Context: an optimization exercise on an open-source flow, tuned for a short achievable clock period and few clock cycles. The choices shown serve that exercise and are no tape-out recipe.
Only simulation tests tie the RTL to the original design; equivalence was not proved.
Not every run is shown, and edits may drop behaviour that the tests do not exercise.
Power is estimated from default activity; no workload was simulated.

==> flow/design.v <==
module mips_sys(clk, reset, DIn, DOut, imem_addr, imem_data, dm_addr, dm_wdata, dm_we, dm_rdata);
    input clk, reset;
    input [31:0] DIn;
    output reg [31:0] DOut;
    output [15:0] imem_addr;
    input [31:0] imem_data;
    output reg [13:0] dm_addr;
    output reg [31:0] dm_wdata;
    output reg dm_we;
    input [31:0] dm_rdata;
    localparam [31:0] RESET_PC = 32'h0000_3000;
    localparam [31:0] INT_PC   = 32'h0000_4180;
    localparam [29:0] EPC_INIT = 30'h3210_fedc;
    localparam [31:0] PRID     = 32'h8384_8410;
    integer i;
    function [32:0] add32;
        input [31:0] a, b;
        input cin;
        reg [31:0] g, p, gn, pn;
        integer k, d;
        begin
            g = a & b;
            p = a ^ b;
            g[0] = g[0] | (p[0] & cin);
            for (d = 1; d < 32; d = d * 2) begin
                gn = g;
                pn = p;
                for (k = d; k < 32; k = k + 1) begin
                    gn[k] = g[k] | (p[k] & g[k - d]);
                    pn[k] = p[k] & p[k - d];
                end
                g = gn;
                p = pn;
            end
            add32 = {g[31], a ^ b ^ {g[30:0], cin}};
        end
    endfunction
    function [13:0] add14;
        input [13:0] a, b;
        reg [13:0] g, p, gn, pn;
        integer k, d;
        begin
            g = a & b;
            p = a ^ b;
            for (d = 1; d < 14; d = d * 2) begin
                gn = g;
                pn = p;
                for (k = d; k < 14; k = k + 1) begin
                    gn[k] = g[k] | (p[k] & g[k - d]);
                    pn[k] = p[k] & p[k - d];
                end
                g = gn;
                p = pn;
            end
            add14 = a ^ b ^ {g[12:0], 1'b0};
        end
    endfunction
    function [29:0] inc30;
        input [29:0] x;
        integer k;
        begin
            for (k = 0; k < 30; k = k + 1)
                inc30[k] = x[k] ^ (k == 0 ? 1'b1 : &(x | ~((30'd1 << k) - 30'd1)));
        end
    endfunction
    function [29:0] dec30;
        input [29:0] x;
        integer k;
        begin
            for (k = 0; k < 30; k = k + 1)
                dec30[k] = x[k] ^ (k == 0 ? 1'b1 : ~|(x & ((30'd1 << k) - 30'd1)));
        end
    endfunction
    function [31:0] dec32;
        input [31:0] x;
        integer k;
        begin
            for (k = 0; k < 32; k = k + 1)
                dec32[k] = x[k] ^ (k == 0 ? 1'b1 : ~|(x & ((32'd1 << k) - 32'd1)));
        end
    endfunction
    reg         boot;
    reg  [31:0] pc_f, ras;
    reg         v_d, pt_d;
    reg  [31:0] ir_d, pc4_d, tgt_d;
    reg         v_e, sq_e;
    reg  [31:0] a_e, b_e, c_e, pc4_e, tgt_e;
    reg  [1:0]  fa_e, fb_e, fc_e;         
    reg  [4:0]  dest_e, rt_e;
    reg  [1:0]  rd_e;
    reg         wk_e;                     
    reg         sub_e;
    reg         r_sum_e, r_slt_e, r_or_e, r_link_e, r_cp0_e;
    reg         addi_e, beq_e, bltzal_e, jr_e, mtc0_e, eret_e, pt_e;
    reg         load_e, lb_e, sw_e, sb_e, byte_e;
    reg         we_m, load_m, lb_m, st_m, sbm_m, dev_m, bl_m;
    reg  [4:0]  dest_m;
    reg  [31:0] res_m, c_m;
    reg         we_w;
    reg  [4:0]  dest_w;
    reg  [31:0] res_w;
    reg  [31:0] rf [1:31];
    reg  [31:0] sr;
    reg         cause_ip;
    reg  [29:0] epc;
    reg  [3:0]  tc_ctrl;
    reg  [31:0] tc_preset, tc_last, tc_count;
    reg         ctrl_wr;                  
    wire [31:0] pc4_f = {inc30(pc_f[31:2]), pc_f[1:0]};
    assign imem_addr = pc_f[15:0];
    wire [31:0] fi = imem_data;
    wire f_j    = fi[31:27] == 5'b00001;                        
    wire f_jal  = fi[31:26] == 6'h03;
    wire f_beqt = fi[31:26] == 6'h04 && (fi[15] || fi[25:21] == fi[20:16]);
    wire f_jr   = fi[31:26] == 6'h00 && fi[5:0] == 6'h08;
    wire f_eret = fi[31:26] == 6'h10 && fi[5:0] == 6'h18;
    wire f_pred = f_j || f_beqt || f_jr || f_eret;
    wire [31:0] jtgt_f = {pc4_f[31:28], fi[25:0], 2'b00};
    wire [31:0] btgt_f = {pc4_f[31:16], add14(pc4_f[15:2], fi[13:0]), pc4_f[1:0]};
    wire [31:0] ptgt_f = f_j ? jtgt_f : f_beqt ? btgt_f : f_jr ? ras : {epc, 2'b00};
    wire [5:0]  op_d  = ir_d[31:26];
    wire [4:0]  rs_d  = ir_d[25:21];
    wire [4:0]  rt_d  = ir_d[20:16];
    wire [4:0]  rd_d  = ir_d[15:11];
    wire [5:0]  fn_d  = ir_d[5:0];
    wire [15:0] imm_d = ir_d[15:0];
    wire sp_d     = op_d == 6'h00;
    wire d_addu   = sp_d && fn_d == 6'h21;
    wire d_subu   = sp_d && fn_d == 6'h23;
    wire d_slt    = sp_d && fn_d == 6'h2a;
    wire d_jr     = sp_d && fn_d == 6'h08;
    wire d_ori    = op_d == 6'h0d;
    wire d_lui    = op_d == 6'h0f;
    wire d_addiu  = op_d == 6'h09;
    wire d_addi   = op_d == 6'h08;
    wire d_lw     = op_d == 6'h23;
    wire d_sw     = op_d == 6'h2b;
    wire d_lb     = op_d == 6'h20;
    wire d_sb     = op_d == 6'h28;
    wire d_beq    = op_d == 6'h04;
    wire d_bltzal = op_d == 6'h01;
    wire d_jal    = op_d == 6'h03;
    wire d_cop0   = op_d == 6'h10;
    wire d_eret   = d_cop0 && fn_d == 6'h18;
    wire d_mfc0   = d_cop0 && !d_eret && rs_d == 5'd0;
    wire d_mtc0   = d_cop0 && !d_eret && rs_d == 5'd4;
    wire d_rtype  = d_addu || d_subu || d_slt;
    wire d_mem    = d_lw || d_sw || d_lb || d_sb;
    wire d_useimm = d_ori || d_lui || d_addiu || d_addi || d_mem;
    wire d_use1   = d_rtype || d_jr || d_useimm || d_beq || d_bltzal;
    wire d_use2   = d_rtype || d_beq || d_bltzal || d_sw || d_sb || d_mtc0 || d_addi;
    wire [4:0] p2_d = d_addi ? 5'd30 : rt_d;
    wire [4:0] dest_d = d_rtype ? rd_d : (d_jal || d_bltzal) ? 5'd31 : rt_d;
    wire wk_d = (d_rtype && rd_d != 5'd0) ||
                ((d_ori || d_lui || d_addiu || d_lw || d_lb || d_mfc0) && rt_d != 5'd0) ||
                d_jal;
    wire hz1 = rs_d != 5'd0 && v_e && (
                 (load_e && wk_e && dest_e == rs_d) ||
                 (addi_e && (rt_e == rs_d || rs_d == 5'd30)) ||
                 (bltzal_e && rs_d == 5'd31));
    wire hz2 = p2_d != 5'd0 && v_e && (
                 (load_e && wk_e && dest_e == p2_d) ||
                 (addi_e && (rt_e == p2_d || p2_d == 5'd30)) ||
                 (bltzal_e && p2_d == 5'd31));
    wire [1:0] fs1 = (rs_d != 5'd0 && wk_e && dest_e == rs_d) ? 2'd1 :
                     (rs_d != 5'd0 && we_m && dest_m == rs_d) ? 2'd2 : 2'd0;
    wire [1:0] fs2 = (p2_d != 5'd0 && wk_e && dest_e == p2_d) ? 2'd1 :
                     (p2_d != 5'd0 && we_m && dest_m == p2_d) ? 2'd2 : 2'd0;
    wire stall_d = v_d && ((d_use1 && hz1) || (d_use2 && hz2) || (sb_e && d_mem) || bltzal_e);
    wire [31:0] rf1 = rs_d == 5'd0 ? 32'b0 : (we_w && dest_w == rs_d) ? res_w : rf[rs_d];
    wire [31:0] rf2 = p2_d == 5'd0 ? 32'b0 : (we_w && dest_w == p2_d) ? res_w : rf[p2_d];
    wire [31:0] imm_val = d_ori ? {16'b0, imm_d} :
                          d_lui ? {imm_d, 16'b0} :
                          {{16{imm_d[15]}}, imm_d};
    wire ve = v_e && !sq_e;
    wire [31:0] A = fa_e == 2'd1 ? res_m : fa_e == 2'd2 ? res_w : a_e;
    wire [31:0] B = fb_e == 2'd1 ? res_m : fb_e == 2'd2 ? res_w : b_e;
    wire [31:0] C = fc_e == 2'd1 ? res_m : fc_e == 2'd2 ? res_w : c_e;
    wire [31:0] Bx = sub_e ? ~B : B;
    wire [32:0] sum33 = add32(A, Bx, sub_e);
    wire [31:0] sum = sum33[31:0];
    wire lt  = (A[31] ^ B[31]) ? A[31] : sum[31];
    wire eq  = A == B;
    wire ovf = (A[31] == B[31]) && (sum[31] != A[31]);
    wire [31:0] px = A ^ B;
    wire [31:0] ox = A | B;
    wire zs = !px[0] && (&(px[31:1] ~^ ox[30:0]));
    wire flagged = C[0] || ovf;
    wire irq = tc_ctrl[3] && tc_ctrl[2:1] == 2'b00 && tc_count == 32'b0;
    wire int_req = irq && !ctrl_wr && sr[10] && sr[0] && !sr[1];
    wire int_take = ve && int_req;
    reg [31:0] cp0_val;
    always @(*) begin
        case (rd_e)
            2'd0: cp0_val = sr;
            2'd1: cp0_val = {16'b0, 5'b0, cause_ip, 10'b0};
            2'd2: cp0_val = {epc, 2'b00};
            default: cp0_val = PRID;
        endcase
    end
    wire [31:0] res_e = ({32{r_sum_e}} & sum) |
                        ({32{r_slt_e}} & {31'b0, lt}) |
                        ({32{r_or_e}} & (A | B)) |
                        ({32{r_link_e}} & pc4_e) |
                        ({32{r_cp0_e}} & cp0_val) |
                        ({32{addi_e}} & (flagged ? {C[31:2], zs, 1'b1} : sum));
    wire tk = beq_e && eq;
    wire misp = (beq_e && (tk != pt_e)) || (jr_e && A != tgt_e);
    wire e_redirect = int_take || (ve && misp) || bl_m;
    wire [31:0] tgt_E = bl_m ? c_m : int_take ? INT_PC : jr_e ? A : tk ? tgt_e : pc4_e;
    wire e_ok = ve && !int_take && !boot;    
    wire we_e = wk_e || (addi_e && (flagged || rt_e != 5'd0)) || (bltzal_e && lt);
    wire [4:0] dst_e = (addi_e && flagged) ? 5'd30 : dest_e;
    wire dev_e = (|sum[31:15]) || (&sum[14:8]);
    reg [7:0] lbyte;
    always @(*) begin
        case (res_m[1:0])
            2'd0: lbyte = dm_rdata[7:0];
            2'd1: lbyte = dm_rdata[15:8];
            2'd2: lbyte = dm_rdata[23:16];
            default: lbyte = dm_rdata[31:24];
        endcase
    end
    reg [31:0] merged;
    always @(*) begin
        case (res_m[1:0])
            2'd0: merged = {dm_rdata[31:8], c_m[7:0]};
            2'd1: merged = {dm_rdata[31:16], c_m[7:0], dm_rdata[7:0]};
            2'd2: merged = {dm_rdata[31:24], c_m[7:0], dm_rdata[15:0]};
            default: merged = {c_m[7:0], dm_rdata[23:0]};
        endcase
    end
    reg [31:0] tc_rd, dev_rd;
    always @(*) begin
        case (res_m[3:0])
            4'h0: tc_rd = {28'b0, tc_ctrl};
            4'h4: tc_rd = tc_preset;
            4'h8: tc_rd = tc_count;
            default: tc_rd = 32'b0;
        endcase
        case (res_m[5:4])
            2'd0: dev_rd = tc_rd;
            2'd1: dev_rd = DIn;
            2'd2: dev_rd = DOut;
            default: dev_rd = 32'b0;
        endcase
    end
    wire [31:0] ld_m = dev_m ? dev_rd : lb_m ? {{24{lbyte[7]}}, lbyte} : dm_rdata;
    wire dev_wr = st_m && dev_m && !boot;
    wire tc_we = dev_wr && res_m[5:4] == 2'd0;
    wire out_we = dev_wr && res_m[5:4] == 2'd2;
    wire wr_ctrl = tc_we && res_m[3:0] == 4'h0;
    wire wr_pst = tc_we && res_m[3:0] == 4'h4;
    wire [3:0]  n_ctrl = wr_ctrl ? c_m[3:0] : tc_ctrl;
    wire [31:0] n_preset = wr_pst ? c_m : tc_preset;
    wire [31:0] pm1 = wr_pst ? dec32(c_m) : dec32(tc_preset);
    wire pz = wr_pst ? c_m == 32'b0 : tc_preset == 32'b0;
    wire [31:0] n_pre_dec = pz ? 32'b0 : pm1;           
    wire cz = tc_count == 32'b0;
    wire [31:0] cnt_dec = cz ? 32'b0 : dec32(tc_count);
    wire pchg = wr_pst ? c_m != tc_last : tc_preset != tc_last;
    wire load0 = tc_ctrl[2:1] == 2'b00 ? pchg : tc_ctrl[2:1] == 2'b01 ? cz : 1'b0;
    wire [31:0] n_count = !tc_ctrl[0] || tc_ctrl[2] ? tc_count : load0 ? n_pre_dec : cnt_dec;
    wire [31:0] n_last = tc_ctrl[0] ? n_preset : tc_last;
    always @(posedge clk or posedge reset) begin
        if (reset) boot <= 1'b1;
        else boot <= 1'b0;
    end
    always @(posedge clk) begin
        if (boot) begin
            pc_f <= RESET_PC;
            v_d <= 1'b0;
        end else if (e_redirect) begin
            pc_f <= tgt_E;
            v_d <= 1'b0;
        end else if (!stall_d) begin
            pc_f <= f_pred ? ptgt_f : pc4_f;
            v_d <= 1'b1;
        end
        if (!boot && !e_redirect && !stall_d && f_jal) ras <= pc4_f;
    end
    always @(posedge clk) begin
        if (!stall_d) begin
            ir_d <= imem_data;
            pc4_d <= pc4_f;
            pt_d <= f_pred;
            tgt_d <= f_jr ? ras : btgt_f;
        end
    end
    wire d_go = v_d && !stall_d && !boot;
    always @(posedge clk) begin
        v_e <= d_go;
        sq_e <= e_redirect;
        wk_e <= d_go && wk_d;
        addi_e <= d_go && d_addi;
        beq_e <= d_go && d_beq;
        bltzal_e <= d_go && d_bltzal;
        jr_e <= d_go && d_jr;
        mtc0_e <= d_go && d_mtc0;
        eret_e <= d_go && d_eret;
        load_e <= d_go && (d_lw || d_lb);
        sw_e <= d_go && d_sw;
        sb_e <= d_go && d_sb;
    end
    always @(posedge clk) begin
        a_e <= rf1;
        b_e <= d_useimm ? imm_val : rf2;
        c_e <= rf2;
        fa_e <= fs1;
        fb_e <= d_useimm ? 2'd0 : fs2;
        fc_e <= fs2;
        pc4_e <= pc4_d;
        tgt_e <= tgt_d;
        dest_e <= dest_d;
        rt_e <= rt_d;
        rd_e <= rd_d[1:0];
        sub_e <= d_subu || d_slt || d_bltzal;
        r_sum_e <= d_addu || d_subu || d_addiu || d_mem;
        r_slt_e <= d_slt;
        r_or_e <= d_ori || d_lui;
        r_link_e <= d_jal || d_bltzal;
        r_cp0_e <= d_mfc0;
        pt_e <= pt_d;
        lb_e <= d_lb;
        byte_e <= d_lb || d_sb;
    end
    always @(posedge clk) begin
        we_m <= e_ok && we_e;
        load_m <= e_ok && load_e;
        st_m <= e_ok && (sw_e || sb_e);
        sbm_m <= e_ok && sb_e && !dev_e;
        bl_m <= e_ok && bltzal_e && lt;
        dest_m <= dst_e;
        res_m <= res_e;
        c_m <= bltzal_e ? tgt_e : C;
        lb_m <= lb_e;
        dev_m <= dev_e;
    end
    always @(posedge clk) begin
        if (!sbm_m) dm_addr <= byte_e ? {sum[13:2], 2'b00} : sum[13:0];
        dm_wdata <= sbm_m ? merged : C;
    end
    always @(posedge clk or posedge reset) begin
        if (reset) dm_we <= 1'b0;
        else dm_we <= !boot && (sbm_m || (e_ok && sw_e && !dev_e));
    end
    always @(posedge clk) begin
        we_w <= we_m && !boot;
        dest_w <= dest_m;
        res_w <= load_m ? ld_m : res_m;
    end
    always @(posedge clk) begin
        for (i = 1; i < 32; i = i + 1)
            if (boot) rf[i] <= 32'b0;
            else if (we_w && dest_w == i) rf[i] <= res_w;
    end
    always @(posedge clk) begin
        cause_ip <= irq && !boot;
        if (boot) begin
            sr <= 32'h0000_0001;
            epc <= EPC_INIT;
        end else if (int_take) begin
            sr[1] <= 1'b1;
            epc <= dec30(pc4_e[31:2]);
        end else if (ve && mtc0_e && rd_e == 2'd0) begin
            sr <= C;
        end else if (ve && eret_e) begin
            sr[1] <= 1'b0;
        end
    end
    always @(posedge clk or posedge reset) begin
        if (reset) DOut <= 32'b0;
        else if (out_we) DOut <= c_m;
    end
    always @(posedge clk) begin
        if (boot) begin
            tc_ctrl <= 4'b0;
            tc_preset <= 32'b0;
            tc_last <= 32'b0;
            tc_count <= 32'b0;
            ctrl_wr <= 1'b0;
        end else begin
            ctrl_wr <= tc_we && res_m[3:0] == 4'h0;
            tc_ctrl <= n_ctrl;
            tc_preset <= n_preset;
            tc_last <= n_last;
            tc_count <= n_count;
        end
    end
endmodule
==> flow/flow/run.sh <==
#!/bin/bash
# Standard ORFS layout; the only change is a larger setup margin for the
# timing repair steps, so that repair keeps improving the paths well past the
# 10 ns the constraints ask for. Each step's full output goes to its own log.
set -euo pipefail
bash standard.sh synth > synth.log 2>&1
bash standard.sh SETUP_SLACK_MARGIN=7 finish > layout.log 2>&1
==> flow/standard.sh <==
#!/bin/bash
# synth_recipe.tcl (not shown) runs the flow's synth.tcl, then flattens the netlist and writes it again
# the make line also repeats each setting of config.mk as NAME=value (left out here)
make -C /OpenROAD-flow-scripts/flow DESIGN_CONFIG=/design/flow/config.mk WORK_HOME=/design/flow/orfs CLKGATE_MAP_FILE= SYNTH_SCRIPT=/design/flow/synth_recipe.tcl "${@:-finish}"
==> flow/config.mk <==
export PLATFORM = sky130hd
export DESIGN_NAME = mips_sys
export DESIGN_NICKNAME = mips_sys
export VERILOG_FILES = /design/flow/design.v
export SDC_FILE = /design/flow/constraint.sdc
export NUM_CORES = 4
export LEC_CHECK = 0
export ABC_CLOCK_PERIOD_IN_PS = 2500
export CAP_MARGIN = 20
export CORE_MARGIN = 2
export CORE_UTILIZATION = 30
export PLACE_DENSITY = 0.5
export SETUP_SLACK_MARGIN = 5
export SLEW_MARGIN = 20
==> flow/constraint.sdc <==
create_clock -name core_clock -period 10.0 [get_ports {clk}]
set_input_delay 2.0000 -clock core_clock [delete_from_list [all_inputs] [get_ports {clk}]]
set_output_delay 2.0000 -clock core_clock [all_outputs]
set_load 0.01 [all_outputs]
Figure 1. Met1 routing (run 1).
Drawn at 1 px/µm.
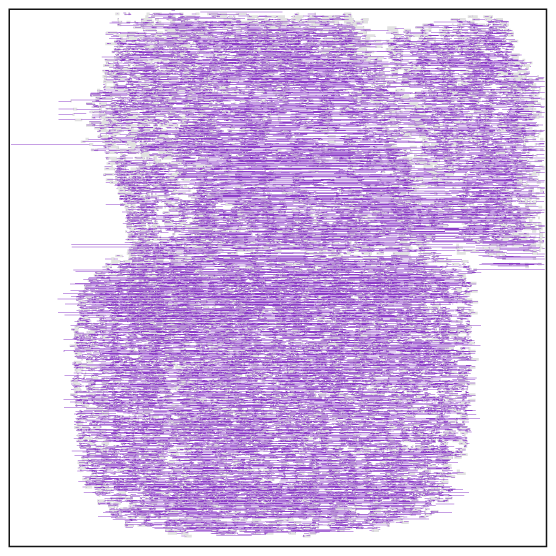
nets with wire on the layer: 10618
wire length on this layer: 214 mm

Figure 2. The metal 4 layer (run 1).
Drawn at 1 px/µm.
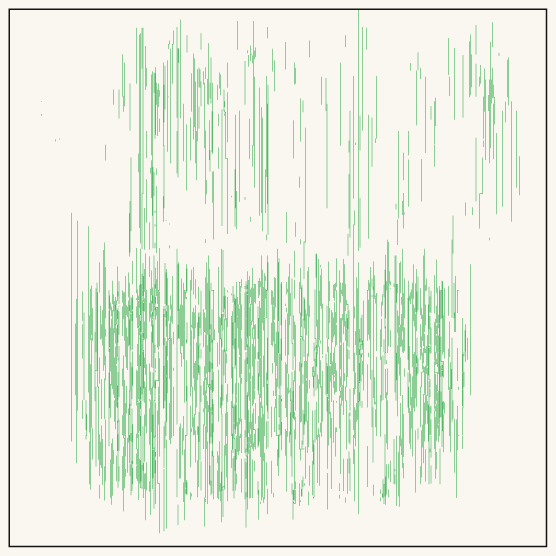
nets with wire on the layer: 589
main direction: vertical
longest straight run: 241 µm

==> results.py, run 1 <==
metrics = {
    "run_status": {
        "outcome": "finished clean",
    },
    "timing": {
        "worst_slack_ns": 5.35,
        "setup_tns_ns": 0,
        "worst_pin_slew_ns": 1.26,
        "fmax_mhz": 215,
        "finalClockSkew_ns": 0.114,
    },
    "placement": {
        "dpl_cell_area_um2": 91800,
    },
    "grt": {
        "first_global_vias": 88900,
        "grt_max_degree": 175,
        "overflow": 0,
    },
    "setup_path": {
        "cp_max_fo": 5,
        "crit_chain": "buf_6 > buf_6 > mux2_4 > o21ai_4 > xnor2_2 > ha_4 > a211o_1 > a21oi_2 > o21ai_2 > and2_4 > o41ai_4 > a211o_1 > o211a_4 > o21ai_2 > or4_4 > nor4_4 > and4_1",
        "cp.arrival_ns": 5.47,
        "critPathLaunchType": "flip-flop",
        "crit_type": "flip-flop to flip-flop",
        "r2r_cells": 17,
        "slowest_stage": "dfxtp_4",
        "cp-end-kind": "flip-flop",
    },
    "finish": {
        "postLayoutCoreUtil_pct": 40.1,
        "largest_reg_flops": 992,
        "nFillCells": 27700,
    },
    "logic_synthesis": {
        "synthTopCellsByArea": "dfxtp_1 36%, nand2_1 11%, a21oi_1 8.4%",
        "syn_area_um2": 84800,
        "ys_seq_area_share_pct": 42.3,
        "ys_ff_latch": 1711,
        "synth.distinct_cells": 98,
        "syn_inst": 10600,
        "ys_top_cells_by_count": "2495 x nand2_1, 1534 x dfxtp_1, 1418 x a21oi_1",
        "synthSimpleGateAreaFrac_pct": 18.8,
        "syn-num-nets": 10800,
        "synthArstFlopShare_pct": 1.99,
        "yosys_warnings": 34,
    },
    "clocking": {
        "clock_sinks": 1711,
        "cts-resized-gates": 1650,
        "tritoncts": "built",
    },
    "pwr": {
        "pg_clk_w": 0.00742,
        "finalPower_w": 0.0162,
        "powerDensity_nw_per_um2": 143,
        "switching_power_w": 0.00441,
        "p_int_w": 0.0117,
        "p_comb_share_pct": 9.9,
    },
    "route": {
        "drc": 0,
    },
    "die": {
        "die_area_um2": 287000,
    },
    "hold_path": {
        "min_path_type": "flip-flop to flip-flop",
    },
}
Testbench counts for the RTL of run 1, summed over its fixed seeds: cycles 80,496.
Figure 3. Signal wires on met2 (run 1).
Drawn at 1 px/µm.
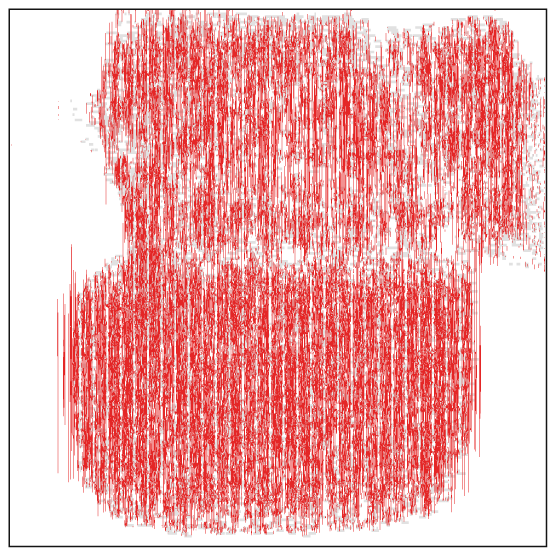
wire length on this layer: 217 mm
main direction: vertical
share of all routed wire: 38%
nets with wire on the layer: 8928
longest straight run: 204 µm
Vias: 99000
GR Util met2: 50.5%
total routed wirelength: 578000 µm

[run 1: final timing paths]
| kind | start | end | slack (ns) |
|---|---|---|---|
| max | fb_e[1]$_SDFF_PN0_ | sbm_m$_DFF_P_ | 5.35 |
| min | tgt_d[29]$_DFFE_PP_ | tgt_e[29]$_DFF_P_ | 0.32 |
| max reg2reg | fb_e[1]$_SDFF_PN0_ | sbm_m$_DFF_P_ | 5.35 |
| min reg2reg | tgt_d[29]$_DFFE_PP_ | tgt_e[29]$_DFF_P_ | 0.32 |
| max in group asynchronous | reset | DOut[2]$_DFFE_PP0P_ | 8.04 |
| min in group asynchronous | reset | DOut[20]$_DFFE_PP0P_ | 1.54 |
[run 1: metal layers]
layer / GRT usage [%] / part of all wire (%)
met5: 1.90 / 0.13
met4: 24.6 / 8.4
met3: 18.5 / 17
met2: 50.5 / 38
met1: 47.9 / 37
[run 1: cells in the final DEF (no fill, tap or decap), types with 83 or more instances in the layout]
cell and count:
a211oi_1 83, a21oi_1 1290, a21oi_2 109, a221oi_1 218
a222oi_1 93, a22o_1 192, a22oi_1 414, buf_12 158
buf_4 565, buf_6 205, clkbuf_16 209, dfxtp_1 1468
edfxtp_1 143, inv_1 154, mux2_2 89, mux2i_1 205
nand2_1 2394, nand3_1 104, nand4_1 160, nor2_1 371
nor2_4 107, o21ai_0 178, xnor2_1 116, xor2_1 119
[run 1: final cells by class]
| class | instances | area [µm²] | share of cell area (%) |
|---|---|---|---|
| multi-input combinational | 7747 | 51500 | 45.6 |
| sequential | 1711 | 36000 | 31.9 |
| timing repair buffer | 1185 | 13600 | 12.1 |
| clock buffer | 278 | 5670 | 5.02 |
| tap | 3743 | 4680 | 4.15 |
| inverter | 168 | 663 | 0.587 |
| clock inverter | 64 | 626 | 0.554 |
| antenna | 46 | 115 | 0.102 |
[run 1: worst register-to-register path, cell delays in order (launching register included)]
cell     delay (ns)
dfxtp_4        0.46
buf_6          0.13
buf_6          0.11
mux2_4         0.31
o21ai_4        0.27
xnor2_2        0.18
ha_4           0.24
a211o_1        0.34
a21oi_2        0.22
o21ai_2        0.10
and2_4         0.20
o41ai_4        0.46
a211o_1        0.22
o211a_4        0.20
o21ai_2        0.07
or4_4          0.43
nor4_4         0.41
and4_1         0.26
Figure 4. The metal 3 layer (run 1).
Drawn at 1 px/µm.
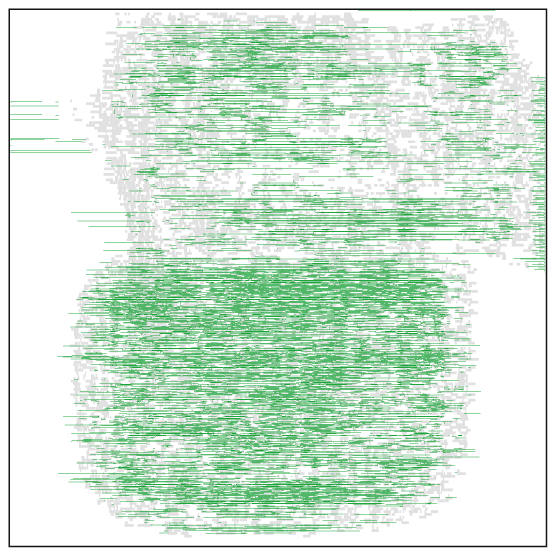

==> run 2, diff against run 1 <==
--- a/flow/design.v
+++ b/flow/design.v
@@ -85,7 +85,6 @@
     reg  [31:0] ir_d, pc4_d, tgt_d;
     reg         v_e, sq_e;
     reg  [31:0] a_e, b_e, c_e, pc4_e, tgt_e;
-    reg  [1:0]  fa_e, fb_e, fc_e;         
     reg  [4:0]  dest_e, rt_e;
     reg  [1:0]  rd_e;
     reg         wk_e;                     
@@ -93,12 +92,13 @@
     reg         r_sum_e, r_slt_e, r_or_e, r_link_e, r_cp0_e;
     reg         addi_e, beq_e, bltzal_e, jr_e, mtc0_e, eret_e, pt_e;
     reg         load_e, lb_e, sw_e, sb_e, byte_e;
-    reg         we_m, load_m, lb_m, st_m, sbm_m, dev_m, bl_m;
+    reg         we_m, load_m, lb_m, st_m, sbm_m, dev_m, bl_m, flag_m, zs_m;
     reg  [4:0]  dest_m;
     reg  [31:0] res_m, c_m;
     reg         we_w;
     reg  [4:0]  dest_w;
     reg  [31:0] res_w;
+    wire [31:0] res_e, val_m;
     reg  [31:0] rf [1:31];
     reg  [31:0] sr;
     reg         cause_ip;
@@ -162,20 +162,31 @@
                  (load_e && wk_e && dest_e == p2_d) ||
                  (addi_e && (rt_e == p2_d || p2_d == 5'd30)) ||
                  (bltzal_e && p2_d == 5'd31));
-    wire [1:0] fs1 = (rs_d != 5'd0 && wk_e && dest_e == rs_d) ? 2'd1 :
-                     (rs_d != 5'd0 && we_m && dest_m == rs_d) ? 2'd2 : 2'd0;
-    wire [1:0] fs2 = (p2_d != 5'd0 && wk_e && dest_e == p2_d) ? 2'd1 :
-                     (p2_d != 5'd0 && we_m && dest_m == p2_d) ? 2'd2 : 2'd0;
     wire stall_d = v_d && ((d_use1 && hz1) || (d_use2 && hz2) || (sb_e && d_mem) || bltzal_e);
-    wire [31:0] rf1 = rs_d == 5'd0 ? 32'b0 : (we_w && dest_w == rs_d) ? res_w : rf[rs_d];
-    wire [31:0] rf2 = p2_d == 5'd0 ? 32'b0 : (we_w && dest_w == p2_d) ? res_w : rf[p2_d];
+    reg [31:0] rfr1, rfr2;
+    always @(*) begin
+        rfr1 = 32'b0;
+        rfr2 = 32'b0;
+        for (i = 1; i < 32; i = i + 1) begin
+            rfr1 = rfr1 | ({32{rs_d == i}} & rf[i]);
+            rfr2 = rfr2 | ({32{p2_d == i}} & rf[i]);
+        end
+    end
+    wire e1 = rs_d != 5'd0 && wk_e && dest_e == rs_d;
+    wire m1 = rs_d != 5'd0 && we_m && dest_m == rs_d;
+    wire w1 = rs_d != 5'd0 && we_w && dest_w == rs_d;
+    wire e2 = p2_d != 5'd0 && wk_e && dest_e == p2_d;
+    wire m2 = p2_d != 5'd0 && we_m && dest_m == p2_d;
+    wire w2 = p2_d != 5'd0 && we_w && dest_w == p2_d;
+    wire [31:0] op1 = e1 ? res_e : m1 ? val_m : w1 ? res_w : rfr1;
+    wire [31:0] op2 = e2 ? res_e : m2 ? val_m : w2 ? res_w : rfr2;
     wire [31:0] imm_val = d_ori ? {16'b0, imm_d} :
                           d_lui ? {imm_d, 16'b0} :
                           {{16{imm_d[15]}}, imm_d};
     wire ve = v_e && !sq_e;
-    wire [31:0] A = fa_e == 2'd1 ? res_m : fa_e == 2'd2 ? res_w : a_e;
-    wire [31:0] B = fb_e == 2'd1 ? res_m : fb_e == 2'd2 ? res_w : b_e;
-    wire [31:0] C = fc_e == 2'd1 ? res_m : fc_e == 2'd2 ? res_w : c_e;
+    wire [31:0] A = a_e;
+    wire [31:0] B = b_e;
+    wire [31:0] C = c_e;
     wire [31:0] Bx = sub_e ? ~B : B;
     wire [32:0] sum33 = add32(A, Bx, sub_e);
     wire [31:0] sum = sum33[31:0];
@@ -198,16 +209,15 @@
             default: cp0_val = PRID;
         endcase
     end
-    wire [31:0] res_e = ({32{r_sum_e}} & sum) |
+    assign res_e = ({32{r_sum_e}} & sum) |
                         ({32{r_slt_e}} & {31'b0, lt}) |
                         ({32{r_or_e}} & (A | B)) |
                         ({32{r_link_e}} & pc4_e) |
-                        ({32{r_cp0_e}} & cp0_val) |
-                        ({32{addi_e}} & (flagged ? {C[31:2], zs, 1'b1} : sum));
+                        ({32{r_cp0_e}} & cp0_val);
     wire tk = beq_e && eq;
     wire misp = (beq_e && (tk != pt_e)) || (jr_e && A != tgt_e);
     wire e_redirect = int_take || (ve && misp) || bl_m;
-    wire [31:0] tgt_E = bl_m ? c_m : int_take ? INT_PC : jr_e ? A : tk ? tgt_e : pc4_e;
+    wire [31:0] tgt_E = bl_m ? c_m : int_take ? INT_PC : jr_e ? A : pt_e ? pc4_e : tgt_e;
     wire e_ok = ve && !int_take && !boot;    
     wire we_e = wk_e || (addi_e && (flagged || rt_e != 5'd0)) || (bltzal_e && lt);
     wire [4:0] dst_e = (addi_e && flagged) ? 5'd30 : dest_e;
@@ -246,6 +256,7 @@
         endcase
     end
     wire [31:0] ld_m = dev_m ? dev_rd : lb_m ? {{24{lbyte[7]}}, lbyte} : dm_rdata;
+    assign val_m = load_m ? ld_m : flag_m ? {c_m[31:2], zs_m, 1'b1} : res_m;
     wire dev_wr = st_m && dev_m && !boot;
     wire tc_we = dev_wr && res_m[5:4] == 2'd0;
     wire out_we = dev_wr && res_m[5:4] == 2'd2;
@@ -277,7 +288,7 @@
             pc_f <= f_pred ? ptgt_f : pc4_f;
             v_d <= 1'b1;
         end
-        if (!boot && !e_redirect && !stall_d && f_jal) ras <= pc4_f;
+        if (!stall_d && f_jal) ras <= pc4_f;
     end
     always @(posedge clk) begin
         if (!stall_d) begin
@@ -303,19 +314,16 @@
         sb_e <= d_go && d_sb;
     end
     always @(posedge clk) begin
-        a_e <= rf1;
-        b_e <= d_useimm ? imm_val : rf2;
-        c_e <= rf2;
-        fa_e <= fs1;
-        fb_e <= d_useimm ? 2'd0 : fs2;
-        fc_e <= fs2;
+        a_e <= op1;
+        b_e <= d_useimm ? imm_val : op2;
+        c_e <= op2;
         pc4_e <= pc4_d;
         tgt_e <= tgt_d;
         dest_e <= dest_d;
         rt_e <= rt_d;
         rd_e <= rd_d[1:0];
         sub_e <= d_subu || d_slt || d_bltzal;
-        r_sum_e <= d_addu || d_subu || d_addiu || d_mem;
+        r_sum_e <= d_addu || d_subu || d_addiu || d_addi || d_mem;
         r_slt_e <= d_slt;
         r_or_e <= d_ori || d_lui;
         r_link_e <= d_jal || d_bltzal;
@@ -333,6 +341,8 @@
         dest_m <= dst_e;
         res_m <= res_e;
         c_m <= bltzal_e ? tgt_e : C;
+        flag_m <= addi_e && flagged;
+        zs_m <= zs;
         lb_m <= lb_e;
         dev_m <= dev_e;
     end
@@ -347,7 +357,7 @@
     always @(posedge clk) begin
         we_w <= we_m && !boot;
         dest_w <= dest_m;
-        res_w <= load_m ? ld_m : res_m;
+        res_w <= val_m;
     end
     always @(posedge clk) begin
         for (i = 1; i < 32; i = i + 1)
--- a/flow/config.mk
+++ b/flow/config.mk
@@ -6,9 +6,9 @@
 export NUM_CORES = 4
 export LEC_CHECK = 0
 export ABC_CLOCK_PERIOD_IN_PS = 2500
-export CAP_MARGIN = 20
+export CAP_MARGIN = 40
 export CORE_MARGIN = 2
 export CORE_UTILIZATION = 30
 export PLACE_DENSITY = 0.5
 export SETUP_SLACK_MARGIN = 5
-export SLEW_MARGIN = 20
+export SLEW_MARGIN = 40
Figure 5. The metal 3 layer (run 2).
Drawn at 1 px/µm.
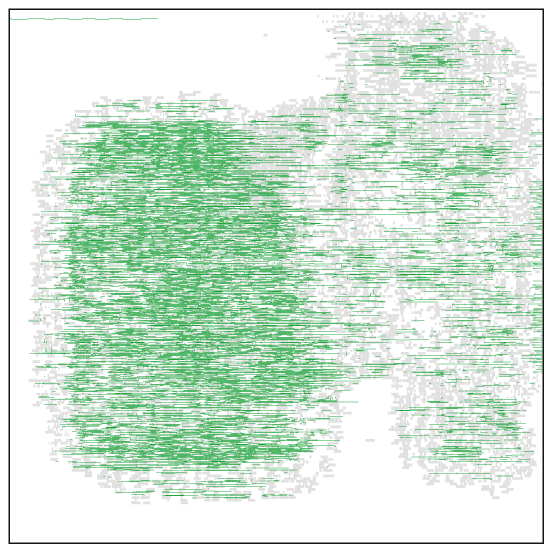
longest straight run: 248 µm
share of all routed wire: 15%
met3 Use GR: 17.8%
total routed wirelength: 592000 µm

Figure 6. Signal wires on met2 (run 2).
Drawn at 1 px/µm.
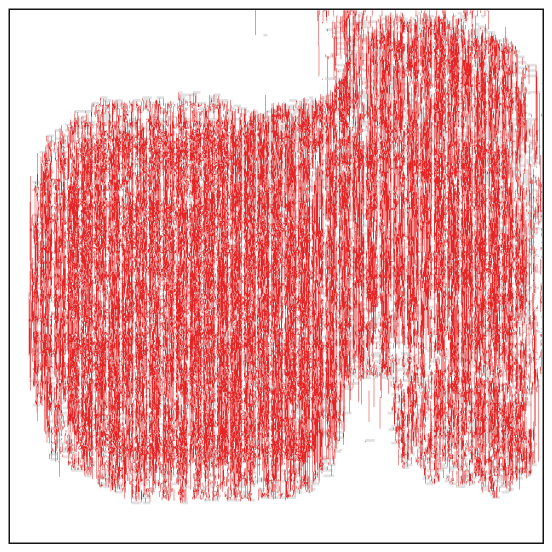
share of all routed wire: 39%
nets with wire on the layer: 9208
main direction: vertical
wire length on this layer: 230 mm
Vias: 101000
GR Util met2: 54.0%

Figure 7. The metal 4 layer (run 2).
Drawn at 1 px/µm.
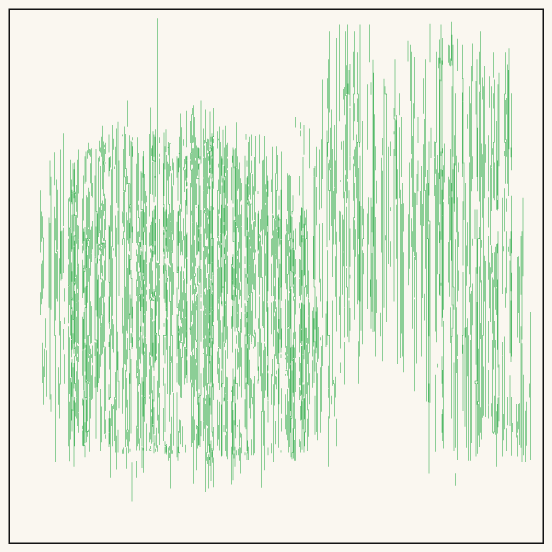
longest straight run: 272 µm
share of all routed wire: 12%
main direction: vertical
nets with wire on the layer: 777

==> results.py, run 2 <==
metrics = {
    "run_status": {
        "outcome": "finished clean",
    },
    "grt": {
        "first_global_vias": 90600,
        "grt_use_met1_pct": 45.1,
        "grt_max_degree": 98,
        "overflow": 0,
        "grt-busiest-layer": "met2",
    },
    "setup_path": {
        "cp.arrival_ns": 4.91,
        "critPathLaunchType": "flip-flop",
        "crit_type": "flip-flop to flip-flop",
        "required_ns": 10.80,
        "worst-path-buf-inv": 3,
        "r2r_start": "sub_e$_DFF_P_",
        "ff2ff_setup_slack_ns": 5.88,
        "cp_max_fo": 7,
        "cp-end-kind": "flip-flop",
        "r2r_cells": 15,
        "r2r_end": "dm_we$_DFF_PP0_",
        "crit_chain": "buf_12 > buf_12 > xor2_1 > ha_1 > and4_1 > a21o_1 > o21bai_4 > and3_4 > o41ai_4 > buf_4 > xor2_4 > or4_1 > or4_4 > or4_4 > a21oi_4",
        "slowest_stage": "or4_1",
    },
    "timing": {
        "worst_pin_slew_ns": 1.05,
        "worst_slack_ns": 5.88,
        "min_period_over_period_pct": 41.2,
        "finalClockSkew_ns": 0.112,
        "fmax_mhz": 243,
        "setup_tns_ns": 0,
    },
    "logic_synthesis": {
        "syn_area_um2": 83800,
        "ys_seq_area_share_pct": 42.7,
        "ys_ff_latch": 1707,
        "synth.distinct_cells": 106,
        "synthArstFlopShare_pct": 1.99,
        "yosys_warnings": 2,
        "syn-num-nets": 10800,
        "ys_top_cells_by_count": "2518 x nand2_1, 1530 x dfxtp_1, 1339 x a21oi_1",
        "syn_inst": 10600,
    },
    "die": {
        "die_area_um2": 283000,
        "die_y_um": 532,
        "die_w_um": 532,
    },
    "finish": {
        "layout_common_cells": "2428 x nand2_1, 1440 x dfxtp_1, 1231 x a21oi_1, 760 x a22oi_1, 664 x buf_4",
        "syn2layout_area_growth_pct": 38.7,
        "largest_reg_flops": 992,
        "layout_commonest_cell": "nand2_1",
    },
    "hold_path": {
        "hold_depth": 0,
        "min_path_type": "flip-flop to flip-flop",
        "min_to": "tgt_e[6]$_DFF_P_",
        "hp-start": "tgt_d[6]$_DFFE_PN_",
    },
    "clocking": {
        "clock_sinks": 1707,
        "numCtsBuffers": 203,
        "cts_max_path_buffers": 4,
        "tritoncts": "built",
    },
    "pwr": {
        "powerDensity_nw_per_um2": 139,
    },
    "placement": {
        "placed_cells": 13800,
    },
    "route": {
        "drc": 0,
    },
}
Testbench counts for the RTL of run 2, summed over its fixed seeds: cycles 80,496.
## run 2: cell types whose count changed in the layout (fill, tap and decap cells not counted), sizes merged, moves of 58 or more
cell,previous run,this run
a22oi,437,814
a22o,192,62
a21oi,1418,1339
a221oi,291,98
o21ai,314,252
nor2,500,558
buf,1079,1284
mux2i,243,130
## run 2: where the power goes
part	switching, W	internal [W]	total [W]
Sequential	0.000107	0.00695	0.00706
Combinational	0.000780	0.000410	0.00119
Clock	0.00330	0.00459	0.00789
Total	0.00419	0.0120	0.0161
## run 2: logic make-up (layout without fill, tap and decap cells)
logic type                 after synthesis  in the layout  share of synthesized area [%]
DFF                                   1707           1707                           42.7
other                                    1             69                        0.00448
AOI/OAI and AO/OA                     3226           3226                           25.0
muxes                                  219            219                           2.76
xor gates and xnor gates               260            260                           2.73
adders and majority gates              102            102                           1.54
buffers and inverters                 1179           1989                           5.42
and+or+nand+nor                       3881           3893                           19.8
## run 2: metrics by stage
step,utilization (%),total power (W)
2_1_floorplan,-,0.00758
3_3_place_gp,32.6,0.00803
3_5_place_dp,32.8,0.00804
4_1_cts,39.9,0.0159
5_1_grt,41.7,0.0163
6_report,41.7,0.0161
## run 2: worst max-delay path by stage
| stage | end | slack (ns) | cells past startpoint |
|---|---|---|---|
| 2_1_floorplan | pc_f[7]$_SDFFE_PP0P_ | 5.79 | 12 |
| 3_3_place_gp | pc_f[25]$_SDFFE_PP0P_ | 4.12 | 11 |
| 3_5_place_dp | pc_f[25]$_SDFFE_PP0P_ | 4.32 | 11 |
| 4_1_cts | dm_we$_DFF_PP0_ | 5.99 | 14 |
| 5_1_grt | dm_we$_DFF_PP0_ | 5.83 | 15 |
| 6_report | dm_we$_DFF_PP0_ | 5.88 | 15 |
## run 2: final cells by class
| class | count | area (µm²) |
|---|---|---|
| fillers | 27300 | 162000 |
| multi-input cells | 7701 | 51000 |
| flip-flops and latches | 1707 | 36000 |
| repair buffers | 1404 | 16500 |
| clock buffers | 284 | 5820 |
| well taps | 3724 | 4660 |
| clock inverters | 83 | 1030 |
| inverters | 204 | 812 |
| repair inverters | 14 | 229 |
| diodes | 68 | 170 |
## run 2: routing by layer
layer	share of wire (%)	vias up
met3	15	3537
met1	34	48300
met2	39	10200
met5	0.26	-
li1	-	39200
met4	12	54
## run 2: what timing repair did
item	CTS	global route
resized for setup	1923	529
setup endpoints to repair	1144	842
cloned	85	18
pin swaps	370	286
setup buffers	584	221
Figure 8. Met1 routing (run 2).
Drawn at 1 px/µm.
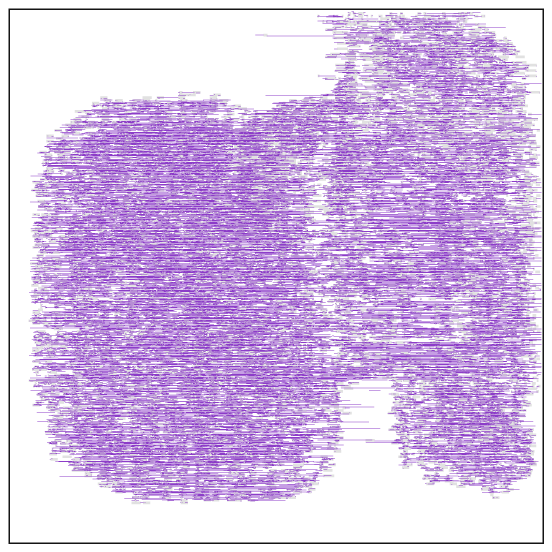

==> run 3, diff against run 2 <==
--- a/flow/design.v
+++ b/flow/design.v
@@ -92,7 +92,8 @@
     reg         r_sum_e, r_slt_e, r_or_e, r_link_e, r_cp0_e;
     reg         addi_e, beq_e, bltzal_e, jr_e, mtc0_e, eret_e, pt_e;
     reg         load_e, lb_e, sw_e, sb_e, byte_e;
-    reg         we_m, load_m, lb_m, st_m, sbm_m, dev_m, bl_m, flag_m, zs_m;
+    reg         we_m, load_m, lb_m, sbm_m, dev_m, bl_m, flag_m, zs_m;
+    reg         wctl_m, wpst_m, wout_m;    
     reg  [4:0]  dest_m;
     reg  [31:0] res_m, c_m;
     reg         we_w;
@@ -118,51 +119,54 @@
     wire [31:0] jtgt_f = {pc4_f[31:28], fi[25:0], 2'b00};
     wire [31:0] btgt_f = {pc4_f[31:16], add14(pc4_f[15:2], fi[13:0]), pc4_f[1:0]};
     wire [31:0] ptgt_f = f_j ? jtgt_f : f_beqt ? btgt_f : f_jr ? ras : {epc, 2'b00};
-    wire [5:0]  op_d  = ir_d[31:26];
+    wire [5:0] op_f = fi[31:26];
+    wire [4:0] rs_f = fi[25:21];
+    wire [4:0] rt_f = fi[20:16];
+    wire [4:0] rd_f = fi[15:11];
+    wire [5:0] fn_f = fi[5:0];
+    wire sp_f     = op_f == 6'h00;
+    wire f_addu   = sp_f && fn_f == 6'h21;
+    wire f_subu   = sp_f && fn_f == 6'h23;
+    wire f_slt    = sp_f && fn_f == 6'h2a;
+    wire f_ori    = op_f == 6'h0d;
+    wire f_lui    = op_f == 6'h0f;
+    wire f_addiu  = op_f == 6'h09;
+    wire f_addi   = op_f == 6'h08;
+    wire f_lw     = op_f == 6'h23;
+    wire f_sw     = op_f == 6'h2b;
+    wire f_lb     = op_f == 6'h20;
+    wire f_sb     = op_f == 6'h28;
+    wire f_beq    = op_f == 6'h04;
+    wire f_bltzal = op_f == 6'h01;
+    wire f_cop0   = op_f == 6'h10;
+    wire f_mfc0   = f_cop0 && !f_eret && rs_f == 5'd0;
+    wire f_mtc0   = f_cop0 && !f_eret && rs_f == 5'd4;
+    wire f_rtype  = f_addu || f_subu || f_slt;
+    wire f_mem    = f_lw || f_sw || f_lb || f_sb;
+    wire f_useimm = f_ori || f_lui || f_addiu || f_addi || f_mem;
+    wire f_use1   = f_rtype || f_jr || f_useimm || f_beq || f_bltzal;
+    wire f_use2   = f_rtype || f_beq || f_bltzal || f_sw || f_sb || f_mtc0 || f_addi;
+    wire [4:0] p2_f = f_addi ? 5'd30 : rt_f;
+    wire [4:0] dest_f = f_rtype ? rd_f : (f_jal || f_bltzal) ? 5'd31 : rt_f;
+    wire wk_f = (f_rtype && rd_f != 5'd0) ||
+                ((f_ori || f_lui || f_addiu || f_lw || f_lb || f_mfc0) && rt_f != 5'd0) ||
+                f_jal;
+    reg d_addu, d_subu, d_slt, d_jr, d_ori, d_lui, d_addiu, d_addi, d_lw, d_sw, d_lb, d_sb;
+    reg d_beq, d_bltzal, d_jal, d_eret, d_mfc0, d_mtc0, d_mem, d_useimm, d_use1, d_use2, wk_d;
+    reg [4:0] p2_d, dest_d;
     wire [4:0]  rs_d  = ir_d[25:21];
     wire [4:0]  rt_d  = ir_d[20:16];
     wire [4:0]  rd_d  = ir_d[15:11];
-    wire [5:0]  fn_d  = ir_d[5:0];
     wire [15:0] imm_d = ir_d[15:0];
-    wire sp_d     = op_d == 6'h00;
-    wire d_addu   = sp_d && fn_d == 6'h21;
-    wire d_subu   = sp_d && fn_d == 6'h23;
-    wire d_slt    = sp_d && fn_d == 6'h2a;
-    wire d_jr     = sp_d && fn_d == 6'h08;
-    wire d_ori    = op_d == 6'h0d;
-    wire d_lui    = op_d == 6'h0f;
-    wire d_addiu  = op_d == 6'h09;
-    wire d_addi   = op_d == 6'h08;
-    wire d_lw     = op_d == 6'h23;
-    wire d_sw     = op_d == 6'h2b;
-    wire d_lb     = op_d == 6'h20;
-    wire d_sb     = op_d == 6'h28;
-    wire d_beq    = op_d == 6'h04;
-    wire d_bltzal = op_d == 6'h01;
-    wire d_jal    = op_d == 6'h03;
-    wire d_cop0   = op_d == 6'h10;
-    wire d_eret   = d_cop0 && fn_d == 6'h18;
-    wire d_mfc0   = d_cop0 && !d_eret && rs_d == 5'd0;
-    wire d_mtc0   = d_cop0 && !d_eret && rs_d == 5'd4;
-    wire d_rtype  = d_addu || d_subu || d_slt;
-    wire d_mem    = d_lw || d_sw || d_lb || d_sb;
-    wire d_useimm = d_ori || d_lui || d_addiu || d_addi || d_mem;
-    wire d_use1   = d_rtype || d_jr || d_useimm || d_beq || d_bltzal;
-    wire d_use2   = d_rtype || d_beq || d_bltzal || d_sw || d_sb || d_mtc0 || d_addi;
-    wire [4:0] p2_d = d_addi ? 5'd30 : rt_d;
-    wire [4:0] dest_d = d_rtype ? rd_d : (d_jal || d_bltzal) ? 5'd31 : rt_d;
-    wire wk_d = (d_rtype && rd_d != 5'd0) ||
-                ((d_ori || d_lui || d_addiu || d_lw || d_lb || d_mfc0) && rt_d != 5'd0) ||
-                d_jal;
-    wire hz1 = rs_d != 5'd0 && v_e && (
-                 (load_e && wk_e && dest_e == rs_d) ||
-                 (addi_e && (rt_e == rs_d || rs_d == 5'd30)) ||
-                 (bltzal_e && rs_d == 5'd31));
-    wire hz2 = p2_d != 5'd0 && v_e && (
-                 (load_e && wk_e && dest_e == p2_d) ||
-                 (addi_e && (rt_e == p2_d || p2_d == 5'd30)) ||
-                 (bltzal_e && p2_d == 5'd31));
-    wire stall_d = v_d && ((d_use1 && hz1) || (d_use2 && hz2) || (sb_e && d_mem) || bltzal_e);
+    wire hzf1 = rs_f != 5'd0 && (
+                 ((d_lw || d_lb) && wk_d && dest_d == rs_f) ||
+                 (d_addi && (rt_d == rs_f || rs_f == 5'd30)));
+    wire hzf2 = p2_f != 5'd0 && (
+                 ((d_lw || d_lb) && wk_d && dest_d == p2_f) ||
+                 (d_addi && (rt_d == p2_f || p2_f == 5'd30)));
+    wire stall_n = (f_use1 && hzf1) || (f_use2 && hzf2) || (d_sb && f_mem) || d_bltzal;
+    reg stall_q;
+    wire stall_d = v_d && stall_q;
     reg [31:0] rfr1, rfr2;
     always @(*) begin
         rfr1 = 32'b0;
@@ -187,10 +191,10 @@
     wire [31:0] A = a_e;
     wire [31:0] B = b_e;
     wire [31:0] C = c_e;
-    wire [31:0] Bx = sub_e ? ~B : B;
+    wire [31:0] Bx = B;      
     wire [32:0] sum33 = add32(A, Bx, sub_e);
     wire [31:0] sum = sum33[31:0];
-    wire lt  = (A[31] ^ B[31]) ? A[31] : sum[31];
+    wire lt  = (A[31] == B[31]) ? A[31] : sum[31];    
     wire eq  = A == B;
     wire ovf = (A[31] == B[31]) && (sum[31] != A[31]);
     wire [31:0] px = A ^ B;
@@ -257,11 +261,9 @@
     end
     wire [31:0] ld_m = dev_m ? dev_rd : lb_m ? {{24{lbyte[7]}}, lbyte} : dm_rdata;
     assign val_m = load_m ? ld_m : flag_m ? {c_m[31:2], zs_m, 1'b1} : res_m;
-    wire dev_wr = st_m && dev_m && !boot;
-    wire tc_we = dev_wr && res_m[5:4] == 2'd0;
-    wire out_we = dev_wr && res_m[5:4] == 2'd2;
-    wire wr_ctrl = tc_we && res_m[3:0] == 4'h0;
-    wire wr_pst = tc_we && res_m[3:0] == 4'h4;
+    wire out_we = wout_m && !boot;
+    wire wr_ctrl = wctl_m;
+    wire wr_pst = wpst_m;
     wire [3:0]  n_ctrl = wr_ctrl ? c_m[3:0] : tc_ctrl;
     wire [31:0] n_preset = wr_pst ? c_m : tc_preset;
     wire [31:0] pm1 = wr_pst ? dec32(c_m) : dec32(tc_preset);
@@ -293,6 +295,13 @@
     always @(posedge clk) begin
         if (!stall_d) begin
             ir_d <= imem_data;
+            d_addu <= f_addu; d_subu <= f_subu; d_slt <= f_slt; d_jr <= f_jr;
+            d_ori <= f_ori; d_lui <= f_lui; d_addiu <= f_addiu; d_addi <= f_addi;
+            d_lw <= f_lw; d_sw <= f_sw; d_lb <= f_lb; d_sb <= f_sb;
+            d_beq <= f_beq; d_bltzal <= f_bltzal; d_jal <= f_jal; d_eret <= f_eret;
+            d_mfc0 <= f_mfc0; d_mtc0 <= f_mtc0; d_mem <= f_mem; d_useimm <= f_useimm;
+            d_use1 <= f_use1; d_use2 <= f_use2; wk_d <= wk_f;
+            p2_d <= p2_f; dest_d <= dest_f;
             pc4_d <= pc4_f;
             pt_d <= f_pred;
             tgt_d <= f_jr ? ras : btgt_f;
@@ -300,6 +309,7 @@
     end
     wire d_go = v_d && !stall_d && !boot;
     always @(posedge clk) begin
+        stall_q <= d_go && stall_n;
         v_e <= d_go;
         sq_e <= e_redirect;
         wk_e <= d_go && wk_d;
@@ -315,7 +325,7 @@
     end
     always @(posedge clk) begin
         a_e <= op1;
-        b_e <= d_useimm ? imm_val : op2;
+        b_e <= d_useimm ? imm_val : (d_subu || d_slt || d_bltzal) ? ~op2 : op2;
         c_e <= op2;
         pc4_e <= pc4_d;
         tgt_e <= tgt_d;
@@ -335,9 +345,11 @@
     always @(posedge clk) begin
         we_m <= e_ok && we_e;
         load_m <= e_ok && load_e;
-        st_m <= e_ok && (sw_e || sb_e);
         sbm_m <= e_ok && sb_e && !dev_e;
         bl_m <= e_ok && bltzal_e && lt;
+        wctl_m <= e_ok && (sw_e || sb_e) && dev_e && sum[5:0] == 6'h00;
+        wpst_m <= e_ok && (sw_e || sb_e) && dev_e && sum[5:0] == 6'h04;
+        wout_m <= e_ok && (sw_e || sb_e) && dev_e && sum[5:4] == 2'd2;
         dest_m <= dst_e;
         res_m <= res_e;
         c_m <= bltzal_e ? tgt_e : C;
@@ -390,7 +402,7 @@
             tc_count <= 32'b0;
             ctrl_wr <= 1'b0;
         end else begin
-            ctrl_wr <= tc_we && res_m[3:0] == 4'h0;
+            ctrl_wr <= wctl_m;
             tc_ctrl <= n_ctrl;
             tc_preset <= n_preset;
             tc_last <= n_last;
==> flow/flow/run.sh (replaced) <==
#!/bin/bash
# Standard ORFS layout with two changes:
#  - synthesis leaves adders as plain gates for ABC (ADDER_MAP_FILE empty)
#    instead of mapping them to the slow full/half-adder cells; registers are
#    untouched, so they keep the standard synthesis's names and cells;
#  - a larger setup margin for the timing repair steps, so that repair keeps
#    improving the paths well past the 10 ns the constraints ask for.
# Each step's full output goes to its own log in the work folder.
set -euo pipefail
bash standard.sh ADDER_MAP_FILE= synth > synth.log 2>&1
bash standard.sh ADDER_MAP_FILE= SETUP_SLACK_MARGIN=7 finish > layout.log 2>&1
Figure 9. Met1 routing (run 3).
Drawn at 1 px/µm.
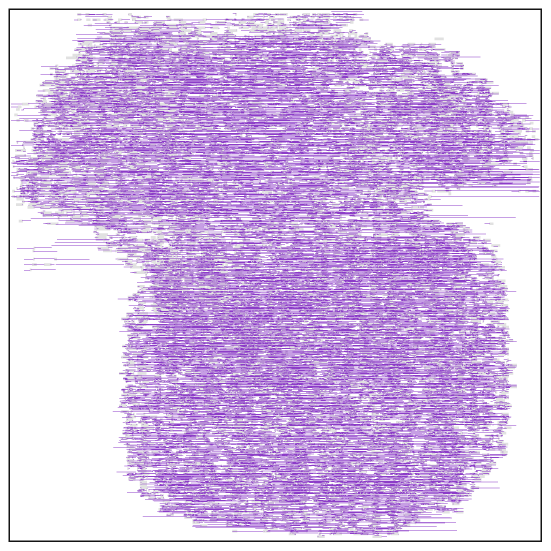
total routed wirelength: 562000 µm
Vias: 97300
met1 global-route usage: 49.4%

Figure 10. The metal 3 layer (run 3).
Drawn at 1 px/µm.
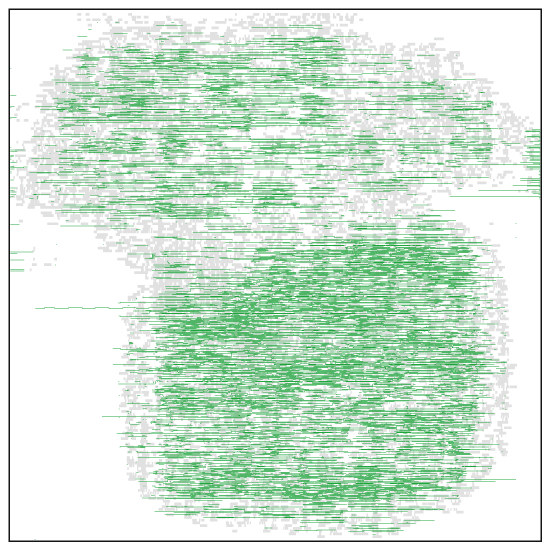
met3 Use GR: 15.7%

Figure 11. The metal 4 layer (run 3).
Drawn at 1 px/µm.
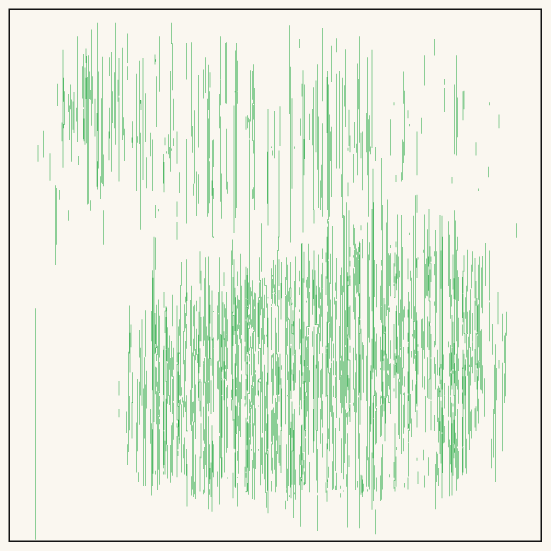
wire length on this layer: 47.9 mm
main direction: vertical
share of all routed wire: 8.5%
longest straight run: 247 µm

==> results.py, run 3 <==
metrics = {
    "pwr": {
        "powerDensity_nw_per_um2": 144,
        "pg_seq_w": 0.00721,
        "p_clk_share_pct": 48.2,
        "maxPowerGroup": "clock",
        "switching_power_w": 0.00428,
        "pwr-share-seq_pct": 44.3,
        "combinationalPower_w": 0.00123,
    },
    "logic_synthesis": {
        "ys_ff_latch": 1735,
        "yosys_warnings": 2,
        "syn-num-nets": 10600,
        "synthArstFlopShare_pct": 1.96,
        "synth.distinct_cells": 104,
        "syn_area_um2": 83200,
        "syn_inst": 10500,
        "ys_top_cells_by_count": "2513 x nand2_1, 1533 x dfxtp_1, 1335 x a21oi_1",
        "ys_seq_area_share_pct": 44.0,
    },
    "finish": {
        "layout_common_cells": "2426 x nand2_1, 1421 x dfxtp_1, 1235 x a21oi_1, 715 x buf_4, 708 x a22oi_1",
        "largest_reg_flops": 992,
        "syn2layout_area_growth_pct": 36.0,
    },
    "setup_path": {
        "crit_chain": "buf_8 > mux4_2 > nand2_8 > buf_4 > o21ai_4 > o211ai_1 > o21a_2 > nor2_1 > a21oi_2 > o21ai_2 > xnor2_1 > a22o_1",
        "slowest_stage": "o211ai_1",
        "crit_type": "input port to flip-flop",
        "cp.arrival_ns": 4.56,
        "critPathLaunchType": "input port",
        "worst-path-buf-inv": 2,
        "cp_max_fo": 6,
        "required_ns": 10.78,
    },
    "hold_path": {
        "min_path_type": "flip-flop to flip-flop",
    },
    "die": {
        "die_area_um2": 282000,
        "die_w_um": 531,
        "die_y_um": 531,
    },
    "run_status": {
        "outcome": "finished clean",
    },
    "grt": {
        "grt_max_degree": 192,
        "overflow": 0,
        "first_global_vias": 86800,
    },
    "timing": {
        "fmax_mhz": 264,
        "finalClockSkew_ns": 0.0882,
        "setup_tns_ns": 0,
    },
    "route": {
        "drc": 0,
    },
    "clocking": {
        "cts_max_path_buffers": 4,
        "clock_sinks": 1735,
    },
}
Testbench counts for the RTL of run 3, summed over its fixed seeds: cycles 80,496.
run 3: path summary, 6_finish.rpt:
| check | endpoint | slack, ns | start | cells past startpoint |
|---|---|---|---|---|
| max | b_e[12]$_DFF_P_ | 6.21 | dm_rdata[23] | 12 |
| min | lb_m$_DFF_P_ | 0.33 | lb_e$_DFF_P_ | 0 |
| max reg2reg | dm_we$_DFF_PP0_ | 6.27 | a_e[0]$_DFF_P_ | 14 |
| min reg2reg | lb_m$_DFF_P_ | 0.33 | lb_e$_DFF_P_ | 0 |
| max in group asynchronous | DOut[23]$_DFFE_PP0P_ | 7.99 | reset | 2 |
| min in group asynchronous | DOut[10]$_DFFE_PP0P_ | 1.55 | reset | 2 |
run 3: area by class of cell:
class	count	area, µm²
Antenna cell	29	72.6
Timing Repair inverter	4	57.6
Sequential cell	1735	36800
Fill cell	27300	163000
Timing Repair Buffer	1391	15700
Clock buffer	277	5730
Tap cell	3705	4640
Clock inverter	80	967
Inverter	123	526
Multi-Input combinational cell	7623	48600
run 3: routing by layer:
metal | part of all wire (%) | vias up | GRT usage (%) | wire length [µm]
met2 | 38 | 9380 | 50.7 | 213000
li1 | - | 38400 | - | -
met1 | 37 | 46800 | 49.4 | 209000
met4 | 8.5 | 50 | 24.0 | 47900
met5 | 0.14 | - | 0.308 | 786
met3 | 16 | 2600 | 15.7 | 91600
run 3: what timing repair did:
action	in CTS	in global routing
resized for setup	1769	579
setup buffers	556	218
gates cloned	43	16
pin swaps	354	305
endpoints found under the setup margin	1043	794
run 3: cells by family after synthesis:
family | after synthesis | share of synthesized area [%]
compound gates | 3160 | 24.6
xor+xnor | 340 | 3.59
fa+ha+maj | 14 | 0.171
buf+inv | 1110 | 5.17
flops | 1735 | 44.0
mux | 214 | 2.70
other cells | 1 | 0.00451
simple gates | 3888 | 19.8
run 3: stage by stage:
step / area (µm²) / util (%) / hold slack [ns] / cells / setup WS [ns]
floorplan: 84100 / - / 0.310 / 10500 / 5.72
CTS: 108000 / 39.3 / 0.328 / 14700 / 6.22
global placement: 90000 / 32.6 / 0.315 / 13700 / 3.98
global route: 113000 / 40.9 / 0.346 / 14900 / 6.16
detailed placement: 91000 / 32.9 / 0.314 / 13700 / 3.99
finish: 113000 / 41.0 / 0.328 / 15000 / 6.21
Figure 12. Signal wires on met2 (run 3).
Drawn at 1 px/µm.
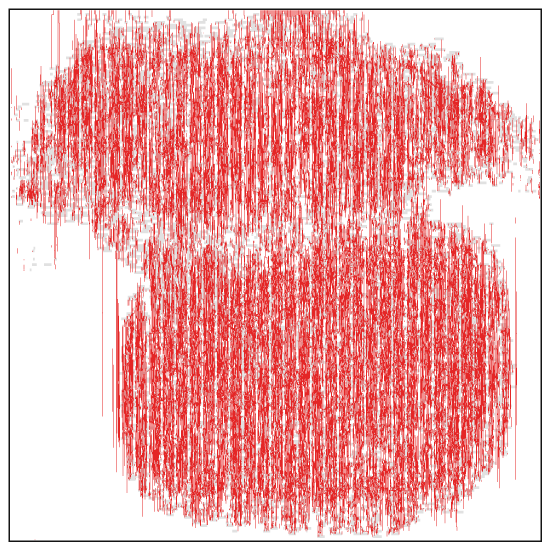

==> run 4, diff against run 3 <==
--- a/flow/design.v
+++ b/flow/design.v
@@ -13,7 +13,7 @@
     localparam [29:0] EPC_INIT = 30'h3210_fedc;
     localparam [31:0] PRID     = 32'h8384_8410;
     integer i;
-    function [32:0] add32;
+    function [31:0] cry32;
         input [31:0] a, b;
         input cin;
         reg [31:0] g, p, gn, pn;
@@ -32,7 +32,31 @@
                 g = gn;
                 p = pn;
             end
-            add32 = {g[31], a ^ b ^ {g[30:0], cin}};
+            cry32 = g;
+        end
+    endfunction
+    function eq7;
+        input [6:0] a, b, k;
+        input cin;
+        reg [6:0] t;
+        integer j;
+        begin
+            t = a ^ b ^ k;
+            eq7 = t[0] == cin;
+            for (j = 0; j < 6; j = j + 1)
+                eq7 = eq7 && (((a[j] & b[j]) | (a[j] & t[j]) | (b[j] & t[j])) == t[j + 1]);
+        end
+    endfunction
+    function eq17z;
+        input [16:0] a, b;
+        input cin;
+        reg [16:0] t;
+        integer j;
+        begin
+            t = a ^ b;
+            eq17z = t[0] == cin;
+            for (j = 0; j < 16; j = j + 1)
+                eq17z = eq17z && (((a[j] & b[j]) | (a[j] & t[j]) | (b[j] & t[j])) == t[j + 1]);
         end
     endfunction
     function [13:0] add14;
@@ -99,7 +123,7 @@
     reg         we_w;
     reg  [4:0]  dest_w;
     reg  [31:0] res_w;
-    wire [31:0] res_e, val_m;
+    wire [31:0] res_e, val_m, valn_m;
     reg  [31:0] rf [1:31];
     reg  [31:0] sr;
     reg         cause_ip;
@@ -164,7 +188,8 @@
     wire hzf2 = p2_f != 5'd0 && (
                  ((d_lw || d_lb) && wk_d && dest_d == p2_f) ||
                  (d_addi && (rt_d == p2_f || p2_f == 5'd30)));
-    wire stall_n = (f_use1 && hzf1) || (f_use2 && hzf2) || (d_sb && f_mem) || d_bltzal;
+    wire hzl = (f_subu || f_slt || f_bltzal) && rt_f != 5'd0 && load_e && wk_e && dest_e == rt_f;
+    wire stall_n = (f_use1 && hzf1) || (f_use2 && hzf2) || (d_sb && f_mem) || d_bltzal || hzl;
     reg stall_q;
     wire stall_d = v_d && stall_q;
     reg [31:0] rfr1, rfr2;
@@ -184,6 +209,7 @@
     wire w2 = p2_d != 5'd0 && we_w && dest_w == p2_d;
     wire [31:0] op1 = e1 ? res_e : m1 ? val_m : w1 ? res_w : rfr1;
     wire [31:0] op2 = e2 ? res_e : m2 ? val_m : w2 ? res_w : rfr2;
+    wire [31:0] op2n = e2 ? res_e : m2 ? valn_m : w2 ? res_w : rfr2;
     wire [31:0] imm_val = d_ori ? {16'b0, imm_d} :
                           d_lui ? {imm_d, 16'b0} :
                           {{16{imm_d[15]}}, imm_d};
@@ -192,8 +218,8 @@
     wire [31:0] B = b_e;
     wire [31:0] C = c_e;
     wire [31:0] Bx = B;      
-    wire [32:0] sum33 = add32(A, Bx, sub_e);
-    wire [31:0] sum = sum33[31:0];
+    wire [31:0] cy = cry32(A, Bx, sub_e);
+    wire [31:0] sum = A ^ Bx ^ {cy[30:0], sub_e};
     wire lt  = (A[31] == B[31]) ? A[31] : sum[31];    
     wire eq  = A == B;
     wire ovf = (A[31] == B[31]) && (sum[31] != A[31]);
@@ -225,7 +251,9 @@
     wire e_ok = ve && !int_take && !boot;    
     wire we_e = wk_e || (addi_e && (flagged || rt_e != 5'd0)) || (bltzal_e && lt);
     wire [4:0] dst_e = (addi_e && flagged) ? 5'd30 : dest_e;
-    wire dev_e = (|sum[31:15]) || (&sum[14:8]);
+    wire mid1 = cy[7] ? eq7(A[14:8], Bx[14:8], 7'h7f, 1'b1) : eq7(A[14:8], Bx[14:8], 7'h7f, 1'b0);
+    wire hiz = cy[14] ? eq17z(A[31:15], Bx[31:15], 1'b1) : eq17z(A[31:15], Bx[31:15], 1'b0);
+    wire dev_e = !hiz || mid1;
     reg [7:0] lbyte;
     always @(*) begin
         case (res_m[1:0])
@@ -260,7 +288,8 @@
         endcase
     end
     wire [31:0] ld_m = dev_m ? dev_rd : lb_m ? {{24{lbyte[7]}}, lbyte} : dm_rdata;
-    assign val_m = load_m ? ld_m : flag_m ? {c_m[31:2], zs_m, 1'b1} : res_m;
+    assign valn_m = flag_m ? {c_m[31:2], zs_m, 1'b1} : res_m;
+    assign val_m = load_m ? ld_m : valn_m;
     wire out_we = wout_m && !boot;
     wire wr_ctrl = wctl_m;
     wire wr_pst = wpst_m;
@@ -309,7 +338,9 @@
     end
     wire d_go = v_d && !stall_d && !boot;
     always @(posedge clk) begin
-        stall_q <= d_go && stall_n;
+        stall_q <= (d_go && stall_n) ||
+                   (stall_d && (d_subu || d_slt || d_bltzal) && rt_d != 5'd0 &&
+                    load_e && wk_e && dest_e == rt_d);
         v_e <= d_go;
         sq_e <= e_redirect;
         wk_e <= d_go && wk_d;
@@ -325,7 +356,7 @@
     end
     always @(posedge clk) begin
         a_e <= op1;
-        b_e <= d_useimm ? imm_val : (d_subu || d_slt || d_bltzal) ? ~op2 : op2;
+        b_e <= d_useimm ? imm_val : (d_subu || d_slt || d_bltzal) ? ~op2n : op2;
         c_e <= op2;
         pc4_e <= pc4_d;
         tgt_e <= tgt_d;
Figure 13. Signal wires on met2 (run 4).
Drawn at 1 px/µm.
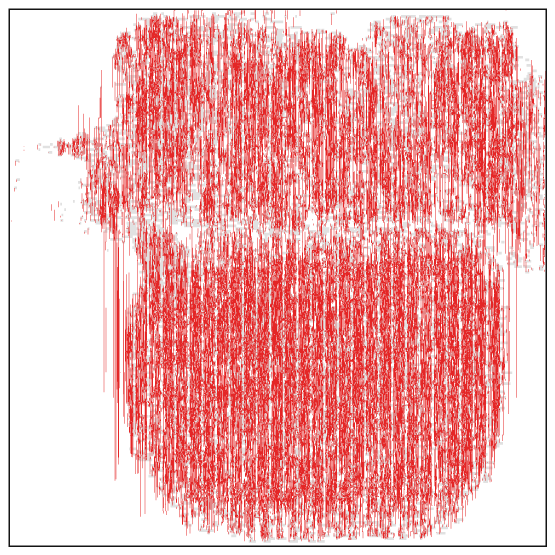
Vias: 102000
total routed wirelength: 582000 µm
GR Util met2: 49.6%

Figure 14. Clock routing (run 4).
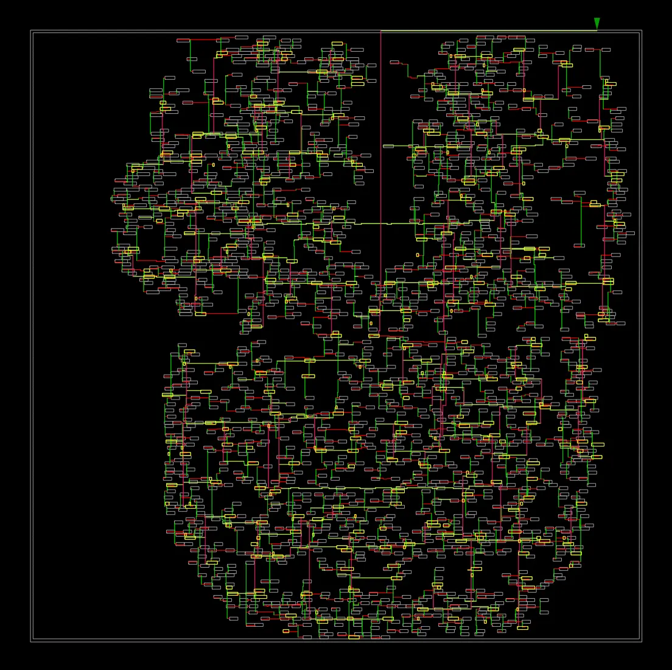
clock latency at the later pin of the worst-skew pair: 0.95 ns
clock buffers: 291
Num CTS Buffers: 199
num sequential: 1735

Figure 15. The metal 4 layer (run 4).
Drawn at 1 px/µm.
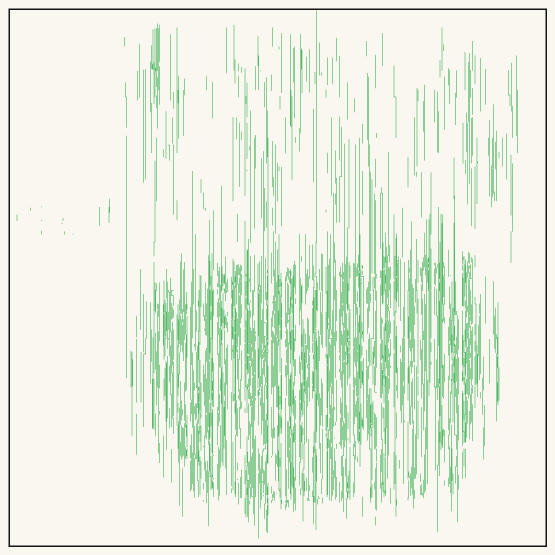

==> results.py, run 4 <==
metrics = {
    "run_status": {
        "outcome": "finished clean",
    },
    "timing": {
        "setup_tns_ns": 0,
        "rsz0062_at_grt": "true",
        "fmax_mhz": 252,
        "timing.hold.ws_ns": 0.314,
    },
    "logic_synthesis": {
        "syn-num-nets": 10900,
        "synth_top_family_by_area": "compound AO/OA/AOI/OAI gates",
        "ys_seq_area_share_pct": 43.2,
        "syn_area_um2": 84700,
        "ys_top_cells_by_count": "2558 x nand2_1, 1533 x dfxtp_1, 1314 x a21oi_1",
        "syn_inst": 10800,
        "synth_compound_area_share_pct": 24.0,
        "synth_fa_ha_area_share_pct": 0.189,
        "synthSimpleGateAreaFrac_pct": 21.2,
        "synth.distinct_cells": 91,
        "ys_ff_latch": 1735,
        "synth_mux_area_share_pct": 2.96,
        "yosys_warnings": 2,
        "synth_xor_area_share_pct": 3.17,
    },
    "finish": {
        "nFillCells": 27700,
        "multi_input_area_um2": 50600,
        "syn2layout_area_growth_pct": 34.9,
        "regArea_um2": 36900,
        "layout_common_cells": "2500 x nand2_1, 1418 x dfxtp_1, 1235 x a21oi_1, 811 x a22oi_1, 629 x buf_4",
    },
    "hold_path": {
        "hold_depth": 0,
        "min_to": "pc4_e[2]$_DFF_P_",
        "min_path_type": "flip-flop to flip-flop",
        "hp-start": "pc4_d[2]$_DFFE_PN_",
    },
    "die": {
        "die_y_um": 535,
        "io_pins": 193,
        "die_area_um2": 287000,
        "die_w_um": 535,
    },
    "setup_path": {
        "critPathLaunch": "imem_data[1]",
        "r2r_cells": 13,
        "critPathLaunchType": "input port",
        "crit_type": "input port to flip-flop",
        "required_ns": 10.78,
        "cp.arrival_ns": 4.76,
        "slowest_stage": "or3_4",
        "slowest_delay_ns": 0.40,
        "worst-path-buf-inv": 2,
        "r2r_end": "pc_f[14]$_SDFFE_PP0P_",
        "crit_chain": "buf_12 > o21ai_4 > a211o_1 > a211oi_4 > buf_4 > a41oi_4 > o311a_1 > or3_4 > a41oi_2 > nand4_1 > or4_1 > nor3b_1",
        "cp_max_fo": 7,
        "r2r_start": "pc_f[4]$_SDFFE_PP0P_",
    },
    "route": {
        "drc": 0,
    },
    "run": {
        "cap_violations": 0,
    },
    "clocking": {
        "clock_sinks": 1735,
        "cts_max_path_buffers": 4,
        "path_clk_slew_ns": 0.06,
    },
    "placement": {
        "dpl.hpwl_um": 329000,
        "globalplace.congestion": 1.03,
    },
    "grt": {
        "first_global_vias": 88600,
        "overflow": 0,
        "track_usage_pct": 38.2,
    },
    "pwr": {
        "powerDensity_nw_per_um2": 141,
    },
}
Testbench counts for the RTL of run 4, summed over its fixed seeds: cycles 80,521.
## run 4: kinds of logic (layout without fill, tap and decap cells)
group | count (synthesis) | after routing
mux | 238 | 238
xor+xnor | 307 | 307
other cells | 1 | 56
buf+inv | 1169 | 1788
compound gates | 3190 | 3190
simple gates | 4176 | 4192
flops | 1735 | 1735
fa+ha+maj | 16 | 16
## run 4: per-stage QoR
step / area, µm² / util (%) / setup slack (ns) / instances
floorplan: 85700 / - / 5.24 / 10800
global placement: 90900 / 32.3 / 3.89 / 14000
detailed placement: 91800 / 32.6 / 3.99 / 14000
CTS: 109000 / 38.8 / 6.06 / 15000
global route: 114000 / 40.6 / 5.97 / 15200
finish: 114000 / 40.6 / 6.03 / 15300
## run 4: worst max path at each step
| stage | to | slack, ns | depth (start not counted) |
|---|---|---|---|
| floorplan | pc_f[14]$_SDFFE_PP0P_ | 5.24 | 12 |
| global placement | pc_f[7]$_SDFFE_PP0P_ | 3.89 | 14 |
| detailed placement | pc_f[7]$_SDFFE_PP0P_ | 3.99 | 14 |
| CTS | tgt_d[15]$_DFFE_PN_ | 6.06 | 12 |
| global route | pc_f[14]$_SDFFE_PP0P_ | 5.97 | 12 |
| finish | pc_f[14]$_SDFFE_PP0P_ | 6.03 | 12 |
## run 4: area by class of cell
class	instances	share of cell area [%]
inverter	115	0.444
timing repair inverter	1	0.00547
tap	3743	4.10
timing repair buffer	1318	13.0
clock inverter	63	0.732
clock buffer	291	5.09
antenna	55	0.120
sequential	1735	32.3
multi-input combinational	7944	44.2
## run 4: timing repair
action / CTS / global route
pin swaps: 383 / 394
gates cloned: 55 / 13
endpoints found under the setup margin: 845 / 676
resized for setup: 1832 / 576
setup buffers: 541 / 223
## run 4: worst reg2reg max path: stages, from the launching register on
cell	delay, ns
dfxtp_4	0.35
buf_4	0.17
buf_4	0.19
and3_1	0.34
a211o_1	0.41
a211oi_4	0.31
buf_4	0.17
a41oi_4	0.14
o311a_1	0.36
or3_4	0.40
a41oi_2	0.19
nand4_1	0.11
or4_1	0.39
nor3b_1	0.14
## run 4: metal layers
metal	up-vias	global-route usage, %	wire length (µm)
met5	-	1.28	1560
met2	10400	49.6	215000
met1	48700	49.0	213000
li1	39500	-	-
met3	3032	19.1	102000
met4	58	24.1	50700
## run 4: where the power goes
part	internal (W)	switching [W]	total [W]
sequential	0.00707	0.000126	0.00720
clock	0.00449	0.00330	0.00779
combinational	0.000394	0.000773	0.00117

==> afterwards: timing with drivers on the ports <==
Ports are ideal in the flow. The routed layouts listed here were re-timed in OpenROAD. Step 1: set_driving_cell puts a clkbuf_16 on clk and a buf_2 on each other input, an assumption about the parent block. Step 2 moves the port delays by t, midway between the first and last clock arrival at a register: inputs arrive t later, outputs are due t later. That takes back most of the time a late clock gives input paths. a / b / c = no drivers / after step 1 / after step 2; a / b = the first two.
run	t (ns)	setup WS [ns]	worst setup path at the end
run 1	0.990	5.355 / 5.355 / 4.990	input to register
run 2	0.998	5.885 / 5.885 / 5.461	input to register
run 3	0.975	6.215 / 6.265 / 5.290	input to register
run 4	1.006	6.027 / 5.912 / 4.905	input to register
After both steps setup and hold are still met in every run listed. For run 4, which loses most, drivers alone change the setup slack by -0.115 ns; drivers and shift together by -1.122 ns.
